Background: an optimization exercise with open tools, aiming at small area. Do not read the settings as production practice.
RTL that was checked went through simulation tests only; none was proved equivalent to the original.
The series may have gaps, and a smaller design here may also do less where the tests do not look.
Function not checked in runs 6 and 7: the RTL went through the layout flow alone.

**constraint.sdc**
```tcl
create_clock -name core_clock -period 8.0 [get_ports {clock}]
set_input_delay 1.6000 -clock core_clock [delete_from_list [all_inputs] [get_ports {clock}]]
set_output_delay 1.6000 -clock core_clock [all_outputs]
set_load 0.01 [all_outputs]
```
**config.mk**
```make
export PLATFORM = sky130hd
export DESIGN_NAME = WcaUpConverter
export DESIGN_NICKNAME = WcaUpConverter
export VERILOG_FILES = /design/flow/design.v
export SDC_FILE = /design/flow/constraint.sdc
export NUM_CORES = 4
export LEC_CHECK = 0
export CAP_MARGIN = 20
export CORE_MARGIN = 2
export CORE_UTILIZATION = 60
export SLEW_MARGIN = 20
```
**standard.sh**
```bash
#!/bin/bash
# synth_recipe.tcl (not shown) runs the flow's synth.tcl, then flattens the netlist and writes it again
# the make line also repeats each setting of config.mk as NAME=value (left out here)
make -C /OpenROAD-flow-scripts/flow DESIGN_CONFIG=/design/flow/config.mk WORK_HOME=/design/flow/orfs CLKGATE_MAP_FILE= SYNTH_SCRIPT=/design/flow/synth_recipe.tcl "${@:-finish}"
```
**design.v**
```verilog
module WcaCicInterp
(
	input  wire        clock,
	input  wire        reset,
	input  wire        strobe_cic,
	input  wire        strobe_if,
	input  wire [3:0]  log2_rate,
	input  wire [15:0] data_in,
	output reg  [11:0] data_out
);
	reg [15:0] ncomb1;
	reg [16:0] pipe1, ncomb2;
	reg [17:0] pipe2, ncomb3;
	reg [18:0] pipe3;
	wire [16:0] d1;
	wire [17:0] d2;
	wire [18:0] d3;
	WcaAddInc #(17, 9) sub1 (.a({1'b0, data_in}), .b({1'b1, ncomb1}), .ci(1'b1), .s(d1));
	WcaAddInc #(18, 10) sub2 (.a({pipe1[16], pipe1}), .b({ncomb2[16], ncomb2}), .ci(1'b1), .s(d2));
	WcaAddInc #(19, 10) sub3 (.a({pipe2[17], pipe2}), .b({ncomb3[17], ncomb3}), .ci(1'b1), .s(d3));
	always @(posedge clock)
		if (reset) begin
			ncomb1 <= ~16'd0; pipe1 <= 0; ncomb2 <= ~17'd0; pipe2 <= 0; ncomb3 <= ~18'd0; pipe3 <= 0;
		end else if (strobe_cic) begin
			ncomb1 <= ~data_in;
			pipe1  <= d1;
			ncomb2 <= ~pipe1;
			pipe2  <= d2;
			ncomb3 <= ~pipe2;
			pipe3  <= d3;
		end
	reg [12:0] i1_0, i2_0, i3_0;
	reg [12:0] i1_1, i2_1, i3_1;
	reg [13:0] i1_2, i2_2, i3_2;
	reg        k1_0, k2_0, k3_0, k1_1, k2_1, k3_1;
	reg [5:0]  p3d1;
	reg        p3d2;
	wire [12:0] s1_0, s2_0, s3_0, s1_1, s2_1, s3_1;
	wire [13:0] s1_2, s2_2, s3_2;
	wire        c1_0, c2_0, c3_0, c1_1, c2_1, c3_1;
	WcaRipple #(13) a1_0 (.a(i1_0), .b(pipe3[12:0]), .ci(1'b0), .s(s1_0), .co(c1_0));
	WcaRipple #(13) a2_0 (.a(i2_0), .b(i1_0), .ci(1'b0), .s(s2_0), .co(c2_0));
	WcaRipple #(13) a3_0 (.a(i3_0), .b(i2_0), .ci(1'b0), .s(s3_0), .co(c3_0));
	WcaRipple #(13) a1_1 (.a(i1_1), .b({{7{p3d1[5]}}, p3d1}), .ci(k1_0), .s(s1_1), .co(c1_1));
	WcaRipple #(13) a2_1 (.a(i2_1), .b(i1_1), .ci(k2_0), .s(s2_1), .co(c2_1));
	WcaRipple #(13) a3_1 (.a(i3_1), .b(i2_1), .ci(k3_0), .s(s3_1), .co(c3_1));
	WcaRipple #(14) a1_2 (.a(i1_2), .b({14{p3d2}}), .ci(k1_1), .s(s1_2), .co());
	WcaRipple #(14) a2_2 (.a(i2_2), .b(i1_2), .ci(k2_1), .s(s2_2), .co());
	WcaRipple #(14) a3_2 (.a(i3_2), .b(i2_2), .ci(k3_1), .s(s3_2), .co());
	always @(posedge clock)
		if (reset) begin
			i1_0 <= 0; i2_0 <= 0; i3_0 <= 0;
			i1_1 <= 0; i2_1 <= 0; i3_1 <= 0;
			i1_2 <= 0; i2_2 <= 0; i3_2 <= 0;
			k1_0 <= 0; k2_0 <= 0; k3_0 <= 0; k1_1 <= 0; k2_1 <= 0; k3_1 <= 0;
			p3d1 <= 0; p3d2 <= 0;
		end else if (strobe_if) begin
			i1_0 <= s1_0; i2_0 <= s2_0; i3_0 <= s3_0;
			i1_1 <= s1_1; i2_1 <= s2_1; i3_1 <= s3_1;
			i1_2 <= s1_2; i2_2 <= s2_2; i3_2 <= s3_2;
			k1_0 <= c1_0; k2_0 <= c2_0; k3_0 <= c3_0; k1_1 <= c1_1; k2_1 <= c2_1; k3_1 <= c3_1;
			p3d1 <= pipe3[18:13];
			p3d2 <= p3d1[5];
		end
	wire [39:0] lo = {14'd0, s3_1, i3_0};
	reg  [11:0] part;
	always @(*)
		case (log2_rate)
			4'h1: part = lo[18:7];
			4'h2: part = lo[21:10];
			4'h3: part = lo[24:13];
			4'h4: part = lo[27:16];
			4'h5: part = lo[30:19];
			4'h6: part = lo[33:22];
			4'h7: part = lo[36:25];
			4'h8: part = lo[39:28];
			default: part = lo[15:4];
		endcase
	reg [11:0] data_store;
	reg [3:0]  rate_d;
	reg        pend;
	wire [39:0] hi = {s3_2, 26'd0};
	reg  [11:0] hsel;
	reg  [11:0] hmask;
	always @(*)
		case (rate_d)
			4'h1: begin hsel = hi[18:7];  hmask = 12'h000; end
			4'h2: begin hsel = hi[21:10]; hmask = 12'h000; end
			4'h3: begin hsel = hi[24:13]; hmask = 12'h000; end
			4'h4: begin hsel = hi[27:16]; hmask = 12'hc00; end
			4'h5: begin hsel = hi[30:19]; hmask = 12'hf80; end
			4'h6: begin hsel = hi[33:22]; hmask = 12'hff0; end
			4'h7: begin hsel = hi[36:25]; hmask = 12'hffe; end
			4'h8: begin hsel = hi[39:28]; hmask = 12'hfff; end
			default: begin hsel = hi[15:4]; hmask = 12'h000; end
		endcase
	wire [11:0] done = pend ? ((data_store & ~hmask) | (hsel & hmask)) : data_store;
	always @(posedge clock) begin
		pend <= strobe_if & ~reset;
		if (strobe_if & ~reset) begin
			data_store <= part;
			rate_d     <= log2_rate;
		end else if (pend)
			data_store <= done;
	end
	assign data_out = done;
endmodule
module WcaRipple #(parameter W = 8)
(
	input  wire [W-1:0] a,
	input  wire [W-1:0] b,
	input  wire         ci,
	output wire [W-1:0] s,
	output wire         co
);
	wire [W:0] c;
	assign c[0] = ci;
	genvar k;
	generate for (k = 0; k < W; k = k + 1) begin : gb
		assign s[k]   = a[k] ^ b[k] ^ c[k];
		assign c[k+1] = (a[k] & b[k]) | (a[k] & c[k]) | (b[k] & c[k]);
	end endgenerate
	assign co = c[W];
endmodule
module WcaIncSeg #(parameter W = 8)
(
	input  wire [W-1:0] a,
	input  wire [W-1:0] b,
	input  wire         ci,
	output wire [W-1:0] s,
	output wire         co
);
	wire [W-1:0] s0;
	wire         c0;
	WcaRipple #(W) r (.a(a), .b(b), .ci(1'b0), .s(s0), .co(c0));
	wire [W:0] p;
	assign p[0] = 1'b1;
	genvar k;
	generate for (k = 0; k < W; k = k + 1) begin : gb
		assign s[k]   = s0[k] ^ (ci & p[k]);
		assign p[k+1] = p[k] & s0[k];
	end endgenerate
	assign co = c0 | (ci & p[W]);
endmodule
module WcaAddInc #(parameter W = 16, parameter L = 8)
(
	input  wire [W-1:0] a,
	input  wire [W-1:0] b,
	input  wire         ci,
	output wire [W-1:0] s
);
	wire c1;
	WcaRipple #(L)     g0 (.a(a[L-1:0]), .b(b[L-1:0]), .ci(ci), .s(s[L-1:0]), .co(c1));
	WcaIncSeg #(W - L) g1 (.a(a[W-1:L]), .b(b[W-1:L]), .ci(c1), .s(s[W-1:L]), .co());
endmodule
module WcaAdd40
(
	input  wire [39:0] a,
	input  wire [39:0] b,
	output wire [39:0] s
);
	wire c1, c2;
	WcaRipple #(12) g0 (.a(a[11:0]),  .b(b[11:0]),  .ci(1'b0), .s(s[11:0]),  .co(c1));
	WcaIncSeg #(14) g1 (.a(a[25:12]), .b(b[25:12]), .ci(c1),   .s(s[25:12]), .co(c2));
	WcaIncSeg #(14) g2 (.a(a[39:26]), .b(b[39:26]), .ci(c2),   .s(s[39:26]), .co());
endmodule
module WcaCordic12
(
	input  wire        clock,
	input  wire        reset,
	input  wire        strobe,
	input  wire [11:0] X0,
	input  wire [11:0] Y0,
	input  wire [10:0] A0,
	output wire [11:0] XN,
	output wire [11:0] YN,
	output wire        zero
);
	reg [11:0] x1, x2, x3, x4, x5, x6, x7, x8, x9, x10, x11, x12;
	reg [11:0] y1, y2, y3, y4, y5, y6, y7, y8, y9, y10, y11, y12;
	reg [9:0] a1;
	reg [9:0] a2;
	reg [8:0] a3;
	reg [7:0] a4;
	reg [6:0] a5;
	reg [5:0] a6;
	reg [4:0] a7;
	reg [3:0] a8;
	reg [2:0] a9;
	reg [1:0] a10;
	reg       a11;
	wire d0 = A0[10], d1 = a1[9], d2 = a2[9], d3 = a3[8], d4 = a4[7], d5 = a5[6];
	wire d6 = a6[5], d7 = a7[4], d8 = a8[3], d9 = a9[2], d10 = a10[1], d11 = a11;
	wire [11:0] nx1, ny1;
	WcaRipple #(12) ax1 (.a(X0), .b(Y0 ^ {12{~d0}}), .ci(~d0), .s(nx1), .co());
	WcaRipple #(12) ay1 (.a(Y0), .b(X0 ^ {12{d0}}), .ci(d0), .s(ny1), .co());
	wire [11:0] nx2, ny2;
	WcaRipple #(12) ax2 (.a(x1), .b({{1{y1[11]}}, y1[11:1]} ^ {12{~d1}}), .ci(~d1), .s(nx2), .co());
	WcaRipple #(12) ay2 (.a(y1), .b({{1{x1[11]}}, x1[11:1]} ^ {12{d1}}), .ci(d1), .s(ny2), .co());
	wire [11:0] nx3, ny3;
	WcaRipple #(12) ax3 (.a(x2), .b({{2{y2[11]}}, y2[11:2]} ^ {12{~d2}}), .ci(~d2), .s(nx3), .co());
	WcaRipple #(12) ay3 (.a(y2), .b({{2{x2[11]}}, x2[11:2]} ^ {12{d2}}), .ci(d2), .s(ny3), .co());
	wire [11:0] nx4, ny4;
	WcaRipple #(12) ax4 (.a(x3), .b({{3{y3[11]}}, y3[11:3]} ^ {12{~d3}}), .ci(~d3), .s(nx4), .co());
	WcaRipple #(12) ay4 (.a(y3), .b({{3{x3[11]}}, x3[11:3]} ^ {12{d3}}), .ci(d3), .s(ny4), .co());
	wire [11:0] nx5, ny5;
	WcaRipple #(12) ax5 (.a(x4), .b({{4{y4[11]}}, y4[11:4]} ^ {12{~d4}}), .ci(~d4), .s(nx5), .co());
	WcaRipple #(12) ay5 (.a(y4), .b({{4{x4[11]}}, x4[11:4]} ^ {12{d4}}), .ci(d4), .s(ny5), .co());
	wire [11:0] nx6, ny6;
	WcaRipple #(12) ax6 (.a(x5), .b({{5{y5[11]}}, y5[11:5]} ^ {12{~d5}}), .ci(~d5), .s(nx6), .co());
	WcaRipple #(12) ay6 (.a(y5), .b({{5{x5[11]}}, x5[11:5]} ^ {12{d5}}), .ci(d5), .s(ny6), .co());
	wire [11:0] nx7, ny7;
	WcaRipple #(12) ax7 (.a(x6), .b({{6{y6[11]}}, y6[11:6]} ^ {12{~d6}}), .ci(~d6), .s(nx7), .co());
	WcaRipple #(12) ay7 (.a(y6), .b({{6{x6[11]}}, x6[11:6]} ^ {12{d6}}), .ci(d6), .s(ny7), .co());
	wire [11:0] nx8, ny8;
	WcaRipple #(12) ax8 (.a(x7), .b({{7{y7[11]}}, y7[11:7]} ^ {12{~d7}}), .ci(~d7), .s(nx8), .co());
	WcaRipple #(12) ay8 (.a(y7), .b({{7{x7[11]}}, x7[11:7]} ^ {12{d7}}), .ci(d7), .s(ny8), .co());
	wire [11:0] nx9, ny9;
	WcaRipple #(12) ax9 (.a(x8), .b({{8{y8[11]}}, y8[11:8]} ^ {12{~d8}}), .ci(~d8), .s(nx9), .co());
	WcaRipple #(12) ay9 (.a(y8), .b({{8{x8[11]}}, x8[11:8]} ^ {12{d8}}), .ci(d8), .s(ny9), .co());
	wire [11:0] nx10, ny10;
	WcaRipple #(12) ax10 (.a(x9), .b({{9{y9[11]}}, y9[11:9]} ^ {12{~d9}}), .ci(~d9), .s(nx10), .co());
	WcaRipple #(12) ay10 (.a(y9), .b({{9{x9[11]}}, x9[11:9]} ^ {12{d9}}), .ci(d9), .s(ny10), .co());
	wire [11:0] nx11, ny11;
	WcaRipple #(12) ax11 (.a(x10), .b({{10{y10[11]}}, y10[11:10]} ^ {12{~d10}}), .ci(~d10), .s(nx11), .co());
	WcaRipple #(12) ay11 (.a(y10), .b({{10{x10[11]}}, x10[11:10]} ^ {12{d10}}), .ci(d10), .s(ny11), .co());
	wire [11:0] nx12, ny12;
	WcaRipple #(12) ax12 (.a(x11), .b({{11{y11[11]}}, y11[11:11]} ^ {12{~d11}}), .ci(~d11), .s(nx12), .co());
	WcaRipple #(12) ay12 (.a(y11), .b({{11{x11[11]}}, x11[11:11]} ^ {12{d11}}), .ci(d11), .s(ny12), .co());
	always @(posedge clock)
		if (strobe) begin
			x1 <= nx1; y1 <= ny1;
			x2 <= nx2; y2 <= ny2;
			x3 <= nx3; y3 <= ny3;
			x4 <= nx4; y4 <= ny4;
			x5 <= nx5; y5 <= ny5;
			x6 <= nx6; y6 <= ny6;
			x7 <= nx7; y7 <= ny7;
			x8 <= nx8; y8 <= ny8;
			x9 <= nx9; y9 <= ny9;
			x10 <= nx10; y10 <= ny10;
			x11 <= nx11; y11 <= ny11;
			x12 <= nx12; y12 <= ny12;
			a1  <= d0  ? A0[9:0] + 10'h200 : A0[9:0] - 10'h200;
			a2  <= d1  ? a1 + 10'h12e : a1 - 10'h12e;
			a3  <= d2  ? a2[8:0] + 9'h0a0 : a2[8:0] - 9'h0a0;
			a4  <= d3  ? a3[7:0] + 8'h51 : a3[7:0] - 8'h51;
			a5  <= d4  ? a4[6:0] + 7'h29 : a4[6:0] - 7'h29;
			a6  <= d5  ? a5[5:0] + 6'h14 : a5[5:0] - 6'h14;
			a7  <= d6  ? a6[4:0] + 5'h0a : a6[4:0] - 5'h0a;
			a8  <= d7  ? a7[3:0] + 4'h5 : a7[3:0] - 4'h5;
			a9  <= d8  ? a8[2:0] + 3'h3 : a8[2:0] - 3'h3;
			a10 <= d9  ? a9[1:0] + 2'h1 : a9[1:0] - 2'h1;
			a11 <= d10 ? a10[0] ^ 1'b1 : a10[0] ^ 1'b1;
		end
	reg [3:0] cnt;
	always @(posedge clock)
		if (reset)
			cnt <= 4'd0;
		else if (strobe && cnt != 4'd12)
			cnt <= cnt + 4'd1;
	assign zero = (cnt != 4'd12);
	assign XN = x12;
	assign YN = y12;
endmodule
module WcaUpConverter
(
	input              clock,
	input              reset,
	input              enable,
	input  wire [7:0]  cfg,
	input  wire        strobe_cic,
	input  wire [31:0] phase_cordic,
	input  wire [3:0]  log2_rate,
	input  wire        strobe_if,
	input  wire [31:0] iq_bb_in,
	output reg  [23:0] iq_if_out
);
	wire aclr     = cfg[1];
	wire rst_cic  = reset | aclr | ~enable;
	wire rst_cor  = reset | aclr;
	wire [11:0] icic_out, qcic_out;
	WcaCicInterp cic_i (.clock(clock), .reset(rst_cic), .strobe_cic(strobe_cic), .strobe_if(strobe_if),
		.log2_rate(log2_rate), .data_in(iq_bb_in[15:0]), .data_out(icic_out));
	WcaCicInterp cic_q (.clock(clock), .reset(rst_cic), .strobe_cic(strobe_cic), .strobe_if(strobe_if),
		.log2_rate(log2_rate), .data_in(iq_bb_in[31:16]), .data_out(qcic_out));
	reg [11:0] icic_latch, qcic_latch;
	always @(posedge clock)
		if (strobe_if) begin
			icic_latch <= icic_out;
			qcic_latch <= qcic_out;
		end
	wire [11:0] icor_in = cfg[3] ? iq_bb_in[15:4]  : icic_latch;
	wire [11:0] qcor_in = cfg[3] ? iq_bb_in[31:20] : qcic_latch;
	reg [11:0] X0, Y0;
	reg [10:0] A0;
	always @(posedge clock)
		if (strobe_if) begin
			case (phase_cordic[31:30])
				2'b01:   begin X0 <= -qcor_in; Y0 <= icor_in;  end
				2'b10:   begin X0 <= qcor_in;  Y0 <= -icor_in; end
				default: begin X0 <= icor_in;  Y0 <= qcor_in;  end
			endcase
			A0 <= {phase_cordic[31], phase_cordic[29:20]};
		end
	wire [11:0] xn, yn;
	wire        zero;
	WcaCordic12 cordic (.clock(clock), .reset(rst_cor), .strobe(strobe_if),
		.X0(X0), .Y0(Y0), .A0(A0), .XN(xn), .YN(yn), .zero(zero));
	always @(posedge clock)
		if (strobe_if)
			iq_if_out <= cfg[2] ? {qcor_in, icor_in} : (zero ? 24'd0 : {yn, xn});
endmodule
```
**flow/run.sh**
```bash
#!/bin/bash
# Layout flow: the standard layout (standard.sh), with one change to
# synthesis: yosys 'synth' runs with -noabc, so its generic ABC pass does not
# restructure the explicitly written ripple-carry adders before extract_fa
# maps them to full-adder cells (that pass leaves them with an inverter on an
# input and on the sum of most bits). Registers, their names and cell types
# are the same as in the standard synthesis. Each tool's output is logged
# here (make.log) and by ORFS under orfs/logs/.
set -euo pipefail
here=$(pwd)
std_first='proc synth {args} { yosys synth -nofsm -noshare {*}$args }'
if [[ "$(head -1 synth_recipe.tcl)" != "$std_first" ]]; then
  echo "unexpected first line in synth_recipe.tcl" >&2
  exit 1
fi
{ echo 'proc synth {args} { yosys synth -nofsm -noshare -noabc {*}$args }'; tail -n +2 synth_recipe.tcl; } > "$here/synth_recipe_noabc.tcl"
sed "s#SYNTH_SCRIPT=[^ ]*#SYNTH_SCRIPT=$here/synth_recipe_noabc.tcl#" standard.sh > "$here/standard_noabc.sh"
grep -q "SYNTH_SCRIPT=$here/synth_recipe_noabc.tcl" "$here/standard_noabc.sh"
bash "$here/standard_noabc.sh" > "$here/make.log" 2>&1
```
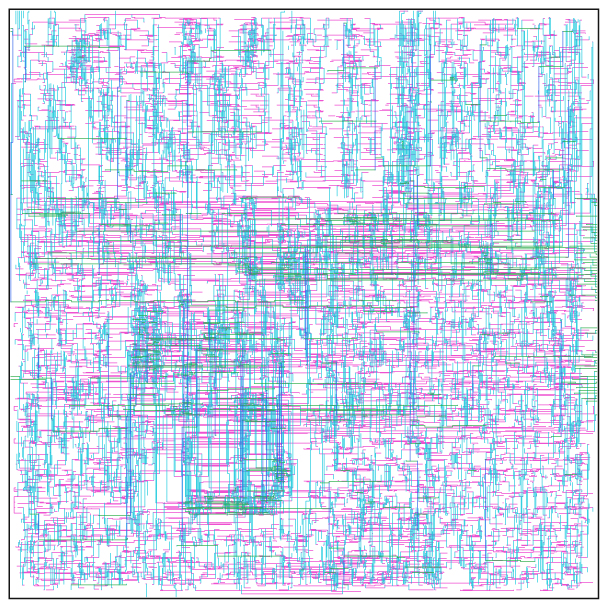
*Routed metal, one color a layer, run 1*
Scale: 2 px per um.
M1 -> magenta  # wire length 45.8 mm
M2 -> cyan  # wire length 46.1 mm
M4 -> blue  # wire length 2500 um
M3 -> green  # wire length 6510 um
GRT Overall Usage: 24.3%
routed len/inst: 19.9 um
final WL: 101 mm

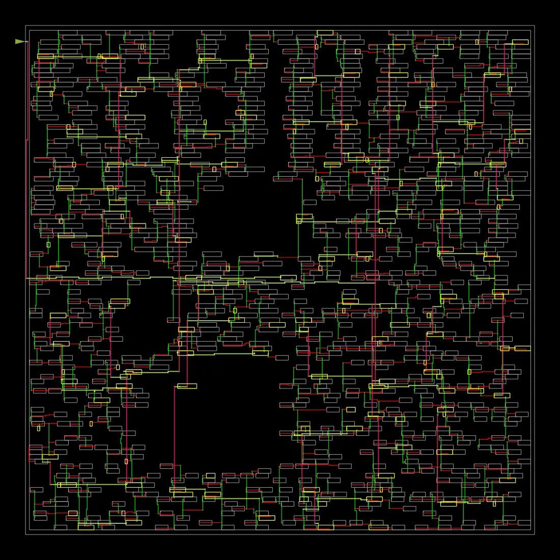
*Clock routing, run 1*
CTS Buf Count: 100

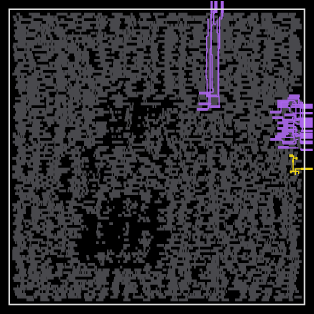
*I/O nets highlighted, run 1*
Scale: 1 px per um.
reset -> yellow  # direction input, end cells 5, wire 47.1 um
iq_if_out -> purple  # direction output, end cells 24, wire 879 um
I/O pin total: 105
port bufs: 79

## run 1: state kept, by name (all words and copies together) (netlist names), 18 cells and up
signal,cells
cic_q.pipe3,19
cic_q.ncomb3,18
cic_i.pipe2,18
cic_q.pipe2,18
iq_if_out,24
cic_i.pipe3,19
cic_i.ncomb3,18
## run 1: critical path, delay by kind of cell (launching register included)
family                     cells  cell delay, ns
and+or+nand+nor                1            0.06
AOI/OAI and AO/OA              3            0.99
DFF                            1            0.33
adders and majority gates     13            5.95
## run 1: Yosys cell counts, drive strengths merged, types with 41 or more instances
master  count
fa        590
dfxtp     481
edfxtp    464
nor2      424
mux2i     348
nand2     282
o21ai     185
xnor2     138
inv       134
xor2      133
clkbuf    130
ha         80
buf        65
a21oi      49
a22oi      43
mux2       41
## run 1: final cells by class
cell class,count,area share [%]
Inverter,135,0.915
Timing Repair Buffer,113,1.99
Tap cell,1080,2.44
Multi-Input combinational cell,2614,46.2
Clock buffer,142,5.14
Clock inverter,44,0.831
Sequential cell,945,42.5
## run 1: metal layers
| layer | part of all wire [%] | vias up | track usage, % |
|---|---|---|---|
| met5 | 0 | - | 0 |
| met2 | 46 | 713 | 37.2 |
| li1 | - | 13300 | - |
| met3 | 6.5 | 144 | 5.09 |
| met4 | 2.5 | 0 | 6.68 |
| met1 | 45 | 14300 | 35.6 |
## run 1: through the flow
stage               cell area, um2  std cells  hold slack, ns  utilization, %  worst slack (ns)
detailed placement           52100       4887           0.405            62.4             0.427
floorplan                    50400       3889           0.400               -              1.02
finish                       55400       5073           0.399            66.4             0.433
CTS                          55400       5073           0.398            66.4             0.377
global route                 55400       5073           0.411            66.4            0.0880
global placement             52100       4887           0.401            62.4             0.552
## run 1: logic make-up (layout without fill, tap and decap cells)
kind of cell	after synthesis	in the layout	share of synthesized area (%)
xor+xnor	271	271	4.71
simple gates	834	834	6.90
buf+inv	330	434	2.59
fa+ha+maj	670	670	25.4
mux	390	390	7.89
compound gates	449	449	5.76
flops	945	945	46.7
==> flow_summary.toml, run 1 <==
[run_status]
status = "timing/DRC/antenna clean"

[cells_and_area]
multiInputGateArea_um2 = 25600
syn2layout_area_growth_pct = 9.90
fill_cells = 6043
diodes = 0
final_common_cell = "fa_1"
final_layout_size_suffix_gt1_share_pct = 6.31
nets = 4660
final-seq-area_um2 = 23600
final_cell_mix = "590 x fa_1, 481 x dfxtp_1, 464 x edfxtp_1"

[sta]
tightest_slew_ns = 1.24
slew_violations = 0
finalSetupViolations = 0
min_period_ns = 7.57
rsz0062_at_grt = "false"
fin_skew_ns = 0.0293
fin_crit_sh_pct = 94.6
slew_headroom_pct = 17.4
finalSetupTns_ns = 0
final_hold_viol_count = 0
fmaxAchievable_ghz = 0.132

[clock_tree]
worstSkewPairLatency_ns = 0.68
cts_setup_buffers = 0
clock_sinks = 945
postCtsHoldBufs = 0
clk_pin_slew_worst_paths_ns = 0.06
h-tree-depth = 3
clock_path_buffers = 3
cts_tree = "yes"
root_buffer = "clkbuf_16"
post_cts_resized = 0

[critical_path]
reg2reg_depth = 17
r2r-start = "cic_i.i3_1[0]"
regToRegSetupSlack_ns = 0.43
crit_path_frequent_cell = "fa_1"
critPathCaptureType = "register"
startpoint_type = "register"
path_cells = "fa_1 -> fa_1 -> fa_1 -> fa_1 -> fa_1 -> fa_1 -> fa_1 -> fa_1 -> fa_1 -> fa_1 -> fa_1 -> fa_1 -> fa_1 -> a22oi_1 -> nor2_1 -> a2111oi_0 -> o21ba_2"
crit_start = "cic_i.i3_1[0]"
slowest_delay_ns = 0.61
crit_path_end = "cic_i.data_store[3]"
r2r-end = "cic_i.data_store[3]"
arrival_ns = 7.98
crit_fanout = 5
required_ns = 8.41
cp_slowest_cell = "fa_1"
critical_path_class = "register to register"

[placed_design]
dp_hpwl_mm = 73.7
globalplace.congestion = 0.884

[floorplanning]
fp.coreArea_um2 = 83400
die_area_um2 = 86400
start_util_pct = 60.4
die_h_um = 294
dieWidth_um = 294
rows = 106

[synth]
async_flop_share_pct = 0
synthDistinctLibCells = 74
synth_edf_count = 464
netlist_area_um2 = 50400
synth_cells = 3889
synth_top_area_share_pct = 27.6
synth_ff_type = "dfxtp_1"
synth_top_cell_by_area = "edfxtp_1"
synth_nets = 4640
syn_area_per_cell_um2 = 13.0
ys_ff_latch = 945
synth_area_leaders = "edfxtp_1 28%, fa_1 23%, dfxtp_1 19%"
yosysWarningCount = 4
synth_seq_area_share_pct = 46.7

[routing]
num_vias = 28400
drt_first_pass_iters = 5
drc = 0
drtAntennaViolNets = 0
vias_per_cell = 5.60
drt_iter0_drc = 1971

[worst_hold_path]
hold_depth = 0
hold_path_class = "register to register"
min_from = "cordic.a5[1]"
hold-path-endpoint = "cordic.a6[1]"

[run]
max_cap_viol_count = 0

[global_route]
antenna_found_initial = 3
grt_pass1_vias = 29600
grt-ovfl-total = 0
grt_max_degree = 187
grt_pass1_wl_mm = 163
==> inputs of run 2 (changes only) <==
--- a/config.mk
+++ b/config.mk
@@ -9,3 +9,4 @@
 export CORE_MARGIN = 2
 export CORE_UTILIZATION = 60
+export CTS_BUF_LIST = sky130_fd_sc_hd__clkbuf_4 sky130_fd_sc_hd__clkbuf_8
 export SLEW_MARGIN = 20
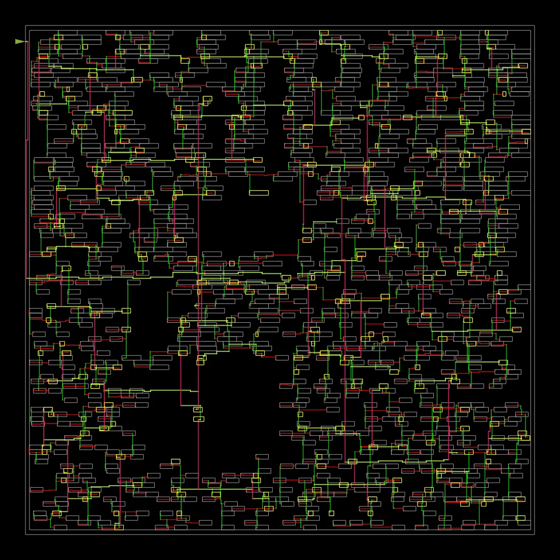
*Clock routing, run 2*
FF+latch count: 945
Worst-Skew Late Latency: 0.85 ns
Clock Buffer Count: 254
clock sink count: 945

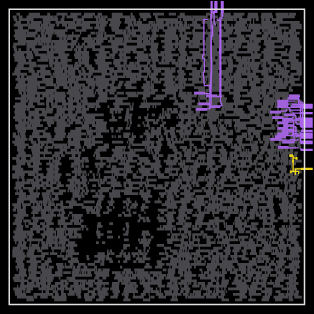
*I/O nets highlighted, run 2*
Scale: 1 px per um.
reset -> yellow  # direction input, end cells 5, wire 46.8 um
iq_if_out -> purple  # direction output, end cells 24, wire 874 um

==> flow_summary.toml, run 2 <==
[routing]
drt_first_pass_iters = 5
wire_per_inst_um = 19.5
num_vias = 28500
drc = 0
drtAntennaViolNets = 0
vias_per_cell = 5.52
drt_iter0_drc = 1771
drt-total-wl_mm = 101

[synth]
synth_edf_count = 464
syn_area_per_cell_um2 = 13.0
synth-xor-area-share_pct = 4.71
synth_seq_area_share_pct = 46.7
synth.most_common_cell = "fa_1"
synthDistinctLibCells = 74
synth_top_area_share_pct = 27.6
netlist_area_um2 = 50400
synthTopCellsByCount = "590 x fa_1, 481 x dfxtp_1, 464 x edfxtp_1"
synth_top_family_by_area = "adder cells"
ys_ff_latch = 945
yosysWarningCount = 4
synth-compound-area-share_pct = 5.76
synthMuxAreaShare_pct = 7.89
synth_cells = 3889
yosys.area_share.simple_pct = 6.90
synth_fa_ha_area_share_pct = 25.4
synth_top_cell_by_area = "edfxtp_1"
async_flop_share_pct = 0
synth_nets = 4640
synth_ff_type = "dfxtp_1"
synth_area_leaders = "edfxtp_1 28%, fa_1 23%, dfxtp_1 19%"

[clock_tree]
clk_pin_slew_worst_paths_ns = 0.06
clock_path_buffers = 3
postCtsHoldBufs = 0
h-tree-depth = 4
cts_setup_buffers = 0
cts_buffers = 162
post_cts_resized = 0
cts_tree = "yes"
root_buffer = "clkbuf_8"

[critical_path]
slowest_delay_ns = 0.62
regToRegSetupSlack_ns = 0.40
arrival_ns = 8.17
critical_path_class = "register to register"
crit_fanout = 5
crit_path_frequent_cell = "fa_1"
cp_slowest_cell = "fa_1"
required_ns = 8.57
critPathCaptureType = "register"
path_cells = "fa_1 -> fa_1 -> fa_1 -> fa_1 -> fa_1 -> fa_1 -> fa_1 -> fa_1 -> fa_1 -> fa_1 -> fa_1 -> fa_1 -> fa_1 -> a22oi_1 -> nor2_1 -> a2111oi_0 -> o21ba_2"
startpoint_type = "register"

[run]
max_cap_viol_count = 0

[global_route]
antenna_found_initial = 4
gr-usage-met2_pct = 36.8
grt_use_total_pct = 24.5
use_met3_pct = 6.21
grt_busiest_layer = "met2"
grt.met1_usage_pct = 35.1
grt_pass1_vias = 30100
grt_max_degree = 187
grt-ovfl-total = 0
grt_pass1_wl_mm = 164

[placed_design]
port_buffers = 79
placed_cell_area_um2 = 52100
globalplace.congestion = 0.884
dp_hpwl_mm = 73.7

[cells_and_area]
postLayoutCellArea_um2 = 55400
syn2layout_area_growth_pct = 9.86
largest_reg_flops = 24
nets = 4722
final_cell_mix = "590 x fa_1, 481 x dfxtp_1, 464 x edfxtp_1"
fill_cells = 6100
reg_top3 = "iq_if_out (24), cic_i.pipe3 (19), cic_q.pipe3 (19)"
largest-register = "iq_if_out"
final_common_cell = "fa_1"
final_layout_size_suffix_gt1_share_pct = 9.07

[sta]
holdWs_ns = 0.410
fin_skew_ns = 0.0405
tightest_slew_ns = 1.27
finalSetupTns_ns = 0
slew_headroom_pct = 15.3
slew_violations = 0
fmaxAchievable_ghz = 0.132
finalSetupViolations = 0
final_hold_viol_count = 0
fin_crit_sh_pct = 95.0
min_period_ns = 7.60
rsz0062_at_grt = "false"

[floorplanning]
dieWidth_um = 294
boundaryPins = 105
rows = 106
die_area_um2 = 86400
fp.coreArea_um2 = 83400
die_h_um = 294
start_util_pct = 60.4

[run_status]
status = "timing/DRC/antenna clean"

[worst_hold_path]
hold_path_class = "register to register"
-- run 2: cell counts after synthesis --
No cell type changed its count.
-- run 2: cell type report --
| type | count | area [um2] | share of cell area [%] |
|---|---|---|---|
| diodes | 1 | 2.50 | 0.00452 |
| clock buffers | 254 | 3060 | 5.52 |
| clock inverters | 29 | 225 | 0.407 |
| inverters | 135 | 507 | 0.915 |
| multi-input cells | 2614 | 25600 | 46.2 |
| flip-flops and latches | 945 | 23600 | 42.5 |
| well taps | 1080 | 1350 | 2.44 |
| repair buffers | 113 | 1100 | 1.99 |
-- run 2: path summary, 6_finish.rpt --
kind	start	endpoint	cells after the start
worst min register to register	A0[2]	cordic.a1[2]	0
worst max register to register	cic_i.i3_1[0]	cic_i.data_store[3]	17
worst min-delay path	A0[2]	cordic.a1[2]	0
worst max-delay path	cic_i.i3_1[0]	cic_i.data_store[3]	17
-- run 2: layer usage --
metal  wire [um]  up-vias
li1            -    13400
met1       45800    14200
met2       45800      714
met3        6830      156
met4        2550        0
met5           0        -
-- run 2: worst max-delay path, delay by kind of cell, from the launching register on --
kind	cells	cell delay (ns)
adders and majority gates	13	5.94
AOI/OAI and AO/OA	3	1.00
and+or+nand+nor	1	0.06
DFF	1	0.33
-- run 2: cell families after synthesis --
kind of cell	count (synthesis)
flops	945
simple gates	834
fa+ha+maj	670
compound gates	449
mux	390
buf+inv	330
xor+xnor	271
-- run 2: stage by stage --
| stage | worst slack (ns) | std cells | utilization, % |
|---|---|---|---|
| 2_1_floorplan | 1.02 | 3889 | - |
| 3_3_place_gp | 0.552 | 4887 | 62.4 |
| 3_5_place_dp | 0.427 | 4887 | 62.4 |
| 4_1_cts | 0.367 | 5170 | 66.4 |
| 5_1_grt | 0.0990 | 5171 | 66.4 |
| 6_report | 0.401 | 5171 | 66.4 |
==> inputs of run 3 (changes only) <==
--- a/config.mk
+++ b/config.mk
@@ -9,4 +9,5 @@
 export CORE_MARGIN = 2
 export CORE_UTILIZATION = 60
-export CTS_BUF_LIST = sky130_fd_sc_hd__clkbuf_4 sky130_fd_sc_hd__clkbuf_8
+export CTS_CLUSTER_DIAMETER = 150
+export CTS_CLUSTER_SIZE = 30
 export SLEW_MARGIN = 20
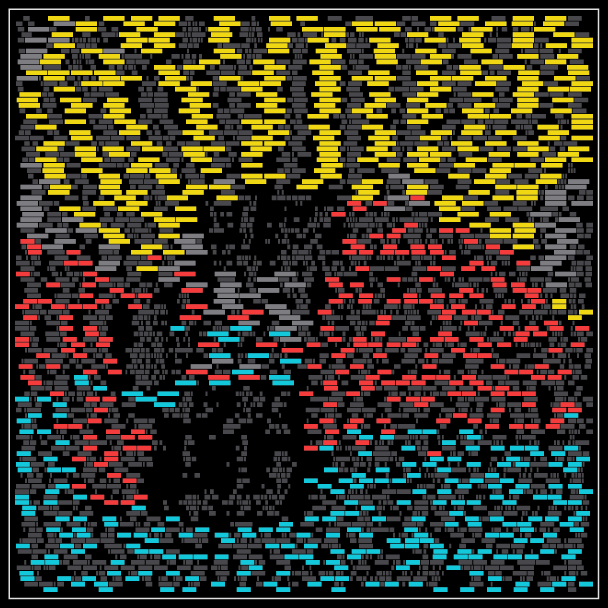
*Sequential cells colored by instance or generate block, run 3*
Scale: 2 px per um. Other sequential cells in the stronger gray, the rest of the logic in the fainter gray.
cic_q -> cyan  # flops 255
cordic -> yellow  # flops 357
cic_i -> red  # flops 250
fin util: 63.7%
Non-Filler Instances: 4944

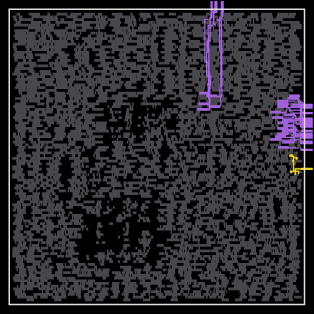
*I/O nets highlighted, run 3*
Scale: 1 px per um.
iq_if_out -> purple  # direction output, end cells 24, wire 873 um
reset -> yellow  # direction input, end cells 5, wire 46.5 um

==> flow_summary.toml, run 3 <==
[routing]
num_vias = 27900
drt_iter0_drc = 1873
highest_layer = "met4"
drc = 0
drt_first_pass_iters = 6
vias_per_cell = 5.65
drtAntennaViolNets = 0
wire_per_inst_um = 19.9
drt-total-wl_mm = 98.5
met1_length_mm = 46.3
route.met2.wl_mm = 45.1

[critical_path]
reg2reg_depth = 17
critPathCaptureType = "register"
r2r-start = "cic_i.i3_1[0]"
r2r-end = "cic_i.data_store[3]"
crit_path_end = "cic_i.data_store[3]"
arrival_ns = 8.01
startpoint_type = "register"
crit_start = "cic_i.i3_1[0]"
critical_path_class = "register to register"
regToRegSetupSlack_ns = 0.38

[clock_tree]
h-tree-depth = 2
root_buffer = "clkbuf_16"
cts_tree = "yes"
worstSkewPairLatency_ns = 0.61
postCtsHoldBufs = 0
clock_sinks = 945
cts_buffers = 37
clock_path_buffers = 3
clk_pin_slew_worst_paths_ns = 0.12

[synth]
async_flop_share_pct = 0
synth_area_leaders = "edfxtp_1 28%, fa_1 23%, dfxtp_1 19%"
synth_top_cell_by_area = "edfxtp_1"
synth_ff_type = "dfxtp_1"
synth_seq_area_share_pct = 46.7
synth.most_common_cell = "fa_1"
synth_nets = 4640
ys_ff_latch = 945
synthTopCellsByCount = "590 x fa_1, 481 x dfxtp_1, 464 x edfxtp_1"
synth_cells = 3889
synth_edf_count = 464
synth_top_area_share_pct = 27.6
netlist_area_um2 = 50400
syn_area_per_cell_um2 = 13.0

[sta]
fmaxAchievable_ghz = 0.131
fin_skew_ns = 0.0295
slew_headroom_pct = 18.1
slew_violations = 0
tightest_slew_ns = 1.23
min_period_ns = 7.62
rsz0062_at_grt = "false"
final_hold_viol_count = 0

[global_route]
grt_pass1_vias = 28800
antenna_found_initial = 4
grt.met1_usage_pct = 36.4
use_met3_pct = 3.23
gr-usage-met2_pct = 36.6
grt_pass1_wl_mm = 160
grt_use_total_pct = 23.7
grt-ovfl-total = 0

[cells_and_area]
final_layout_size_suffix_gt1_share_pct = 3.62
largest-register = "iq_if_out"
nets = 4597
reg_top3 = "iq_if_out (24), cic_i.pipe3 (19), cic_q.pipe3 (19)"
final_common_cell = "fa_1"
final_cell_mix = "590 x fa_1, 481 x dfxtp_1, 464 x edfxtp_1"
fill_cells = 6279
diodes = 0
largest_reg_flops = 24

[run_status]
status = "timing/DRC/antenna clean"

[placed_design]
dp_hpwl_mm = 73.7
dp.cells = 4887
port_buffers = 79

[worst_hold_path]
hold_path_class = "register to register"
hold_depth = 0

[floorplanning]
boundaryPins = 105
start_util_pct = 60.4
rows = 106

[run]
max_cap_viol_count = 0
-- run 3: worst max-delay path: stages (launching register included) --
cell and delay [ns]:
dfxtp_1 0.35, fa_1 0.44, fa_1 0.43, fa_1 0.44, fa_1 0.43, fa_1 0.52
fa_1 0.47, fa_1 0.43, fa_1 0.42, fa_1 0.45, fa_1 0.43, fa_1 0.43
fa_1 0.43, fa_1 0.61, a22oi_1 0.22, nor2_1 0.06, a2111oi_0 0.61, o21ba_2 0.25
-- run 3: metrics by stage --
step	instance area (um2)	util (%)	setup WS [ns]	hold slack [ns]
after floorplan	50400	-	1.02	0.400
after global placement	52100	62.4	0.552	0.401
after detailed placement	52100	62.4	0.427	0.405
after CTS	53100	63.7	0.406	0.431
after global routing	53100	63.7	0.126	0.438
final	53100	63.7	0.380	0.429
-- run 3: logic make-up (layout without fill, tap and decap cells) --
group           after synthesis  count (layout)  synth area share (%)
compound gates              449             449                  5.76
xor+xnor                    271             271                  4.71
fa+ha+maj                   670             670                  25.4
buf+inv                     330             305                  2.59
flops                       945             945                  46.7
mux                         390             390                  7.89
simple gates                834             834                  6.90
-- run 3: worst min-delay path by stage --
stage | startpoint | endpoint
3_5_place_dp | A0[2] | cordic.a1[2]
3_3_place_gp | cordic.a2[0] | cordic.a3[0]
4_1_cts | A0[2] | cordic.a1[2]
2_1_floorplan | A0[0] | cordic.a1[0]
6_report | A0[2] | cordic.a1[2]
5_1_grt | A0[7] | cordic.a1[7]
-- run 3: cell type report --
type | instances | area (um2) | area share [%]
Timing Repair Buffer | 113 | 1100 | 2.08
Sequential cell | 945 | 23600 | 44.3
Inverter | 135 | 507 | 0.954
Tap cell | 1080 | 1350 | 2.54
Clock inverter | 2 | 32.5 | 0.0612
Multi-Input combinational cell | 2614 | 25600 | 48.1
Clock buffer | 55 | 1010 | 1.91
==> inputs of run 4 (changes only) <==
--- a/flow/run.sh
+++ b/flow/run.sh
@@ -5,5 +5,8 @@
 # maps them to full-adder cells (that pass leaves them with an inverter on an
 # input and on the sum of most bits). Registers, their names and cell types
-# are the same as in the standard synthesis. Each tool's output is logged
+# are the same as in the standard synthesis. Every input and output port is
+# still buffered, with the smallest buffer (buf_1) instead of the cell
+# buffer_ports picks by default (clkdlybuf4s50_1, 2.7x the area); the
+# resizer still upsizes or adds buffers where timing, slew or fanout need it. Each tool's output is logged
 # here (make.log) and by ORFS under orfs/logs/.
 set -euo pipefail
@@ -17,3 +20,3 @@
 sed "s#SYNTH_SCRIPT=[^ ]*#SYNTH_SCRIPT=$here/synth_recipe_noabc.tcl#" standard.sh > "$here/standard_noabc.sh"
 grep -q "SYNTH_SCRIPT=$here/synth_recipe_noabc.tcl" "$here/standard_noabc.sh"
-bash "$here/standard_noabc.sh" > "$here/make.log" 2>&1
+BUFFER_PORTS_ARGS="-buffer_cell sky130_fd_sc_hd__buf_1" bash "$here/standard_noabc.sh" > "$here/make.log" 2>&1
--- a/config.mk
+++ b/config.mk
@@ -8,6 +8,6 @@
 export CAP_MARGIN = 20
 export CORE_MARGIN = 2
-export CORE_UTILIZATION = 60
-export CTS_CLUSTER_DIAMETER = 150
-export CTS_CLUSTER_SIZE = 30
+export CORE_UTILIZATION = 70
+export CTS_CLUSTER_DIAMETER = 120
+export CTS_CLUSTER_SIZE = 24
 export SLEW_MARGIN = 20
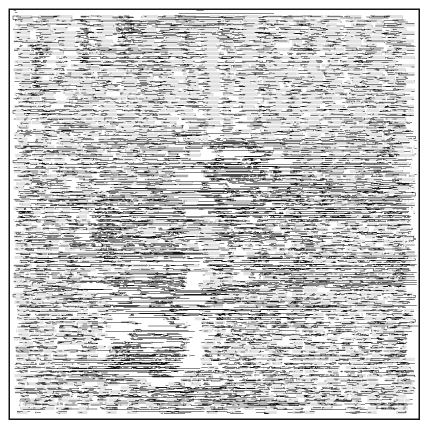
*The metal 1 layer, run 4*
Scale: 1.5 px per um. Cells faint in the background.
longest straight run = 129 um
share of all routed wire = 44%
main direction = horizontal
wire length on this layer = 42.9 mm
nets with wire on the layer = 4365
met1 Usage GRT: 40.2%
final WL: 98.6 mm
vias: 28300

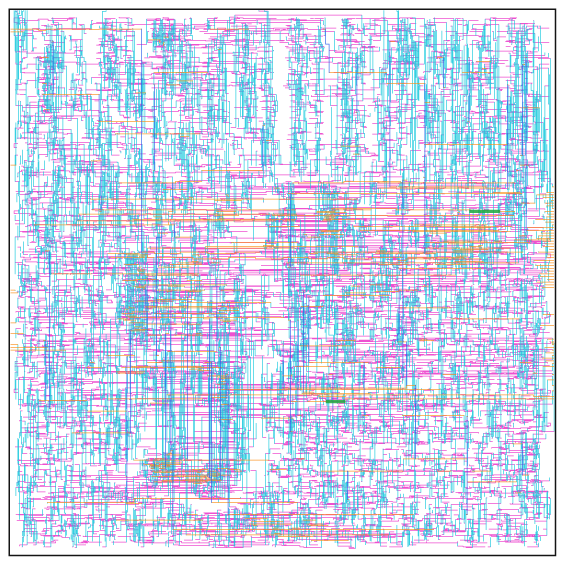
*Routed metal, one color a layer, run 4*
Scale: 2 px per um.
M1 -> magenta  # wire length 42.9 mm
M3 -> orange  # wire length 6630 um
M5 -> green  # wire length 22.1 um
M2 -> cyan  # wire length 46.9 mm
M4 -> blue  # wire length 2210 um

==> flow_summary.toml, run 4 <==
[run_status]
status = "timing/DRC/antenna clean"

[critical_path]
reg2reg_depth = 17
cp_slowest_cell = "fa_1"
crit_path_frequent_cell = "fa_1"
r2r-end = "cic_i.data_store[3]"
path_cells = "fa_1 -> fa_1 -> fa_1 -> fa_1 -> fa_1 -> fa_1 -> fa_1 -> fa_1 -> fa_1 -> fa_1 -> fa_1 -> fa_1 -> fa_1 -> a22oi_1 -> nor2_1 -> a2111oi_0 -> o21ba_2"
regToRegSetupSlack_ns = 0.52
crit_fanout = 5
slowest_delay_ns = 0.60
crit_start = "cic_i.i3_1[0]"
arrival_ns = 7.87
critPathCaptureType = "register"
startpoint_type = "register"
critical_path_class = "register to register"
r2r-start = "cic_i.i3_1[0]"
required_ns = 8.39

[sta]
fin_crit_sh_pct = 93.5
finalSetupViolations = 0
final_hold_viol_count = 0
rsz0062_at_grt = "false"
fmaxAchievable_ghz = 0.134
tightest_slew_ns = 1.18
min_period_ns = 7.48
slew_headroom_pct = 21.6
finalSetupTns_ns = 0
slew_violations = 0
fin_skew_ns = 0.0341
holdWs_ns = 0.425

[routing]
drt_first_pass_iters = 6
vias_per_cell = 5.85
drtAntennaViolNets = 0
drc = 0
drt_iter0_drc = 2503
wire_per_inst_um = 20.4

[global_route]
grt_pass1_wl_mm = 160
grt_use_total_pct = 27.5
grt_pass1_vias = 29400
grt_max_degree = 213
grt-ovfl-total = 0
antenna_found_initial = 4

[floorplanning]
die_area_um2 = 74200
rows = 98
fp.coreArea_um2 = 71400
dieWidth_um = 272
start_util_pct = 70.6
boundaryPins = 105
die_h_um = 272

[cells_and_area]
final_common_cell = "fa_1"
syn2layout_area_growth_pct = 4.69
largest_reg_flops = 24
final_cell_mix = "590 x fa_1, 481 x dfxtp_1, 464 x edfxtp_1"
nets = 4610
final-seq-area_um2 = 23600
multiInputGateArea_um2 = 25600
largest-register = "iq_if_out"
postLayoutCellArea_um2 = 52800
final_layout_size_suffix_gt1_share_pct = 3.99
reg_top3 = "iq_if_out (24), cic_i.pipe3 (19), cic_q.pipe3 (19)"
final_core_util_pct = 74.0
fill_cells = 4552

[clock_tree]
cts_tree = "yes"
worstSkewPairLatency_ns = 0.64
cts_setup_buffers = 0
post_cts_resized = 0
h-tree-depth = 2
clock_sinks = 945
clk_pin_slew_worst_paths_ns = 0.10
root_buffer = "clkbuf_16"
postCtsHoldBufs = 0
cts_buffers = 45
clock_path_buffers = 3

[placed_design]
placed_cell_area_um2 = 51400
globalplace.congestion = 0.865
port_buffers = 79
dp_hpwl_mm = 72.5

[run]
max_cap_viol_count = 0

[synth]
synth_area_leaders = "edfxtp_1 28%, fa_1 23%, dfxtp_1 19%"
synth.most_common_cell = "fa_1"
synth_top_cell_by_area = "edfxtp_1"
yosysWarningCount = 4
synth_top_area_share_pct = 27.6
ys_ff_latch = 945
synth_edf_count = 464
syn_area_per_cell_um2 = 13.0
synth_ff_type = "dfxtp_1"
netlist_area_um2 = 50400
synth_nets = 4640
synthTopCellsByCount = "590 x fa_1, 481 x dfxtp_1, 464 x edfxtp_1"
synth_seq_area_share_pct = 46.7
synthDistinctLibCells = 74
synth_cells = 3889
async_flop_share_pct = 0

[worst_hold_path]
hold-path-endpoint = "cordic.a3[3]"
hold_path_class = "register to register"
hold_depth = 0
min_from = "cordic.a2[3]"
## run 4: cell counts after synthesis
Identical to the previous run, type by type.
## run 4: area by class of cell
class	count	area share [%]
inverters	135	0.960
clock buffers	66	2.28
multi-input cells	2614	48.4
well taps	950	2.25
diodes	1	0.00474
flip-flops and latches	945	44.6
clock inverters	4	0.102
repair buffers	118	1.31
## run 4: per-layer routing
| metal | track usage, % | vias up | share of wire, % | routed length, um |
|---|---|---|---|---|
| met2 | 43.7 | 703 | 48 | 46900 |
| met3 | 5.13 | 121 | 6.7 | 6630 |
| met1 | 40.2 | 14300 | 43 | 42900 |
| met4 | 6.48 | 4 | 2.2 | 2210 |
| li1 | - | 13100 | - | - |
| met5 | 0 | - | 0.022 | 22 |
## run 4: cell families (layout without fill, tap and decap cells)
family,count (synthesis),in the layout,share of synthesized area [%]
AND/OR/NAND/NOR,834,834,6.90
flip-flops,945,945,46.7
other,0,1,0
multiplexers,390,390,7.89
buffers and inverters,330,323,2.59
XOR/XNOR,271,271,4.71
AO/OA/AOI/OAI,449,449,5.76
adder cells (fa/ha/maj),670,670,25.4
## run 4: how the worst max path moves through the flow
stage | endpoint | cells past startpoint
after floorplan | cic_q.data_store[3] | 18
after global placement | cic_i.data_store[3] | 17
after detailed placement | cic_i.data_store[3] | 17
after CTS | cic_i.data_store[3] | 17
after global routing | cic_i.data_store[3] | 17
final | cic_i.data_store[3] | 17
## run 4: worst max-delay path: cells and delay by family (launching register included)
kind                       cells  cell delay (ns)
AOI/OAI and AO/OA              3             0.96
DFF                            1             0.34
and+or+nand+nor                1             0.05
adders and majority gates     13             5.86
## run 4: metrics by stage
step	cells	worst slack (ns)
after global routing	4832	0.190
after floorplan	3889	1.02
final	4833	0.518
after global placement	4759	0.643
after CTS	4829	0.478
after detailed placement	4759	0.501
==> inputs of run 5 (changes only) <==
--- a/config.mk
+++ b/config.mk
@@ -8,6 +8,6 @@
 export CAP_MARGIN = 20
 export CORE_MARGIN = 2
-export CORE_UTILIZATION = 70
+export CORE_UTILIZATION = 60
 export CTS_CLUSTER_DIAMETER = 120
-export CTS_CLUSTER_SIZE = 24
+export CTS_CLUSTER_SIZE = 22
 export SLEW_MARGIN = 20
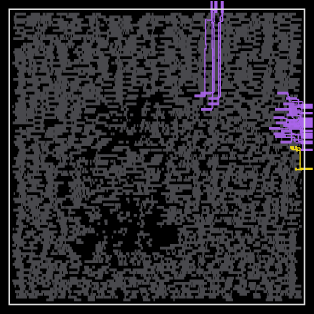
*I/O nets highlighted, run 5*
Scale: 1 px per um.
reset -> yellow  # direction input, end cells 5, wire 46.7 um
iq_if_out -> purple  # direction output, end cells 24, wire 853 um

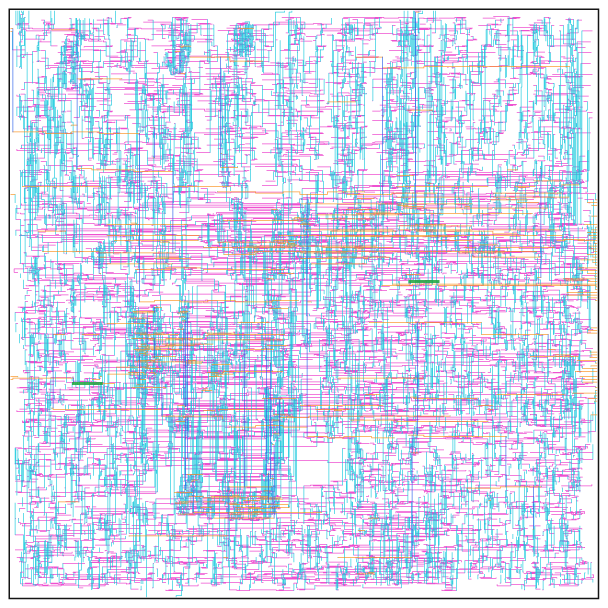
*Routed metal, one color a layer, run 5*
Scale: 2 px per um.
M1 -> magenta  # wire length 46.7 mm
M2 -> cyan  # wire length 46.0 mm
M4 -> blue  # wire length 1550 um
M5 -> green  # wire length 27.6 um
M3 -> orange  # wire length 5160 um
GRT Overall Usage: 23.7%
vias: 28100
routed len/inst: 20.0 um
final WL: 99.4 mm

==> flow_summary.toml, run 5 <==
[floorplanning]
start_util_pct = 60.4
die_area_um2 = 86400
dieWidth_um = 294
boundaryPins = 105

[placed_design]
port_buffers = 79
globalplace.congestion = 0.856

[sta]
tightest_slew_ns = 1.30
fin_skew_ns = 0.0220
fin_crit_sh_pct = 91.6
finalSetupTns_ns = 0
final_hold_viol_count = 0
finalSetupViolations = 0
fmaxAchievable_ghz = 0.136
min_period_ns = 7.33

[routing]
vias_per_cell = 5.65
drt_iter0_drc = 1973
drt_first_pass_iters = 5
drtAntennaViolNets = 0
drc = 0

[critical_path]
crit_path_end = "cic_q.data_store[3]"
arrival_ns = 7.70
critPathCaptureType = "register"
startpoint_type = "register"
critical_path_class = "register to register"
required_ns = 8.37
r2r-end = "cic_q.data_store[3]"
crit_start = "cic_q.i3_1[0]"
crit_cells = 18
path_buf_inv = 0
cp_top_family = "adder cells"

[cells_and_area]
syn2layout_area_growth_pct = 5.18
largest_reg_flops = 24
layout.cells.non_filler = 4972
final_cell_mix = "590 x fa_1, 481 x dfxtp_1, 464 x edfxtp_1"
final_core_util_pct = 63.6
reg_top3 = "iq_if_out (24), cic_i.pipe3 (19), cic_q.pipe3 (19)"

[clock_tree]
post_cts_resized = 0
cts_buffers = 49
worstSkewPairLatency_ns = 0.63
h-tree-depth = 2
cts_setup_buffers = 0
clock_sinks = 945
cts_tree = "yes"
clk_pin_slew_worst_paths_ns = 0.10

[synth]
synth_ff_type = "dfxtp_1"
synthTopCellsByCount = "590 x fa_1, 481 x dfxtp_1, 464 x edfxtp_1"
synth_area_leaders = "edfxtp_1 28%, fa_1 23%, dfxtp_1 19%"
synth_top_area_share_pct = 27.6
yosysWarningCount = 4
synth_seq_area_share_pct = 46.7
synth_edf_count = 464
synth_top_cell_by_area = "edfxtp_1"
async_flop_share_pct = 0
yosys.area_share.simple_pct = 6.90
synth-xor-area-share_pct = 4.71
synth-compound-area-share_pct = 5.76
synth.most_common_cell = "fa_1"
synth_nets = 4640
synth_top_family_by_area = "adder cells"
ys_ff_latch = 945

[worst_hold_path]
hold_depth = 0
hold_path_class = "register to register"

[run_status]
status = "timing/DRC/antenna clean"

[global_route]
grt_pass1_wl_mm = 161
grt_pass1_vias = 28700

[run]
max_cap_viol_count = 0
run 5: cell families after synthesis:
family,Yosys count
AO/OA/AOI/OAI,449
XOR/XNOR,271
adder cells (fa/ha/maj),670
buffers and inverters,330
flip-flops,945
multiplexers,390
AND/OR/NAND/NOR,834
run 5: routing by layer:
layer,global-route usage [%],part of all wire [%],vias to the layer above
met5,0,0.027,-
met2,37.3,46,574
met3,2.82,5.2,105
met4,4.26,1.6,4
li1,-,-,13200
met1,36.3,47,14300
run 5: worst min path at each step:
stage	startpoint	end	slack, ns
after floorplan	A0[0]	cordic.a1[0]	0.40
after global placement	cordic.a2[0]	cordic.a3[0]	0.40
after detailed placement	A0[1]	cordic.a1[1]	0.40
after CTS	A0[1]	cordic.a1[1]	0.43
after global routing	A0[1]	cordic.a1[1]	0.43
final	A0[3]	cordic.a1[3]	0.43
run 5: cell type report:
| class | count | area (um2) | area share [%] |
|---|---|---|---|
| clock buffer | 72 | 1310 | 2.48 |
| inverter | 135 | 507 | 0.956 |
| tap | 1080 | 1350 | 2.55 |
| clock inverter | 4 | 45.0 | 0.0849 |
| antenna | 4 | 10.0 | 0.0189 |
| multi-input combinational | 2614 | 25600 | 48.2 |
| sequential | 945 | 23600 | 44.4 |
| timing repair buffer | 118 | 676 | 1.27 |
run 5: stage by stage:
| step | hold WS [ns] | instance area (um2) | setup WS, ns |
|---|---|---|---|
| 6_report | 0.426 | 53000 | 0.670 |
| 5_1_grt | 0.430 | 53000 | 0.410 |
| 4_1_cts | 0.426 | 53000 | 0.625 |
| 3_5_place_dp | 0.405 | 51700 | 0.630 |
| 3_3_place_gp | 0.400 | 51600 | 0.686 |
| 2_1_floorplan | 0.400 | 50400 | 1.02 |
==> inputs of run 6 (changes only) <==
--- a/design.v
+++ b/design.v
@@ -30,79 +30,28 @@
 			pipe3  <= d3;
 		end
-	reg [12:0] i1_0, i2_0, i3_0;
-	reg [12:0] i1_1, i2_1, i3_1;
-	reg [13:0] i1_2, i2_2, i3_2;
-	reg        k1_0, k2_0, k3_0, k1_1, k2_1, k3_1;
-	reg [5:0]  p3d1;
-	reg        p3d2;
-	wire [12:0] s1_0, s2_0, s3_0, s1_1, s2_1, s3_1;
-	wire [13:0] s1_2, s2_2, s3_2;
-	wire        c1_0, c2_0, c3_0, c1_1, c2_1, c3_1;
-	WcaRipple #(13) a1_0 (.a(i1_0), .b(pipe3[12:0]), .ci(1'b0), .s(s1_0), .co(c1_0));
-	WcaRipple #(13) a2_0 (.a(i2_0), .b(i1_0), .ci(1'b0), .s(s2_0), .co(c2_0));
-	WcaRipple #(13) a3_0 (.a(i3_0), .b(i2_0), .ci(1'b0), .s(s3_0), .co(c3_0));
-	WcaRipple #(13) a1_1 (.a(i1_1), .b({{7{p3d1[5]}}, p3d1}), .ci(k1_0), .s(s1_1), .co(c1_1));
-	WcaRipple #(13) a2_1 (.a(i2_1), .b(i1_1), .ci(k2_0), .s(s2_1), .co(c2_1));
-	WcaRipple #(13) a3_1 (.a(i3_1), .b(i2_1), .ci(k3_0), .s(s3_1), .co(c3_1));
-	WcaRipple #(14) a1_2 (.a(i1_2), .b({14{p3d2}}), .ci(k1_1), .s(s1_2), .co());
-	WcaRipple #(14) a2_2 (.a(i2_2), .b(i1_2), .ci(k2_1), .s(s2_2), .co());
-	WcaRipple #(14) a3_2 (.a(i3_2), .b(i2_2), .ci(k3_1), .s(s3_2), .co());
+	reg [39:0] integ1, integ2, integ3;
+	wire [39:0] s1, s2, s3;
+	WcaAdd40 add1 (.a(integ1), .b({{21{pipe3[18]}}, pipe3}), .s(s1));
+	WcaAdd40 add2 (.a(integ2), .b(integ1), .s(s2));
+	WcaAdd40 add3 (.a(integ3), .b(integ2), .s(s3));
 	always @(posedge clock)
 		if (reset) begin
-			i1_0 <= 0; i2_0 <= 0; i3_0 <= 0;
-			i1_1 <= 0; i2_1 <= 0; i3_1 <= 0;
-			i1_2 <= 0; i2_2 <= 0; i3_2 <= 0;
-			k1_0 <= 0; k2_0 <= 0; k3_0 <= 0; k1_1 <= 0; k2_1 <= 0; k3_1 <= 0;
-			p3d1 <= 0; p3d2 <= 0;
+			integ1 <= 0; integ2 <= 0; integ3 <= 0;
 		end else if (strobe_if) begin
-			i1_0 <= s1_0; i2_0 <= s2_0; i3_0 <= s3_0;
-			i1_1 <= s1_1; i2_1 <= s2_1; i3_1 <= s3_1;
-			i1_2 <= s1_2; i2_2 <= s2_2; i3_2 <= s3_2;
-			k1_0 <= c1_0; k2_0 <= c2_0; k3_0 <= c3_0; k1_1 <= c1_1; k2_1 <= c2_1; k3_1 <= c3_1;
-			p3d1 <= pipe3[18:13];
-			p3d2 <= p3d1[5];
-		end
-	wire [39:0] lo = {14'd0, s3_1, i3_0};
-	reg  [11:0] part;
-	always @(*)
-		case (log2_rate)
-			4'h1: part = lo[18:7];
-			4'h2: part = lo[21:10];
-			4'h3: part = lo[24:13];
-			4'h4: part = lo[27:16];
-			4'h5: part = lo[30:19];
-			4'h6: part = lo[33:22];
-			4'h7: part = lo[36:25];
-			4'h8: part = lo[39:28];
-			default: part = lo[15:4];
-		endcase
-	reg [11:0] data_store;
-	reg [3:0]  rate_d;
-	reg        pend;
-	wire [39:0] hi = {s3_2, 26'd0};
-	reg  [11:0] hsel;
-	reg  [11:0] hmask;
-	always @(*)
-		case (rate_d)
-			4'h1: begin hsel = hi[18:7];  hmask = 12'h000; end
-			4'h2: begin hsel = hi[21:10]; hmask = 12'h000; end
-			4'h3: begin hsel = hi[24:13]; hmask = 12'h000; end
-			4'h4: begin hsel = hi[27:16]; hmask = 12'hc00; end
-			4'h5: begin hsel = hi[30:19]; hmask = 12'hf80; end
-			4'h6: begin hsel = hi[33:22]; hmask = 12'hff0; end
-			4'h7: begin hsel = hi[36:25]; hmask = 12'hffe; end
-			4'h8: begin hsel = hi[39:28]; hmask = 12'hfff; end
-			default: begin hsel = hi[15:4]; hmask = 12'h000; end
-		endcase
-	wire [11:0] done = pend ? ((data_store & ~hmask) | (hsel & hmask)) : data_store;
-	always @(posedge clock) begin
-		pend <= strobe_if & ~reset;
-		if (strobe_if & ~reset) begin
-			data_store <= part;
-			rate_d     <= log2_rate;
-		end else if (pend)
-			data_store <= done;
-	end
-	assign data_out = done;
+			integ1 <= s1;
+			integ2 <= s2;
+			integ3 <= s3;
+			case (log2_rate)
+				4'h1: data_out <= integ3[18:7];
+				4'h2: data_out <= integ3[21:10];
+				4'h3: data_out <= integ3[24:13];
+				4'h4: data_out <= integ3[27:16];
+				4'h5: data_out <= integ3[30:19];
+				4'h6: data_out <= integ3[33:22];
+				4'h7: data_out <= integ3[36:25];
+				4'h8: data_out <= integ3[39:28];
+				default: data_out <= integ3[15:4];
+			endcase
+		end
 endmodule
 module WcaRipple #(parameter W = 8)
--- a/flow/run.sh
+++ b/flow/run.sh
@@ -5,8 +5,5 @@
 # maps them to full-adder cells (that pass leaves them with an inverter on an
 # input and on the sum of most bits). Registers, their names and cell types
-# are the same as in the standard synthesis. Every input and output port is
-# still buffered, with the smallest buffer (buf_1) instead of the cell
-# buffer_ports picks by default (clkdlybuf4s50_1, 2.7x the area); the
-# resizer still upsizes or adds buffers where timing, slew or fanout need it. Each tool's output is logged
+# are the same as in the standard synthesis. Each tool's output is logged
 # here (make.log) and by ORFS under orfs/logs/.
 set -euo pipefail
@@ -20,3 +17,3 @@
 sed "s#SYNTH_SCRIPT=[^ ]*#SYNTH_SCRIPT=$here/synth_recipe_noabc.tcl#" standard.sh > "$here/standard_noabc.sh"
 grep -q "SYNTH_SCRIPT=$here/synth_recipe_noabc.tcl" "$here/standard_noabc.sh"
-BUFFER_PORTS_ARGS="-buffer_cell sky130_fd_sc_hd__buf_1" bash "$here/standard_noabc.sh" > "$here/make.log" 2>&1
+bash "$here/standard_noabc.sh" > "$here/make.log" 2>&1
--- a/config.mk
+++ b/config.mk
@@ -9,5 +9,3 @@
 export CORE_MARGIN = 2
 export CORE_UTILIZATION = 60
-export CTS_CLUSTER_DIAMETER = 120
-export CTS_CLUSTER_SIZE = 22
 export SLEW_MARGIN = 20
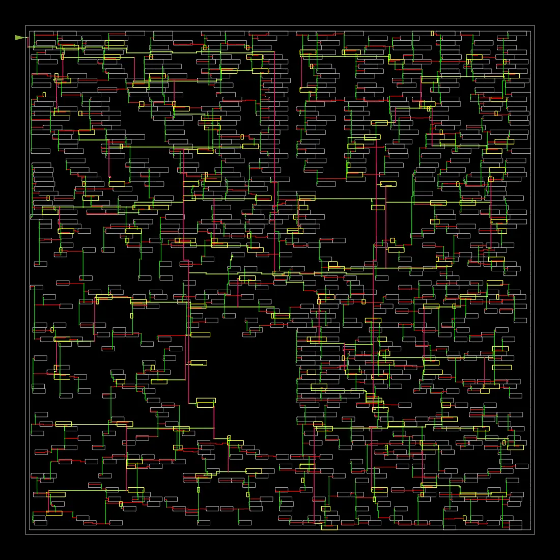
*Clock routing, run 6*
Worst-Skew Late Latency: 0.66 ns
CTS Buf Count: 99

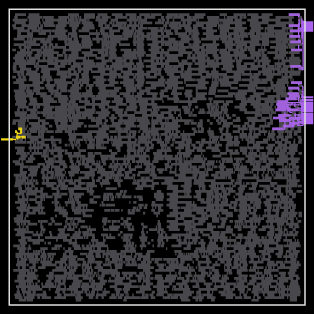
*I/O nets highlighted, run 6*
Scale: 1 px per um.
iq_if_out -> purple  # direction output, end cells 24, wire 419 um
reset -> yellow  # direction input, end cells 6, wire 32.2 um

==> flow_summary.toml, run 6 <==
[run_status]
status = "timing/DRC/antenna clean"

[sta]
min_period_ns = 7.65
slew_violations = 0
fmaxAchievable_ghz = 0.131
holdWs_ns = 0.412
fin_skew_ns = 0.0320
slew_headroom_pct = 22.9
rsz0062_at_grt = "false"
tightest_slew_ns = 1.16
final_hold_viol_count = 0
finalSetupViolations = 0
fin_crit_sh_pct = 95.6

[clock_tree]
clk_pin_slew_worst_paths_ns = 0.06
clock_sinks = 914
cts_tree = "yes"
root_buffer = "clkbuf_16"
clock_path_buffers = 3
postCtsHoldBufs = 0
h-tree-depth = 3

[placed_design]
dp_hpwl_mm = 73.7
dp.cells = 5070
port_buffers = 79
globalplace.congestion = 0.856

[critical_path]
critical_path_class = "register to register"
startpoint_type = "register"
arrival_ns = 8.21
critPathCaptureType = "register"
required_ns = 8.57
crit_fanout = 11

[global_route]
grt_pass1_wl_mm = 168
antenna_found_initial = 6
grt_use_total_pct = 24.5
grt-ovfl-total = 0
grt_max_degree = 213
grt_pass1_vias = 31100

[synth]
synth_seq_area_share_pct = 45.3
ys_ff_latch = 914
yosysWarningCount = 3
netlist_area_um2 = 50600
synth_ff_type = "edfxtp_1"
syn_area_per_cell_um2 = 12.4
synth_area_leaders = "edfxtp_1 27%, fa_1 23%, dfxtp_1 18%"
async_flop_share_pct = 0
synthDistinctLibCells = 66
synth_edf_count = 460
synth_top_area_share_pct = 27.3
synthTopCellsByCount = "578 x fa_1, 460 x edfxtp_1, 454 x dfxtp_1"
synth.most_common_cell = "fa_1"
synth_cells = 4063
synth_nets = 4826
synth_top_cell_by_area = "edfxtp_1"

[cells_and_area]
final_core_util_pct = 66.7
diodes = 0
final_common_cell = "fa_1"
syn2layout_area_growth_pct = 10.3
fill_cells = 6094
final_layout_size_suffix_gt1_share_pct = 6.11
layout.cells.non_filler = 5254
final_cell_mix = "570 x fa_1, 460 x edfxtp_1, 454 x dfxtp_1"
nets = 4856

[routing]
route.met3.wl_mm = 6.08
drt_first_pass_iters = 7
drc = 0
drt-total-wl_mm = 102
drtAntennaViolNets = 0
wire_per_inst_um = 19.3
vias_per_cell = 5.70
route.met2.wl_mm = 46.4
num_vias = 29900
met1_length_mm = 47.4
drt_iter0_drc = 2289
highest_layer = "met5"

[run]
max_cap_viol_count = 0

[floorplanning]
boundaryPins = 105
fp.coreArea_um2 = 83600
die_h_um = 294
die_area_um2 = 86600
rows = 106
dieWidth_um = 294
start_util_pct = 60.5

[worst_hold_path]
hold_path_class = "register to register"
## run 6: cell count changes after synthesis, moves of 32 or more
cell,previous run,this run
xnor2_1,138,249
o21ai_0,178,216
nand3_1,24,57
nor2_1,424,327
xor2_1,133,170
a21oi_1,49,122
clkbuf_1,130,162
nand2_1,282,330
nand4_1,5,47
a211oi_1,34,115
mux2i_1,348,171
## run 6: critical path, cell delays in order (launching register included)
cell	delay [ns]
dfxtp_1	0.33
ha_1	0.22
fa_1	0.42
fa_1	0.44
fa_1	0.43
fa_1	0.43
fa_1	0.42
fa_1	0.42
fa_1	0.43
fa_1	0.45
fa_1	0.45
fa_1	0.43
fa_1	0.42
fa_1	0.43
fa_1	0.58
and4_4	0.25
a21oi_4	0.11
or4_4	0.57
a31o_1	0.22
a21oi_1	0.11
## run 6: layout make-up
cell class | instances | area, um2 | area share [%]
Tap cell | 1080 | 1350 | 2.42
Clock buffer | 140 | 2780 | 4.98
Sequential cell | 914 | 22900 | 41.1
Clock inverter | 42 | 472 | 0.846
Multi-Input combinational cell | 2809 | 26500 | 47.5
Timing Repair Buffer | 125 | 1200 | 2.16
Inverter | 144 | 542 | 0.972
## run 6: per-stage QoR
step	setup slack, ns	TNS [ns]	instance area, um2
after detailed placement	-0.0107	-0.0107	52400
after global placement	0.254	0	52400
after floorplan	0.576	0	50600
final	0.355	0	55800
after CTS	0.0105	0	55600
after global routing	0.00402	0	55800
## run 6: final timing paths
check                                        start               end  slack (ns)  cells after the start
worst max-delay path              cic_q.integ2[12]  cic_q.integ2[39]        0.35                     19
worst min register to register  cic_i.data_out[11]    icic_latch[11]        0.41                      0
worst max register to register    cic_q.integ2[12]  cic_q.integ2[39]        0.35                     19
worst min-delay path            cic_i.data_out[11]    icic_latch[11]        0.41                      0
## run 6: layer usage
layer	up-vias	track usage (%)
li1	14100	-
met4	4	5.71
met1	15000	36.9
met3	123	4.16
met5	-	0
met2	687	37.7
## run 6: kinds of logic (layout without fill, tap and decap cells)
kind of cell	count (synthesis)	count (layout)	share of synthesized area, %
AOI/OAI and AO/OA	614	614	7.70
xor gates and xnor gates	419	419	7.26
adders and majority gates	682	682	25.5
buffers and inverters	340	451	2.57
DFF	914	914	45.3
muxes	192	192	3.85
and+or+nand+nor	902	902	7.88
## run 6: repair_timing
action                                  4_1_cts  5_1_grt
gates resized for setup                       1       18
setup buffers                                 0        1
endpoints found under the setup margin        1       30
pin swaps                                     0        2
==> inputs of run 7 (changes only) <==
==> run.sh (new file) <==
#!/bin/bash
# synth_recipe.tcl (not shown) runs the flow's synth.tcl, then flattens the netlist and writes it again
# the make line also repeats each setting of config.mk as NAME=value (left out here)
make -C /OpenROAD-flow-scripts/flow DESIGN_CONFIG=/design/flow/config.mk WORK_HOME=/design/flow/orfs CLKGATE_MAP_FILE= SYNTH_SCRIPT=/design/flow/synth_recipe.tcl finish
--- a/config.mk
+++ b/config.mk
@@ -8,4 +8,4 @@
 export CAP_MARGIN = 20
 export CORE_MARGIN = 2
-export CORE_UTILIZATION = 60
+export CORE_UTILIZATION = 40
 export SLEW_MARGIN = 20
removed: flow/run.sh
removed: standard.sh
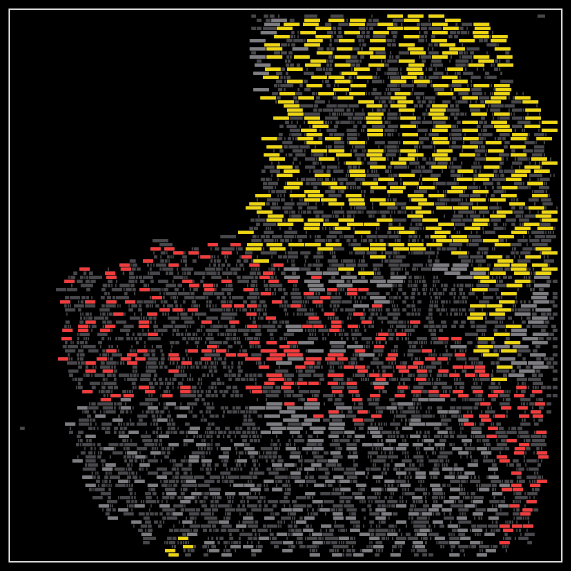
*Sequential cells colored by instance or generate block, run 7*
Scale: 1.5 px per um. Other sequential cells in the stronger gray, the rest of the logic in the fainter gray.
cordic -> yellow  # flops 357
cic_i -> red  # flops 237

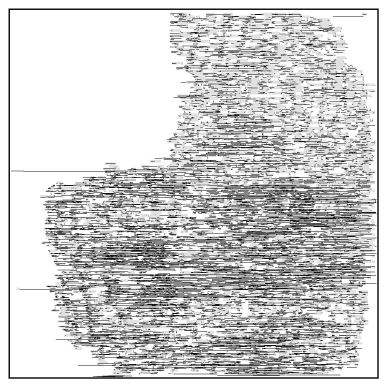
*The metal 1 layer, run 7*
Scale: 1 px per um. Cells faint in the background.
wire length on this layer = 51.0 mm
share of all routed wire = 48%
main direction = horizontal
nets with wire on the layer = 5241

==> flow_summary.toml, run 7 <==
[run_status]
status = "failed layout checks"
violations = "antenna rules"

[run]
max_cap_viol_count = 0

[clock_tree]
clock_sinks = 914
root_buffer = "clkbuf_16"
postCtsHoldBufs = 0
cts_buffers = 101
cts_tree = "yes"
clock_path_buffers = 3
h-tree-depth = 3

[placed_design]
port_buffers = 79
globalplace.congestion = 0.822
dp_hpwl_mm = 76.0
placed_cell_area_um2 = 55600

[global_route]
grt_use_total_pct = 16.2
grt-ovfl-total = 0
grt_max_degree = 212
grt_pass1_wl_mm = 176
grt_pass1_vias = 32600
antenna_found_initial = 4

[sta]
fin_skew_ns = 0.0408
final_hold_viol_count = 0
slew_violations = 0
fmaxAchievable_ghz = 0.130
slew_headroom_pct = 23.4
min_period_ns = 7.68
finalSetupTns_ns = 0
tightest_slew_ns = 1.15

[routing]
vias_per_cell = 4.82
drt-total-wl_mm = 106
num_vias = 32200
drc = 0
drtAntennaViolNets = 1
drt_first_pass_iters = 9

[floorplanning]
rows = 133
die_area_um2 = 135000
dieWidth_um = 367
start_util_pct = 40.2

[synth]
synth_seq_area_share_pct = 43.4
synth_cells = 4786
ys_ff_latch = 914
synth_top_cell_by_area = "edfxtp_1"
synth_top_area_share_pct = 26.2
synth_nets = 5507
synthDistinctLibCells = 68
synth_ff_type = "edfxtp_1"
netlist_area_um2 = 52800
synthTopCellsByCount = "841 x inv_1, 556 x fa_1, 460 x edfxtp_1"
synth.most_common_cell = "inv_1"
synth_area_leaders = "edfxtp_1 26%, fa_1 21%, dfxtp_1 17%"
synth_edf_count = 460

[critical_path]
path_cells = "ha_1 -> inv_1 -> fa_1 -> fa_1 -> fa_2 -> fa_1 -> fa_2 -> fa_2 -> fa_2 -> fa_1 -> fa_1 -> fa_1 -> fa_2 -> fa_1 -> or4_1 -> nor4_2 -> buf_4 -> a21o_4 -> buf_4 -> nand4b_1 -> xor2_1 -> mux2i_1 -> nor2_1"
startpoint_type = "register"
crit_fanout = 6
critical_path_class = "register to register"
cp_slowest_cell = "fa_1"
cp_top_family = "adder cells"
arrival_ns = 8.26
crit_path_frequent_cell = "fa_1"
reg2reg_depth = 23

[worst_hold_path]
hold_depth = 0

[cells_and_area]
final_cell_mix = "839 x inv_1, 530 x fa_1, 460 x edfxtp_1"
nets = 5557
run 7: cell types whose count changed after synthesis, sizes merged, moves of 38 or more:
cell / before / now
a211oi: 115 / 37
nor2: 327 / 405
xnor2: 249 / 195
o21ai: 218 / 173
mux2i: 171 / 209
inv: 142 / 841
run 7: path summary, 6_finish.rpt:
check                   startpoint                to
setup / recovery  cic_q.integ2[12]  cic_q.integ3[35]
hold / removal               A0[1]      cordic.a1[1]
setup reg to reg  cic_q.integ2[12]  cic_q.integ3[35]
hold reg to reg              A0[1]      cordic.a1[1]
run 7: cell type report:
cell class | count | area (um2)
Antenna cell | 5 | 12.5
Clock buffer | 137 | 2810
Clock inverter | 50 | 657
Fill cell | 12000 | 72000
Inverter | 844 | 3170
Multi-Input combinational cell | 2832 | 26200
Sequential cell | 914 | 22900
Tap cell | 1755 | 2200
Timing Repair Buffer | 143 | 1360
run 7: routing by layer:
metal	part of all wire, %	up-vias	global-route usage (%)	wire, um
met5	0.032	-	0	34
met4	2.0	4	4.14	2090
met3	4.9	141	2.76	5180
met1	48	15800	23.6	51000
met2	45	648	25.2	48100
li1	-	15600	-	-
run 7: kinds of logic (layout without fill, tap and decap cells):
kind of cell | Yosys count | in the layout | share of synthesized area (%)
AO/OA/AOI/OAI | 542 | 542 | 6.57
adder cells (fa/ha/maj) | 640 | 640 | 23.1
multiplexers | 234 | 234 | 4.50
other | 0 | 5 | 0
AND/OR/NAND/NOR | 1024 | 1024 | 8.55
XOR/XNOR | 392 | 392 | 6.50
buffers and inverters | 1040 | 1174 | 7.41
flip-flops | 914 | 914 | 43.4
run 7: repair_timing:
item                                    in CTS  in global routing
endpoints found under the setup margin      16                 67
gates resized for setup                     10                 36
setup buffers                                2                  1
pin swaps                                    4                 10
gates cloned                                 0                  0
run 7: stage by stage:
step                setup WS [ns]  std cells
floorplan                  0.0977       4786
global placement           -0.126       6484
detailed placement         -0.222       6484
CTS                       0.00316       6673
global route              -0.0768       6675
finish                      0.315       6680
--- run 8 (changed files replaced; the others as in run 7) ---
removed: run.sh
==> design.v <==
module WcaCicInterp
(
	input  wire        clock,
	input  wire        reset,
	input  wire        strobe_cic,
	input  wire        strobe_if,
	input  wire [3:0]  log2_rate,
	input  wire [15:0] data_in,
	output reg  [11:0] data_out
);
	reg [15:0] ncomb1;
	reg [16:0] pipe1, ncomb2;
	reg [17:0] pipe2, ncomb3;
	reg [18:0] pipe3;
	wire [16:0] d1;
	wire [17:0] d2;
	wire [18:0] d3;
	WcaAddInc #(17, 9) sub1 (.a({1'b0, data_in}), .b({1'b1, ncomb1}), .ci(1'b1), .s(d1));
	WcaAddInc #(18, 10) sub2 (.a({pipe1[16], pipe1}), .b({ncomb2[16], ncomb2}), .ci(1'b1), .s(d2));
	WcaAddInc #(19, 10) sub3 (.a({pipe2[17], pipe2}), .b({ncomb3[17], ncomb3}), .ci(1'b1), .s(d3));
	wire ldc = strobe_cic & ~reset;
	wire hdc = ~strobe_cic & ~reset;
	always @(posedge clock) begin
		ncomb1 <= ({16{ldc}} & ~data_in) | ({16{hdc}} & ncomb1) | {16{reset}};
		pipe1  <= ({17{ldc}} & d1)       | ({17{hdc}} & pipe1);
		ncomb2 <= ({17{ldc}} & ~pipe1)   | ({17{hdc}} & ncomb2) | {17{reset}};
		pipe2  <= ({18{ldc}} & d2)       | ({18{hdc}} & pipe2);
		ncomb3 <= ({18{ldc}} & ~pipe2)   | ({18{hdc}} & ncomb3) | {18{reset}};
		pipe3  <= ({19{ldc}} & d3)       | ({19{hdc}} & pipe3);
	end
	reg [12:0] i1_0, i2_0, i3_0;
	reg [12:0] i1_1, i2_1, i3_1;
	reg [13:0] i1_2, i2_2, i3_2;
	reg        k1_0, k2_0, k3_0, k1_1, k2_1, k3_1;
	reg [5:0]  p3d1;
	reg        p3d2;
	wire [12:0] s1_0, s2_0, s3_0, s1_1, s2_1, s3_1;
	wire [13:0] s1_2, s2_2, s3_2;
	wire        c1_0, c2_0, c3_0, c1_1, c2_1, c3_1;
	WcaRipple #(13) a1_0 (.a(i1_0), .b(pipe3[12:0]), .ci(1'b0), .s(s1_0), .co(c1_0));
	WcaRipple #(13) a2_0 (.a(i2_0), .b(i1_0), .ci(1'b0), .s(s2_0), .co(c2_0));
	WcaRipple #(13) a3_0 (.a(i3_0), .b(i2_0), .ci(1'b0), .s(s3_0), .co(c3_0));
	WcaRipple #(13) a1_1 (.a(i1_1), .b({{7{p3d1[5]}}, p3d1}), .ci(k1_0), .s(s1_1), .co(c1_1));
	WcaRipple #(13) a2_1 (.a(i2_1), .b(i1_1), .ci(k2_0), .s(s2_1), .co(c2_1));
	WcaRipple #(13) a3_1 (.a(i3_1), .b(i2_1), .ci(k3_0), .s(s3_1), .co(c3_1));
	WcaRipple #(14) a1_2 (.a(i1_2), .b({14{p3d2}}), .ci(k1_1), .s(s1_2), .co());
	WcaRipple #(14) a2_2 (.a(i2_2), .b(i1_2), .ci(k2_1), .s(s2_2), .co());
	WcaRipple #(14) a3_2 (.a(i3_2), .b(i2_2), .ci(k3_1), .s(s3_2), .co());
	wire ldi = strobe_if & ~reset;
	wire hdi = ~strobe_if & ~reset;
	always @(posedge clock) begin
		i1_0 <= ({13{ldi}} & s1_0) | ({13{hdi}} & i1_0);
		i2_0 <= ({13{ldi}} & s2_0) | ({13{hdi}} & i2_0);
		i3_0 <= ({13{ldi}} & s3_0) | ({13{hdi}} & i3_0);
		i1_1 <= ({13{ldi}} & s1_1) | ({13{hdi}} & i1_1);
		i2_1 <= ({13{ldi}} & s2_1) | ({13{hdi}} & i2_1);
		i3_1 <= ({13{ldi}} & s3_1) | ({13{hdi}} & i3_1);
		i1_2 <= ({14{ldi}} & s1_2) | ({14{hdi}} & i1_2);
		i2_2 <= ({14{ldi}} & s2_2) | ({14{hdi}} & i2_2);
		i3_2 <= ({14{ldi}} & s3_2) | ({14{hdi}} & i3_2);
		{k1_0, k2_0, k3_0, k1_1, k2_1, k3_1} <= ({6{ldi}} & {c1_0, c2_0, c3_0, c1_1, c2_1, c3_1})
		                                      | ({6{hdi}} & {k1_0, k2_0, k3_0, k1_1, k2_1, k3_1});
		p3d1 <= ({6{ldi}} & pipe3[18:13]) | ({6{hdi}} & p3d1);
		p3d2 <= (ldi & p3d1[5]) | (hdi & p3d2);
	end
	wire [39:0] lo = {14'd0, s3_1, i3_0};
	reg  [11:0] part;
	always @(*)
		case (log2_rate)
			4'h1: part = lo[18:7];
			4'h2: part = lo[21:10];
			4'h3: part = lo[24:13];
			4'h4: part = lo[27:16];
			4'h5: part = lo[30:19];
			4'h6: part = lo[33:22];
			4'h7: part = lo[36:25];
			4'h8: part = lo[39:28];
			default: part = lo[15:4];
		endcase
	reg [11:0] data_store;
	reg [3:0]  rate_d;
	reg        pend;
	wire [39:0] hi = {s3_2, 26'd0};
	reg  [11:0] hsel;
	reg  [11:0] hmask;
	always @(*)
		case (rate_d)
			4'h1: begin hsel = hi[18:7];  hmask = 12'h000; end
			4'h2: begin hsel = hi[21:10]; hmask = 12'h000; end
			4'h3: begin hsel = hi[24:13]; hmask = 12'h000; end
			4'h4: begin hsel = hi[27:16]; hmask = 12'hc00; end
			4'h5: begin hsel = hi[30:19]; hmask = 12'hf80; end
			4'h6: begin hsel = hi[33:22]; hmask = 12'hff0; end
			4'h7: begin hsel = hi[36:25]; hmask = 12'hffe; end
			4'h8: begin hsel = hi[39:28]; hmask = 12'hfff; end
			default: begin hsel = hi[15:4]; hmask = 12'h000; end
		endcase
	wire [11:0] done = pend ? ((data_store & ~hmask) | (hsel & hmask)) : data_store;
	always @(posedge clock) begin
		pend <= strobe_if & ~reset;
		if (strobe_if & ~reset) begin
			data_store <= part;
			rate_d     <= log2_rate;
		end else if (pend)
			data_store <= done;
	end
	assign data_out = done;
endmodule
module WcaRipple #(parameter W = 8)
(
	input  wire [W-1:0] a,
	input  wire [W-1:0] b,
	input  wire         ci,
	output wire [W-1:0] s,
	output wire         co
);
	wire [W:0] c;
	assign c[0] = ci;
	genvar k;
	generate for (k = 0; k < W; k = k + 1) begin : gb
		assign s[k]   = a[k] ^ b[k] ^ c[k];
		assign c[k+1] = (a[k] & b[k]) | (a[k] & c[k]) | (b[k] & c[k]);
	end endgenerate
	assign co = c[W];
endmodule
module WcaIncSeg #(parameter W = 8)
(
	input  wire [W-1:0] a,
	input  wire [W-1:0] b,
	input  wire         ci,
	output wire [W-1:0] s,
	output wire         co
);
	wire [W-1:0] s0;
	wire         c0;
	WcaRipple #(W) r (.a(a), .b(b), .ci(1'b0), .s(s0), .co(c0));
	wire [W:0] p;
	assign p[0] = 1'b1;
	genvar k;
	generate for (k = 0; k < W; k = k + 1) begin : gb
		assign s[k]   = s0[k] ^ (ci & p[k]);
		assign p[k+1] = p[k] & s0[k];
	end endgenerate
	assign co = c0 | (ci & p[W]);
endmodule
module WcaAddInc #(parameter W = 16, parameter L = 8)
(
	input  wire [W-1:0] a,
	input  wire [W-1:0] b,
	input  wire         ci,
	output wire [W-1:0] s
);
	wire c1;
	WcaRipple #(L)     g0 (.a(a[L-1:0]), .b(b[L-1:0]), .ci(ci), .s(s[L-1:0]), .co(c1));
	WcaIncSeg #(W - L) g1 (.a(a[W-1:L]), .b(b[W-1:L]), .ci(c1), .s(s[W-1:L]), .co());
endmodule
module WcaAdd40
(
	input  wire [39:0] a,
	input  wire [39:0] b,
	output wire [39:0] s
);
	wire c1, c2;
	WcaRipple #(12) g0 (.a(a[11:0]),  .b(b[11:0]),  .ci(1'b0), .s(s[11:0]),  .co(c1));
	WcaIncSeg #(14) g1 (.a(a[25:12]), .b(b[25:12]), .ci(c1),   .s(s[25:12]), .co(c2));
	WcaIncSeg #(14) g2 (.a(a[39:26]), .b(b[39:26]), .ci(c2),   .s(s[39:26]), .co());
endmodule
module WcaCordic12
(
	input  wire        clock,
	input  wire        reset,
	input  wire        strobe,
	input  wire [11:0] X0,
	input  wire [11:0] Y0,
	input  wire [10:0] A0,
	output wire [11:0] XN,
	output wire [11:0] YN
);
	reg [11:0] x1, x2, x3, x4, x5, x6, x7, x8, x9, x10, x11, x12;
	reg [11:0] y1, y2, y3, y4, y5, y6, y7, y8, y9, y10, y11, y12;
	reg [9:0] a1;
	reg [9:0] a2;
	reg [8:0] a3;
	reg [7:0] a4;
	reg [6:0] a5;
	reg [5:0] a6;
	reg [4:0] a7;
	reg [3:0] a8;
	reg [2:0] a9;
	reg [1:0] a10;
	reg       a11;
	wire d0 = A0[10], d1 = a1[9], d2 = a2[9], d3 = a3[8], d4 = a4[7], d5 = a5[6];
	wire d6 = a6[5], d7 = a7[4], d8 = a8[3], d9 = a9[2], d10 = a10[1], d11 = a11;
	wire [11:0] nx1, ny1;
	WcaRipple #(12) ax1 (.a(X0), .b(Y0 ^ {12{~d0}}), .ci(~d0), .s(nx1), .co());
	WcaRipple #(12) ay1 (.a(Y0), .b(X0 ^ {12{d0}}), .ci(d0), .s(ny1), .co());
	wire [11:0] nx2, ny2;
	WcaRipple #(12) ax2 (.a(x1), .b({{1{y1[11]}}, y1[11:1]} ^ {12{~d1}}), .ci(~d1), .s(nx2), .co());
	WcaRipple #(12) ay2 (.a(y1), .b({{1{x1[11]}}, x1[11:1]} ^ {12{d1}}), .ci(d1), .s(ny2), .co());
	wire [11:0] nx3, ny3;
	WcaRipple #(12) ax3 (.a(x2), .b({{2{y2[11]}}, y2[11:2]} ^ {12{~d2}}), .ci(~d2), .s(nx3), .co());
	WcaRipple #(12) ay3 (.a(y2), .b({{2{x2[11]}}, x2[11:2]} ^ {12{d2}}), .ci(d2), .s(ny3), .co());
	wire [11:0] nx4, ny4;
	WcaRipple #(12) ax4 (.a(x3), .b({{3{y3[11]}}, y3[11:3]} ^ {12{~d3}}), .ci(~d3), .s(nx4), .co());
	WcaRipple #(12) ay4 (.a(y3), .b({{3{x3[11]}}, x3[11:3]} ^ {12{d3}}), .ci(d3), .s(ny4), .co());
	wire [11:0] nx5, ny5;
	WcaRipple #(12) ax5 (.a(x4), .b({{4{y4[11]}}, y4[11:4]} ^ {12{~d4}}), .ci(~d4), .s(nx5), .co());
	WcaRipple #(12) ay5 (.a(y4), .b({{4{x4[11]}}, x4[11:4]} ^ {12{d4}}), .ci(d4), .s(ny5), .co());
	wire [11:0] nx6, ny6;
	WcaRipple #(12) ax6 (.a(x5), .b({{5{y5[11]}}, y5[11:5]} ^ {12{~d5}}), .ci(~d5), .s(nx6), .co());
	WcaRipple #(12) ay6 (.a(y5), .b({{5{x5[11]}}, x5[11:5]} ^ {12{d5}}), .ci(d5), .s(ny6), .co());
	wire [11:0] nx7, ny7;
	WcaRipple #(12) ax7 (.a(x6), .b({{6{y6[11]}}, y6[11:6]} ^ {12{~d6}}), .ci(~d6), .s(nx7), .co());
	WcaRipple #(12) ay7 (.a(y6), .b({{6{x6[11]}}, x6[11:6]} ^ {12{d6}}), .ci(d6), .s(ny7), .co());
	wire [11:0] nx8, ny8;
	WcaRipple #(12) ax8 (.a(x7), .b({{7{y7[11]}}, y7[11:7]} ^ {12{~d7}}), .ci(~d7), .s(nx8), .co());
	WcaRipple #(12) ay8 (.a(y7), .b({{7{x7[11]}}, x7[11:7]} ^ {12{d7}}), .ci(d7), .s(ny8), .co());
	wire [11:0] nx9, ny9;
	WcaRipple #(12) ax9 (.a(x8), .b({{8{y8[11]}}, y8[11:8]} ^ {12{~d8}}), .ci(~d8), .s(nx9), .co());
	WcaRipple #(12) ay9 (.a(y8), .b({{8{x8[11]}}, x8[11:8]} ^ {12{d8}}), .ci(d8), .s(ny9), .co());
	wire [11:0] nx10, ny10;
	WcaRipple #(12) ax10 (.a(x9), .b({{9{y9[11]}}, y9[11:9]} ^ {12{~d9}}), .ci(~d9), .s(nx10), .co());
	WcaRipple #(12) ay10 (.a(y9), .b({{9{x9[11]}}, x9[11:9]} ^ {12{d9}}), .ci(d9), .s(ny10), .co());
	wire [11:0] nx11, ny11;
	WcaRipple #(12) ax11 (.a(x10), .b({{10{y10[11]}}, y10[11:10]} ^ {12{~d10}}), .ci(~d10), .s(nx11), .co());
	WcaRipple #(12) ay11 (.a(y10), .b({{10{x10[11]}}, x10[11:10]} ^ {12{d10}}), .ci(d10), .s(ny11), .co());
	wire [11:0] nx12, ny12;
	WcaRipple #(12) ax12 (.a(x11), .b({{11{y11[11]}}, y11[11:11]} ^ {12{~d11}}), .ci(~d11), .s(nx12), .co());
	WcaRipple #(12) ay12 (.a(y11), .b({{11{x11[11]}}, x11[11:11]} ^ {12{d11}}), .ci(d11), .s(ny12), .co());
	wire ld = strobe & ~reset;
	wire hd = ~strobe & ~reset;
	always @(posedge clock) begin
		x1 <= ({12{ld}} & nx1) | ({12{hd}} & x1);
		y1 <= ({12{ld}} & ny1) | ({12{hd}} & y1);
		x2 <= ({12{ld}} & nx2) | ({12{hd}} & x2);
		y2 <= ({12{ld}} & ny2) | ({12{hd}} & y2);
		x3 <= ({12{ld}} & nx3) | ({12{hd}} & x3);
		y3 <= ({12{ld}} & ny3) | ({12{hd}} & y3);
		x4 <= ({12{ld}} & nx4) | ({12{hd}} & x4);
		y4 <= ({12{ld}} & ny4) | ({12{hd}} & y4);
		x5 <= ({12{ld}} & nx5) | ({12{hd}} & x5);
		y5 <= ({12{ld}} & ny5) | ({12{hd}} & y5);
		x6 <= ({12{ld}} & nx6) | ({12{hd}} & x6);
		y6 <= ({12{ld}} & ny6) | ({12{hd}} & y6);
		x7 <= ({12{ld}} & nx7) | ({12{hd}} & x7);
		y7 <= ({12{ld}} & ny7) | ({12{hd}} & y7);
		x8 <= ({12{ld}} & nx8) | ({12{hd}} & x8);
		y8 <= ({12{ld}} & ny8) | ({12{hd}} & y8);
		x9 <= ({12{ld}} & nx9) | ({12{hd}} & x9);
		y9 <= ({12{ld}} & ny9) | ({12{hd}} & y9);
		x10 <= ({12{ld}} & nx10) | ({12{hd}} & x10);
		y10 <= ({12{ld}} & ny10) | ({12{hd}} & y10);
		x11 <= ({12{ld}} & nx11) | ({12{hd}} & x11);
		y11 <= ({12{ld}} & ny11) | ({12{hd}} & y11);
		x12 <= ({12{ld}} & nx12) | ({12{hd}} & x12);
		y12 <= ({12{ld}} & ny12) | ({12{hd}} & y12);
		a1 <= ({10{ld}} & (d0  ? A0[9:0] + 10'h200 : A0[9:0] - 10'h200)) | ({10{hd}} & a1);
		a2 <= ({10{ld}} & (d1  ? a1 + 10'h12e : a1 - 10'h12e)) | ({10{hd}} & a2);
		a3 <= ({9{ld}} & (d2  ? a2[8:0] + 9'h0a0 : a2[8:0] - 9'h0a0)) | ({9{hd}} & a3);
		a4 <= ({8{ld}} & (d3  ? a3[7:0] + 8'h51 : a3[7:0] - 8'h51)) | ({8{hd}} & a4);
		a5 <= ({7{ld}} & (d4  ? a4[6:0] + 7'h29 : a4[6:0] - 7'h29)) | ({7{hd}} & a5);
		a6 <= ({6{ld}} & (d5  ? a5[5:0] + 6'h14 : a5[5:0] - 6'h14)) | ({6{hd}} & a6);
		a7 <= ({5{ld}} & (d6  ? a6[4:0] + 5'h0a : a6[4:0] - 5'h0a)) | ({5{hd}} & a7);
		a8 <= ({4{ld}} & (d7  ? a7[3:0] + 4'h5 : a7[3:0] - 4'h5)) | ({4{hd}} & a8);
		a9 <= ({3{ld}} & (d8  ? a8[2:0] + 3'h3 : a8[2:0] - 3'h3)) | ({3{hd}} & a9);
		a10 <= ({2{ld}} & (d9  ? a9[1:0] + 2'h1 : a9[1:0] - 2'h1)) | ({2{hd}} & a10);
		a11 <= (ld & (d10 ? a10[0] ^ 1'b1 : a10[0] ^ 1'b1)) | (hd & a11);
	end
	assign XN = x12;
	assign YN = y12;
endmodule
module WcaUpConverter
(
	input              clock,
	input              reset,
	input              enable,
	input  wire [7:0]  cfg,
	input  wire        strobe_cic,
	input  wire [31:0] phase_cordic,
	input  wire [3:0]  log2_rate,
	input  wire        strobe_if,
	input  wire [31:0] iq_bb_in,
	output reg  [23:0] iq_if_out
);
	wire aclr     = cfg[1];
	wire rst_cic  = reset | aclr | ~enable;
	wire rst_cor  = reset | aclr;
	wire [11:0] icic_out, qcic_out;
	WcaCicInterp cic_i (.clock(clock), .reset(rst_cic), .strobe_cic(strobe_cic), .strobe_if(strobe_if),
		.log2_rate(log2_rate), .data_in(iq_bb_in[15:0]), .data_out(icic_out));
	WcaCicInterp cic_q (.clock(clock), .reset(rst_cic), .strobe_cic(strobe_cic), .strobe_if(strobe_if),
		.log2_rate(log2_rate), .data_in(iq_bb_in[31:16]), .data_out(qcic_out));
	reg [11:0] icic_latch, qcic_latch;
	always @(posedge clock)
		if (strobe_if) begin
			icic_latch <= icic_out;
			qcic_latch <= qcic_out;
		end
	wire [11:0] icor_in = cfg[3] ? iq_bb_in[15:4]  : icic_latch;
	wire [11:0] qcor_in = cfg[3] ? iq_bb_in[31:20] : qcic_latch;
	reg [11:0] X0, Y0;
	reg [10:0] A0;
	always @(posedge clock)
		if (strobe_if) begin
			case (phase_cordic[31:30])
				2'b01:   begin X0 <= -qcor_in; Y0 <= icor_in;  end
				2'b10:   begin X0 <= qcor_in;  Y0 <= -icor_in; end
				default: begin X0 <= icor_in;  Y0 <= qcor_in;  end
			endcase
			A0 <= {phase_cordic[31], phase_cordic[29:20]};
		end
	wire [11:0] xn, yn;
	WcaCordic12 cordic (.clock(clock), .reset(rst_cor), .strobe(strobe_if),
		.X0(X0), .Y0(Y0), .A0(A0), .XN(xn), .YN(yn));
	always @(posedge clock)
		if (strobe_if)
			iq_if_out <= cfg[2] ? {qcor_in, icor_in} : {yn, xn};
endmodule
==> flow/run.sh <==
#!/bin/bash
# Layout flow: the standard layout (standard.sh) with these changes:
# - synthesis: yosys 'synth' runs with -noabc, so its generic ABC pass does
#   not restructure the explicitly written ripple-carry adders before
#   extract_fa maps them to full-adder cells; and the final ABC mapping uses
#   flow/abc.script (area-oriented mapping, &nf -a) instead of ORFS's speed
#   script. Registers, their names and cell types are those of the standard
#   synthesis; only the combinational mapping differs.
# - every input and output port is still buffered, with the smallest buffer
#   (buf_1) instead of the cell buffer_ports picks by default
#   (clkdlybuf4s50_1); the resizer still upsizes or adds buffers where
#   timing, slew or fanout need it.
# Each tool's output is logged here (make.log) and by ORFS under orfs/logs/.
set -euo pipefail
here=$(pwd)
flowdir=$(cd "$(dirname "${BASH_SOURCE[0]}")" && pwd)
std_first='proc synth {args} { yosys synth -nofsm -noshare {*}$args }'
if [[ "$(head -1 synth_recipe.tcl)" != "$std_first" ]]; then
  echo "unexpected first line in synth_recipe.tcl" >&2
  exit 1
fi
cp "$flowdir/abc.script" "$here/abc_custom.script"
{
  echo 'proc synth {args} { yosys synth -nofsm -noshare -noabc {*}$args }'
  echo "proc abc {args} { set i [lsearch -exact \$args -script]; if {\$i >= 0} { lset args [expr {\$i+1}] $here/abc_custom.script }; yosys abc {*}\$args }"
  tail -n +2 synth_recipe.tcl
} > "$here/synth_recipe_custom.tcl"
sed "s#SYNTH_SCRIPT=[^ ]*#SYNTH_SCRIPT=$here/synth_recipe_custom.tcl#" standard.sh > "$here/standard_custom.sh"
grep -q "SYNTH_SCRIPT=$here/synth_recipe_custom.tcl" "$here/standard_custom.sh"
BUFFER_PORTS_ARGS="-buffer_cell sky130_fd_sc_hd__buf_1" bash "$here/standard_custom.sh" > "$here/make.log" 2>&1
==> flow/abc.script <==
&get -n
&st
&dch
&nf -a
&put
topo
stime -c
dnsize -c
==> standard.sh <==
#!/bin/bash
# synth_recipe.tcl (not shown) runs the flow's synth.tcl, then flattens the netlist and writes it again
# the make line also repeats each setting of config.mk as NAME=value (left out here)
make -C /OpenROAD-flow-scripts/flow DESIGN_CONFIG=/design/flow/config.mk WORK_HOME=/design/flow/orfs CLKGATE_MAP_FILE= SYNTH_SCRIPT=/design/flow/synth_recipe.tcl "${@:-finish}"
==> config.mk <==
export PLATFORM = sky130hd
export DESIGN_NAME = WcaUpConverter
export DESIGN_NICKNAME = WcaUpConverter
export VERILOG_FILES = /design/flow/design.v
export SDC_FILE = /design/flow/constraint.sdc
export NUM_CORES = 4
export LEC_CHECK = 0
export CAP_MARGIN = 20
export CORE_MARGIN = 2
export CORE_UTILIZATION = 70
export CTS_CLUSTER_DIAMETER = 120
export CTS_CLUSTER_SIZE = 24
export SLEW_MARGIN = 20
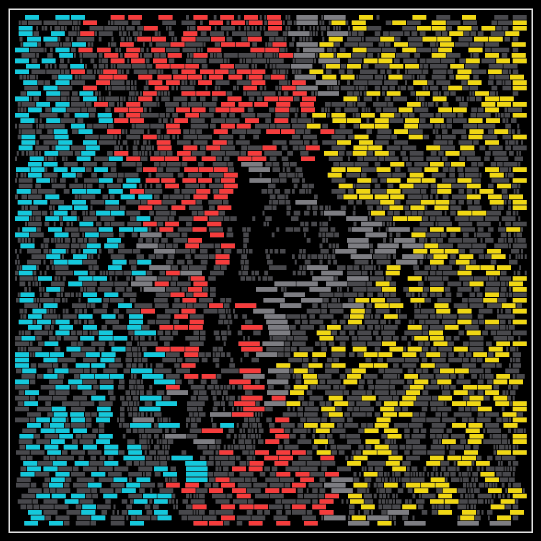
*Sequential cells colored by instance or generate block, run 8*
Scale: 2 px per um. Other sequential cells in the stronger gray, the rest of the logic in the fainter gray.
cic_q -> cyan  # flops 255, where a column on the left
cic_i -> red  # flops 250
cordic -> yellow  # flops 353
not colored = 83
Total Die Area: 68000 um2
fin util: 75.3%

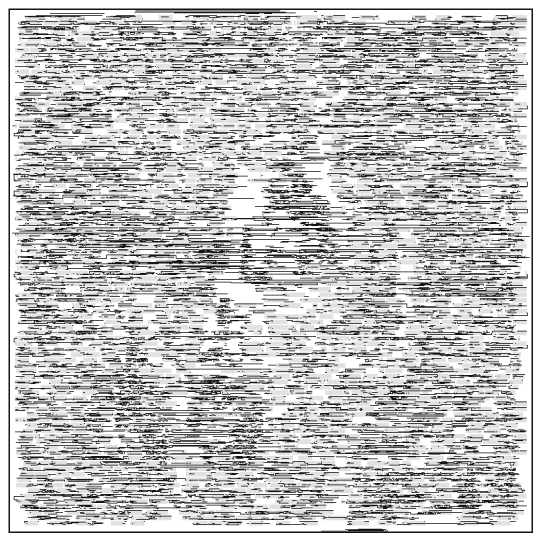
*The metal 1 layer, run 8*
Scale: 2 px per um. Cells faint in the background.
main direction = horizontal
longest straight run = 81.4 um
nets with wire on the layer = 4234
wire length on this layer = 41.4 mm
share of all routed wire = 41%
final WL: 100 mm
vias: 29500
met1 Usage GRT: 40.7%

==> flow_summary.toml, run 8 <==
[run]
max_cap_viol_count = 0

[cells_and_area]
largest-register = "iq_if_out"
largest_reg_flops = 24
diodes = 0
reg_top3 = "iq_if_out (24), cic_i.pipe3 (19), cic_q.pipe3 (19)"
layout.cells.non_filler = 4626
final_cell_mix = "830 x dfxtp_1, 612 x a22o_1, 590 x fa_1"
final_common_cell = "dfxtp_1"
syn2layout_area_growth_pct = 6.93
final_layout_size_suffix_gt1_share_pct = 3.11

[synth]
synth_nets = 4317
synthTopCellsByCount = "830 x dfxtp_1, 612 x a22o_1, 590 x fa_1"
synth_top_area_share_pct = 36.0
synth_ff_type = "dfxtp_1"
syn_area_per_cell_um2 = 12.9
synth_edf_count = 111
synthDistinctLibCells = 57
synth_area_leaders = "dfxtp_1 36%, fa_1 26%, a22o_1 12%"
synth_seq_area_share_pct = 43.2
ys_ff_latch = 941
synth.most_common_cell = "dfxtp_1"
async_flop_share_pct = 0
synth_cells = 3568
yosysWarningCount = 4
synth_top_cell_by_area = "dfxtp_1"
netlist_area_um2 = 46100

[floorplanning]
die_h_um = 261
start_util_pct = 70.4
rows = 94
boundaryPins = 105
fp.coreArea_um2 = 65500
dieWidth_um = 261

[global_route]
grt-ovfl-total = 0
grt_pass1_vias = 30900
grt_max_degree = 205
grt_use_total_pct = 30.4

[sta]
fin_crit_sh_pct = 89.4
fmaxAchievable_ghz = 0.140
slew_headroom_pct = 24.4
tightest_slew_ns = 1.13
slew_violations = 0
fin_skew_ns = 0.0265
rsz0062_at_grt = "false"
finalSetupViolations = 0

[critical_path]
crit_fanout = 2
crit_path_frequent_cell = "fa_1"
r2r-end = "cic_q.data_store[11]"
crit_start = "cic_q.i3_2[0]"
required_ns = 8.39
regToRegSetupSlack_ns = 0.85
crit_cells = 18
critPathCaptureType = "register"
cp_top_family = "adder cells"
path_buf_inv = 0
reg2reg_depth = 18
startpoint_type = "register"
slowest_delay_ns = 0.47
cp_slowest_cell = "fa_1"
path_cells = "fa_1 -> fa_1 -> fa_1 -> fa_1 -> fa_1 -> fa_1 -> fa_1 -> fa_1 -> fa_1 -> fa_1 -> fa_1 -> fa_1 -> fa_1 -> xor2_1 -> xnor2_1 -> o21ai_0 -> o22a_1 -> a21o_1"
critical_path_class = "register to register"

[clock_tree]
clock_path_buffers = 3
post_cts_resized = 0
worstSkewPairLatency_ns = 0.63
cts_setup_buffers = 0
cts_buffers = 45
root_buffer = "clkbuf_16"
postCtsHoldBufs = 0
cts_tree = "yes"
clk_pin_slew_worst_paths_ns = 0.10

[run_status]
status = "timing/DRC/antenna clean"

[routing]
wire_per_inst_um = 21.7
drt_first_pass_iters = 5
drc = 0
drt_iter0_drc = 2308
vias_per_cell = 6.38
drtAntennaViolNets = 0

[placed_design]
dp.cells = 4557
placed_cell_area_um2 = 48000
dp_hpwl_mm = 71.8
globalplace.congestion = 0.902
port_buffers = 79

[worst_hold_path]
hold_path_class = "register to register"

[power_and_ir_drop]
run 8: cell types whose count changed after synthesis, sizes merged, moves of 96 or more:
cell,change
a22o,+596
clkbuf,-151
clkinv,+101
dfxtp,+376
edfxtp,-349
inv,-841
mux2i,-185
nand2,-126
nor2,-251
xor2,-96
run 8: worst min path at each step:
| stage | from | to | depth (start not counted) |
|---|---|---|---|
| final | A0[9] | cordic.a1[9] | 1 |
| after global routing | cic_q.pipe3[14] | cic_q.pipe3[14] | 1 |
| after CTS | A0[9] | cordic.a1[9] | 1 |
| after detailed placement | A0[9] | cordic.a1[9] | 1 |
| after global placement | A0[9] | cordic.a1[9] | 1 |
| after floorplan | A0[9] | cordic.a1[9] | 1 |
run 8: logic make-up after synthesis:
| kind of cell | count (synthesis) | synth area share [%] |
|---|---|---|
| adder cells (fa/ha/maj) | 668 | 27.7 |
| XOR/XNOR | 234 | 4.44 |
| AO/OA/AOI/OAI | 1108 | 18.2 |
| flip-flops | 941 | 43.2 |
| buffers and inverters | 104 | 0.846 |
| AND/OR/NAND/NOR | 461 | 4.35 |
| multiplexers | 52 | 1.20 |
run 8: per-stage QoR:
step                setup slack [ns]  hold slack, ns  setup TNS (ns)
finish                         0.849           0.447               0
global placement               0.990           0.432               0
global route                   0.624           0.483               0
CTS                            0.815           0.452               0
detailed placement             0.880           0.438               0
floorplan                     -0.147           0.418          -41.69
run 8: cell type report:
| cell class | instances | area, um2 |
|---|---|---|
| fill | 4285 | 16200 |
| clock inverter | 2 | 28.8 |
| multi-input combinational | 2523 | 25900 |
| timing repair buffer | 127 | 723 |
| sequential | 941 | 19900 |
| inverter | 104 | 403 |
| tap | 864 | 1080 |
| clock buffer | 65 | 1240 |
run 8: metal layers:
metal	vias up	part of all wire (%)	global-route usage, %
met5	-	0.011	0
met4	2	4.5	12.8
met3	198	4.1	3.09
met2	712	50	51.0
met1	15200	41	40.7
li1	13400	-	-
==> inputs of run 9 (changes only) <==
==> flow/abc.script (replaced) <==
&get -n
&st
&dch
&nf -a
&put
topo
stime -c
buffer -c
upsize -c
dnsize -c
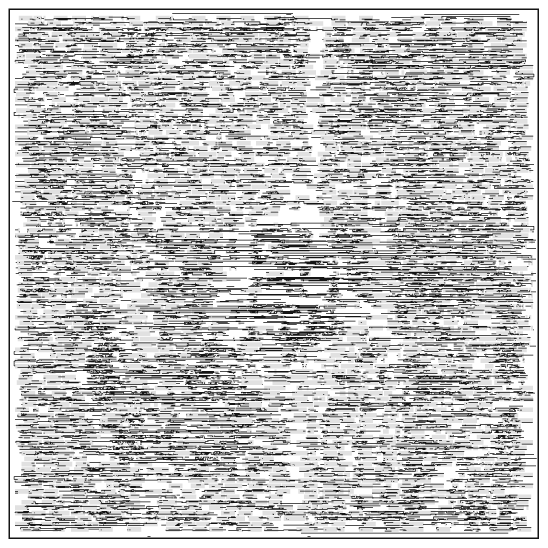
*The metal 1 layer, run 9*
Scale: 2 px per um. Cells faint in the background.
longest straight run = 121 um
wire length on this layer = 42.8 mm
nets with wire on the layer = 4233
main direction = horizontal
share of all routed wire = 41%

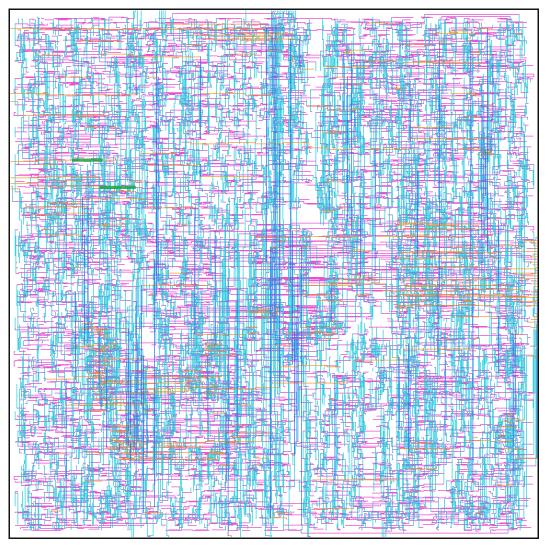
*Routed metal, one color a layer, run 9*
Scale: 2 px per um.
M2 -> cyan  # wire length 51.9 mm
M3 -> orange  # wire length 4400 um
M5 -> green  # wire length 30.4 um
M1 -> magenta  # wire length 42.8 mm
M4 -> blue  # wire length 4590 um
GRT Overall Usage: 30.6%
vias: 29600
final WL: 104 mm

==> flow_summary.toml, run 9 <==
[worst_hold_path]
hold_path_class = "register to register"

[routing]
route.met2.wl_mm = 51.9
met1_length_mm = 42.8
wire_per_inst_um = 22.4
drt_first_pass_iters = 8
highest_layer = "met5"
drtAntennaViolNets = 0
drt_iter0_drc = 2820
vias_per_cell = 6.40
route.met3.wl_mm = 4.40
drc = 0

[synth]
async_flop_share_pct = 0
synthDistinctLibCells = 73
synth_area_leaders = "dfxtp_1 35%, fa_1 25%, a22o_1 11%"
synth_edf_count = 111
synth_cells = 3817
synthTopCellsByCount = "830 x dfxtp_1, 612 x a22o_1, 590 x fa_1"
synth_top_area_share_pct = 35.2
synth.most_common_cell = "dfxtp_1"
syn_area_per_cell_um2 = 12.4
synth_top_cell_by_area = "dfxtp_1"
synth_seq_area_share_pct = 42.2
yosysWarningCount = 4
synth_nets = 4566
synth_ff_type = "dfxtp_1"
ys_ff_latch = 941
netlist_area_um2 = 47200

[sta]
finalSetupViolations = 0
fmaxAchievable_ghz = 0.141
min_period_ns = 7.08
holdWs_ns = 0.458
slew_headroom_pct = 27.5
fin_crit_sh_pct = 88.5
fin_skew_ns = 0.0260
rsz0062_at_grt = "false"
fin_ws_ns = 0.919
final_hold_viol_count = 0
slew_violations = 0
finalSetupTns_ns = 0
tightest_slew_ns = 1.09

[cells_and_area]
layout.cells.non_filler = 4635
largest-register = "iq_if_out"
final_common_cell = "dfxtp_1"
nets = 4487
final_layout_size_suffix_gt1_share_pct = 4.36
largest_reg_flops = 24
postLayoutCellArea_um2 = 49400
reg_top3 = "iq_if_out (24), cic_i.pipe3 (19), cic_q.pipe3 (19)"
final_core_util_pct = 73.7
syn2layout_area_growth_pct = 4.54
final_cell_mix = "829 x dfxtp_1, 612 x a22o_1, 590 x fa_1"

[run]
max_cap_viol_count = 0

[critical_path]
critical_path_class = "register to register"
startpoint_type = "register"
crit_start = "cic_i.i3_2[0]"
crit_fanout = 2
reg2reg_depth = 18
regToRegSetupSlack_ns = 0.92
cp_top_family = "adder cells"
required_ns = 8.39
cp_slowest_cell = "fa_1"
crit_cells = 18
crit_path_frequent_cell = "fa_1"
path_buf_inv = 0
critPathCaptureType = "register"
arrival_ns = 7.47
r2r-end = "cic_i.data_store[11]"
slowest_delay_ns = 0.46
path_cells = "fa_1 -> fa_1 -> fa_1 -> fa_1 -> fa_1 -> fa_1 -> fa_1 -> fa_1 -> fa_1 -> fa_1 -> fa_1 -> fa_1 -> fa_1 -> xor2_1 -> xnor2_1 -> o21ai_0 -> o22a_1 -> a21o_1"
crit_path_end = "cic_i.data_store[11]"
r2r-start = "cic_i.i3_2[0]"

[floorplanning]
rows = 95
dieWidth_um = 264
start_util_pct = 70.5
boundaryPins = 105
die_h_um = 264
die_area_um2 = 69600
fp.coreArea_um2 = 67000

[clock_tree]
root_buffer = "clkbuf_16"
clock_path_buffers = 3
clock_sinks = 941
postCtsHoldBufs = 0
clk_pin_slew_worst_paths_ns = 0.10
worstSkewPairLatency_ns = 0.62
cts_setup_buffers = 0
cts_tree = "yes"
h-tree-depth = 2
post_cts_resized = 0
cts_buffers = 45

[placed_design]
port_buffers = 79
pre_cts_slack_ns = 0.895
globalplace.congestion = 0.890
dp.cells = 4561
dp_hpwl_mm = 74.8
placed_cell_area_um2 = 48100

[global_route]
grt-ovfl-total = 0
grt_max_degree = 181
grt_pass1_vias = 30900
grt_pass1_wl_mm = 169
antenna_found_initial = 6

[run_status]
status = "timing/DRC/antenna clean"
==> run 9: cell count changes in the layout (fill, tap and decap cells not counted), sizes merged <==
cell,previous run,this run
buf,124,120
clkinv,104,0
diode,0,4
inv,2,106
nor4bb,5,3
and4bb,0,2
==> run 9: worst min path at each step <==
stage | slack, ns | from | depth (start not counted) | endpoint
2_1_floorplan | 0.42 | A0[9] | 1 | cordic.a1[9]
3_3_place_gp | 0.42 | A0[9] | 1 | cordic.a1[9]
3_5_place_dp | 0.45 | cic_q.pipe1[0] | 1 | cic_q.ncomb2[0]
4_1_cts | 0.46 | cic_q.pipe1[0] | 1 | cic_q.ncomb2[0]
5_1_grt | 0.49 | cic_q.pipe1[0] | 1 | cic_q.ncomb2[0]
6_report | 0.46 | cic_q.pipe1[0] | 1 | cic_q.ncomb2[0]
==> run 9: cell families after synthesis <==
group | count (synthesis) | synth area share [%]
flip-flops | 941 | 42.2
AO/OA/AOI/OAI | 1108 | 17.8
XOR/XNOR | 234 | 4.34
multiplexers | 52 | 1.27
AND/OR/NAND/NOR | 461 | 4.32
buffers and inverters | 353 | 3.00
adder cells (fa/ha/maj) | 668 | 27.1
==> run 9: worst register-to-register path, cell delays in order (launching register included) <==
cell and delay [ns]:
dfxtp_1 0.34, fa_1 0.45, fa_1 0.43, fa_1 0.44, fa_1 0.43, fa_1 0.43, fa_1 0.42, fa_1 0.44
fa_1 0.43, fa_1 0.44, fa_1 0.46, fa_1 0.45, fa_1 0.43, fa_1 0.42, xor2_1 0.16, xnor2_1 0.18
o21ai_0 0.11, o22a_1 0.21, a21o_1 0.18
==> run 9: final cells by class <==
| type | count | area (um2) |
|---|---|---|
| tap | 873 | 1090 |
| clock buffer | 65 | 1240 |
| clock inverter | 2 | 28.8 |
| antenna | 4 | 10.0 |
| sequential | 941 | 20000 |
| multi-input combinational | 2523 | 26000 |
| fill | 4532 | 17600 |
| inverter | 104 | 398 |
| timing repair buffer | 123 | 694 |
==> run 9: per-layer routing <==
layer / vias up / global-route usage [%]
met1: 15300 / 41.5
met4: 4 / 11.9
met3: 175 / 3.03
met5: - / 0
li1: 13400 / -
met2: 765 / 51.7
==> inputs of run 10 (changes only) <==
==> flow/abc.script (replaced) <==
&get -n
&st
&dch
&nf -a
&st
&dc2
&dch
&nf -a
&put
topo
stime -c
buffer -c
upsize -c
dnsize -c
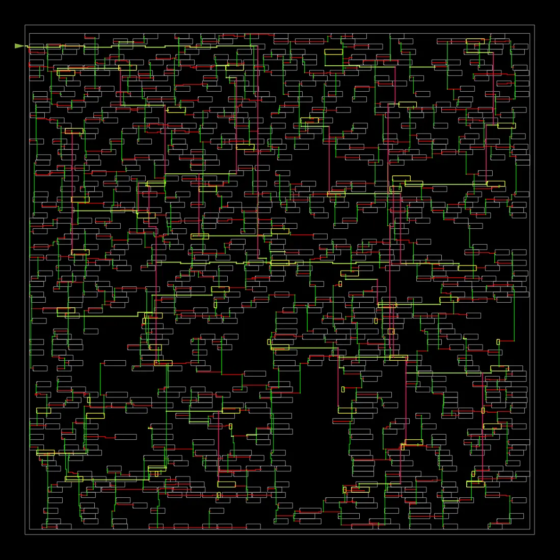
*Clock routing, run 10*
skew final: 0.0321 ns

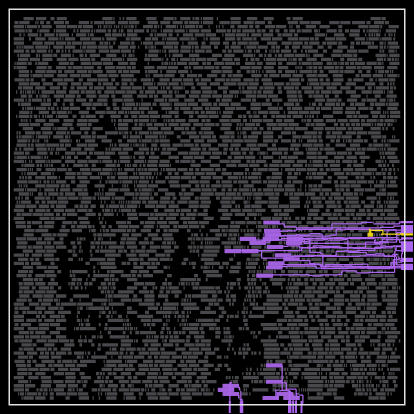
*I/O nets highlighted, run 10*
Scale: 1.5 px per um.
iq_if_out -> purple  # direction output, end cells 24, wire 1660 um
reset -> yellow  # direction input, end cells 2, wire 28.9 um

==> flow_summary.toml, run 10 <==
[synth]
synth_top_family_by_area = "adder cells"
synth_edf_count = 111
synth_nets = 4594
yosysWarningCount = 4
ys_ff_latch = 941
netlist_area_um2 = 46900
syn_area_per_cell_um2 = 12.2
synth_cells = 3845
synth_area_leaders = "dfxtp_1 35%, fa_1 25%, a22o_1 11%"
synth-xor-area-share_pct = 3.23
synth_top_area_share_pct = 35.5
async_flop_share_pct = 0
synthDistinctLibCells = 62
synth_top_cell_by_area = "dfxtp_1"
synthTopCellsByCount = "830 x dfxtp_1, 606 x a22o_1, 590 x fa_1"
synth.most_common_cell = "dfxtp_1"
synth_ff_type = "dfxtp_1"
yosys.area_share.simple_pct = 4.71
synthMuxAreaShare_pct = 0.918
synth_fa_ha_area_share_pct = 27.3
synth_seq_area_share_pct = 42.6
synth-compound-area-share_pct = 18.4

[clock_tree]
post_cts_resized = 0
h-tree-depth = 2
root_buffer = "clkbuf_16"
clk_pin_slew_worst_paths_ns = 0.10
clock_path_buffers = 3
cts_setup_buffers = 0
worstSkewPairLatency_ns = 0.63
cts_tree = "yes"
postCtsHoldBufs = 0
cts_buffers = 45
clock_sinks = 941

[placed_design]
dp_hpwl_mm = 74.3
globalplace.congestion = 0.901
port_buffers = 79
dp.cells = 4592

[routing]
drtAntennaViolNets = 0
drt_iter0_drc = 2537
vias_per_cell = 6.41
drc = 0
num_vias = 29900
drt-total-wl_mm = 103
drt_first_pass_iters = 7
wire_per_inst_um = 22.1

[critical_path]
arrival_ns = 7.45
crit_fanout = 2
r2r-start = "cic_q.i3_2[0]"
cp_top_family = "adder cells"
critPathCaptureType = "register"
critical_path_class = "register to register"
slowest_delay_ns = 0.45
regToRegSetupSlack_ns = 0.93
crit_start = "cic_q.i3_2[0]"
required_ns = 8.38
path_buf_inv = 1
path_cells = "fa_1 -> fa_1 -> fa_1 -> fa_1 -> fa_1 -> fa_1 -> fa_1 -> fa_1 -> fa_1 -> fa_1 -> fa_1 -> fa_1 -> fa_1 -> xor2_1 -> xnor2_1 -> inv_1 -> a221oi_1 -> a21oi_1 -> nand2_1 -> nand2_1"
reg2reg_depth = 20
r2r-end = "cic_q.data_store[11]"
cp_slowest_cell = "fa_1"
startpoint_type = "register"
crit_path_frequent_cell = "fa_1"

[sta]
finalSetupViolations = 0
slew_headroom_pct = 21.1
tightest_slew_ns = 1.15
rsz0062_at_grt = "false"
slew_violations = 0
finalSetupTns_ns = 0
final_hold_viol_count = 0
fin_crit_sh_pct = 88.4
fmaxAchievable_ghz = 0.141
min_period_ns = 7.07

[global_route]
grt_pass1_vias = 31200
grt_use_total_pct = 30.7
antenna_found_initial = 3
grt_pass1_wl_mm = 169
grt_max_degree = 208
grt-ovfl-total = 0

[floorplanning]
dieWidth_um = 263
fp.coreArea_um2 = 66000
die_area_um2 = 69000
start_util_pct = 71.0
die_h_um = 263
boundaryPins = 105
rows = 94

[cells_and_area]
final_cell_mix = "830 x dfxtp_1, 606 x a22o_1, 590 x fa_1"
largest-register = "iq_if_out"
layout.cells.non_filler = 4660
syn2layout_area_growth_pct = 4.70
final_layout_size_suffix_gt1_share_pct = 3.82
nets = 4527
fill_cells = 4371
final_common_cell = "dfxtp_1"
largest_reg_flops = 24
reg_top3 = "iq_if_out (24), cic_i.pipe3 (19), cic_q.pipe3 (19)"
final-seq-area_um2 = 19900
multiInputGateArea_um2 = 25600

[run]
max_cap_viol_count = 0

[worst_hold_path]
hold-path-endpoint = "cic_i.pipe3[18]"
hold_depth = 2
hold_path_class = "register to register"
min_from = "cic_i.pipe3[18]"

[run_status]
status = "timing/DRC/antenna clean"
==> run 10: changes by cell type in the layout (fill, tap and decap cells not counted), moves of 13 or more <==
cell,delta
a22oi_1,-14
nor2_1,+38
a21o_1,+14
nand2_1,+23
a21oi_1,+54
nand2b_1,+13
nand4_1,-17
xnor2_1,-43
xor2_1,-20
==> run 10: per-stage QoR <==
step	hold WS (ns)	utilization, %	setup WS (ns)	cell area [um2]
floorplan	0.416	-	1.19	46900
global placement	0.428	72.4	0.975	47800
detailed placement	0.434	72.4	0.901	47800
CTS	0.448	74.3	0.910	49000
global route	0.468	74.4	0.603	49100
finish	0.444	74.4	0.931	49100
==> run 10: tightest hold or removal path, cell delays in order, from the launching register on <==
cell     delay [ns]
dfxtp_1        0.32
nand2_1        0.05
nand2_1        0.04
==> run 10: worst max-delay path by stage <==
stage / slack (ns) / cells past startpoint / end
2_1_floorplan: 1.19 / 20 / cic_q.data_store[11]
3_3_place_gp: 0.97 / 20 / cic_q.data_store[11]
3_5_place_dp: 0.90 / 20 / cic_q.data_store[11]
4_1_cts: 0.91 / 20 / cic_q.data_store[11]
5_1_grt: 0.60 / 20 / cic_q.data_store[11]
6_report: 0.93 / 20 / cic_q.data_store[11]
==> run 10: metal layers <==
metal | vias to the layer above | routed length, um | share of wire [%] | global-route usage, %
met5 | - | 0 | 0 | 0
met4 | 0 | 4390 | 4.3 | 11.9
met3 | 185 | 4470 | 4.3 | 3.16
met2 | 745 | 53100 | 52 | 53.1
met1 | 15400 | 41100 | 40 | 40.3
li1 | 13500 | - | - | -
==> run 10: area by class of cell <==
class,count,area share [%]
diodes,1,0.00510
clock inverters,4,0.125
inverters,114,0.887
flip-flops and latches,941,40.7
repair buffers,126,1.46
clock buffers,60,2.41
multi-input cells,2550,52.3
well taps,864,2.20
==> inputs of run 11 (changes only) <==
--- a/config.mk
+++ b/config.mk
@@ -8,5 +8,5 @@
 export CAP_MARGIN = 20
 export CORE_MARGIN = 2
-export CORE_UTILIZATION = 70
+export CORE_UTILIZATION = 80
 export CTS_CLUSTER_DIAMETER = 120
 export CTS_CLUSTER_SIZE = 24
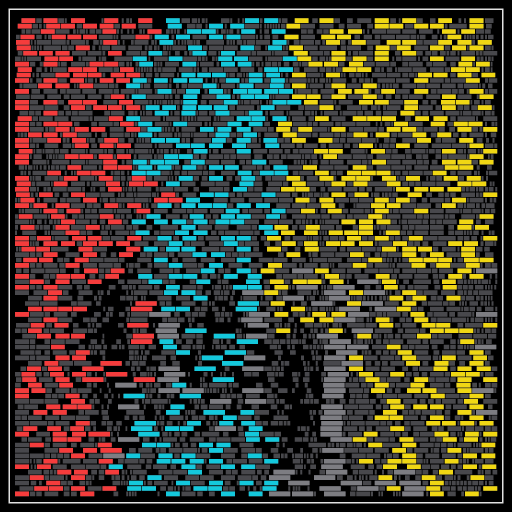
*Sequential cells colored by instance or generate block, run 11*
Scale: 2 px per um. Other sequential cells in the stronger gray, the rest of the logic in the fainter gray.
cic_i -> red  # flops 250, where a column on the left
cic_q -> cyan  # flops 255, where a column down the middle
cordic -> yellow  # flops 353
not colored = 83

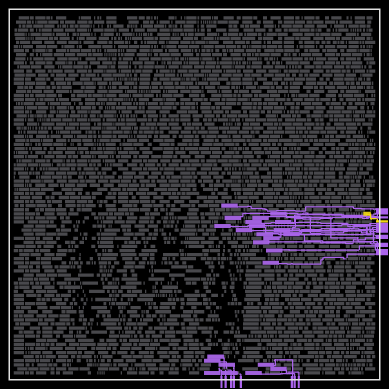
*I/O nets highlighted, run 11*
Scale: 1.5 px per um.
iq_if_out -> purple  # direction output, end cells 24, wire 1440 um
reset -> yellow  # direction input, end cells 2, wire 15.6 um

==> flow_summary.toml, run 11 <==
[clock_tree]
postCtsHoldBufs = 0
root_buffer = "clkbuf_16"
worstSkewPairLatency_ns = 0.63
cts_buffers = 45
clock_path_buffers = 3
cts_tree = "yes"
clock_sinks = 941
h-tree-depth = 2
clk_pin_slew_worst_paths_ns = 0.10
post_cts_resized = 0
cts_setup_buffers = 0

[sta]
slew_violations = 0
fin_skew_ns = 0.0269
min_period_ns = 7.24
fin_ws_ns = 0.760
slew_headroom_pct = 2.37
tightest_slew_ns = 1.46
finalSetupTns_ns = 0
fmaxAchievable_ghz = 0.138
finalSetupViolations = 0
rsz0062_at_grt = "false"
final_hold_viol_count = 0
fin_crit_sh_pct = 90.5

[critical_path]
r2r-start = "cic_q.i3_2[0]"
path_buf_inv = 1
path_cells = "fa_1 -> fa_1 -> fa_1 -> fa_1 -> fa_1 -> fa_1 -> fa_1 -> fa_1 -> fa_1 -> fa_1 -> fa_1 -> fa_1 -> fa_1 -> xor2_1 -> xnor2_1 -> inv_1 -> a221oi_1 -> a21oi_1 -> nand2_1 -> nand2_1"
slowest_delay_ns = 0.46
startpoint_type = "register"
critPathCaptureType = "register"
arrival_ns = 7.62
critical_path_class = "register to register"
cp_slowest_cell = "fa_1"
crit_fanout = 2
required_ns = 8.38
cp_top_family = "adder cells"
crit_path_frequent_cell = "fa_1"
crit_start = "cic_q.i3_2[0]"

[global_route]
grt_max_degree = 241
antenna_found_initial = 0
grt_pass1_wl_mm = 178
grt_pass1_vias = 33000
grt_use_total_pct = 37.8
grt-ovfl-total = 0

[routing]
vias_per_cell = 6.79
drc = 0
num_vias = 30900
drtAntennaViolNets = 0
drt_iter0_drc = 3187
drt_first_pass_iters = 10
drt-total-wl_mm = 112
wire_per_inst_um = 24.7

[cells_and_area]
nets = 4521
final_core_util_pct = 84.6
reg_top3 = "iq_if_out (24), cic_i.pipe3 (19), cic_q.pipe3 (19)"
largest_reg_flops = 24
final_layout_size_suffix_gt1_share_pct = 3.75
largest-register = "iq_if_out"
final_cell_mix = "829 x dfxtp_1, 606 x a22o_1, 590 x fa_1"
final_common_cell = "dfxtp_1"
syn2layout_area_growth_pct = 4.39
diodes = 0

[run]
max_cap_viol_count = 0

[floorplanning]
die_h_um = 246
dieWidth_um = 246
die_area_um2 = 60500
fp.coreArea_um2 = 57800
start_util_pct = 81.1
rows = 88
boundaryPins = 105

[synth]
synth_cells = 3845
synthTopCellsByCount = "830 x dfxtp_1, 606 x a22o_1, 590 x fa_1"
synth_nets = 4594
ys_ff_latch = 941
netlist_area_um2 = 46900
synth_area_leaders = "dfxtp_1 35%, fa_1 25%, a22o_1 11%"
synth_top_cell_by_area = "dfxtp_1"
synth.most_common_cell = "dfxtp_1"
async_flop_share_pct = 0
syn_area_per_cell_um2 = 12.2
yosysWarningCount = 4
synth_edf_count = 111
synth_seq_area_share_pct = 42.6
synth_top_area_share_pct = 35.5
synthDistinctLibCells = 62
synth_ff_type = "dfxtp_1"

[placed_design]
pre_cts_slack_ns = 0.813
dp_hpwl_mm = 78.2
globalplace.congestion = 0.933
port_buffers = 79

[run_status]
status = "timing/DRC/antenna clean"

[worst_hold_path]
hold_path_class = "register to register"
min_from = "cic_q.pipe3[18]"
## run 11: cell counts after synthesis
No cell type changed its count.
## run 11: kinds of logic after synthesis
logic type,Yosys count,share of synthesized area (%)
fa+ha+maj,668,27.3
flops,941,42.6
mux,39,0.918
compound gates,1152,18.4
xor+xnor,173,3.23
buf+inv,354,2.88
simple gates,518,4.71
## run 11: layout make-up
| class | instances | area [um2] |
|---|---|---|
| Inverter | 114 | 435 |
| Tap cell | 765 | 957 |
| Timing Repair Buffer | 120 | 692 |
| Sequential cell | 941 | 20000 |
| Multi-Input combinational cell | 2550 | 25600 |
| Clock inverter | 4 | 61.3 |
| Clock buffer | 59 | 1180 |
| Fill cell | 2807 | 8880 |
## run 11: worst register-to-register path, cell delays in order, from the launching register on
cell,delay [ns]
dfxtp_1,0.35
fa_1,0.45
fa_1,0.45
fa_1,0.43
fa_1,0.43
fa_1,0.43
fa_1,0.44
fa_1,0.46
fa_1,0.44
fa_1,0.43
fa_1,0.42
fa_1,0.44
fa_1,0.44
fa_1,0.42
xor2_1,0.19
xnor2_1,0.16
inv_1,0.07
a221oi_1,0.27
a21oi_1,0.14
nand2_1,0.09
nand2_1,0.06
## run 11: worst paths after layout
kind	end	slack, ns	cells past startpoint
min	cic_q.pipe3[18]	0.45	2
max	cic_q.data_store[11]	0.76	20
min reg2reg	cic_q.pipe3[18]	0.45	2
max reg2reg	cic_q.data_store[11]	0.76	20
## run 11: per-layer routing
layer  wire (um)  GRT usage, %  part of all wire, %
met5           0             0                    0
met4        7790          22.5                  6.9
met3        7320          5.21                  6.5
met2       57300          64.5                   51
met1       40100          46.0                   36
## run 11: per-stage QoR
stage / hold slack, ns / instances / cell area, um2
floorplan: 0.416 / 3845 / 46900
global placement: 0.425 / 4487 / 47600
detailed placement: 0.435 / 4487 / 47600
CTS: 0.448 / 4550 / 48800
global route: 0.460 / 4553 / 48900
finish: 0.448 / 4553 / 48900

-- port drivers added, routing unchanged --
How much do the figures lean on ideal ports? The routed layouts below were timed once more, with nothing changed but the port constraints.
Step 1 sets driving cells, clkbuf_16 on the clock port and buf_2 on the other inputs (assumed; they add their load-dependent delay and slew).
Step 2 times the ports against the registers' clock, not the clock port: input delays grow and output delays shrink by t, the midpoint of the rising clock arrivals with the driver on.
a / b / c = ideal / step 1 / step 2; a / b = the first two.
run	shift t [ns]	slack for setup (ns)	worst setup path at the end	slew at the worst register clock pin (ns)	worst slew at a driven data input, ns
run 1	0.724	0.433 / 0.433 / 0.433	register to register	0.07 / 0.07	0.11
run 2	0.885	0.401 / 0.401 / 0.401	register to register	0.06 / 0.06	0.12
run 3	0.668	0.380 / 0.380 / 0.380	register to register	0.12 / 0.12	0.13
run 4	0.689	0.518 / 0.518 / 0.518	register to register	0.10 / 0.10	0.12
run 5	0.680	0.670 / 0.670 / 0.670	register to register	0.10 / 0.10	0.14
run 6	0.710	0.355 / 0.355 / 0.355	register to register	0.06 / 0.06	0.11
run 7	0.778	0.315 / 0.315 / 0.315	register to register	0.07 / 0.07	0.15
run 8	0.680	0.849 / 0.849 / 0.849	register to register	0.10 / 0.10	0.11
run 9	0.675	0.919 / 0.919 / 0.919	register to register	0.10 / 0.10	0.14
run 10	0.682	0.931 / 0.931 / 0.931	register to register	0.10 / 0.10	0.09
run 11	0.685	0.760 / 0.760 / 0.760	register to register	0.10 / 0.10	0.08
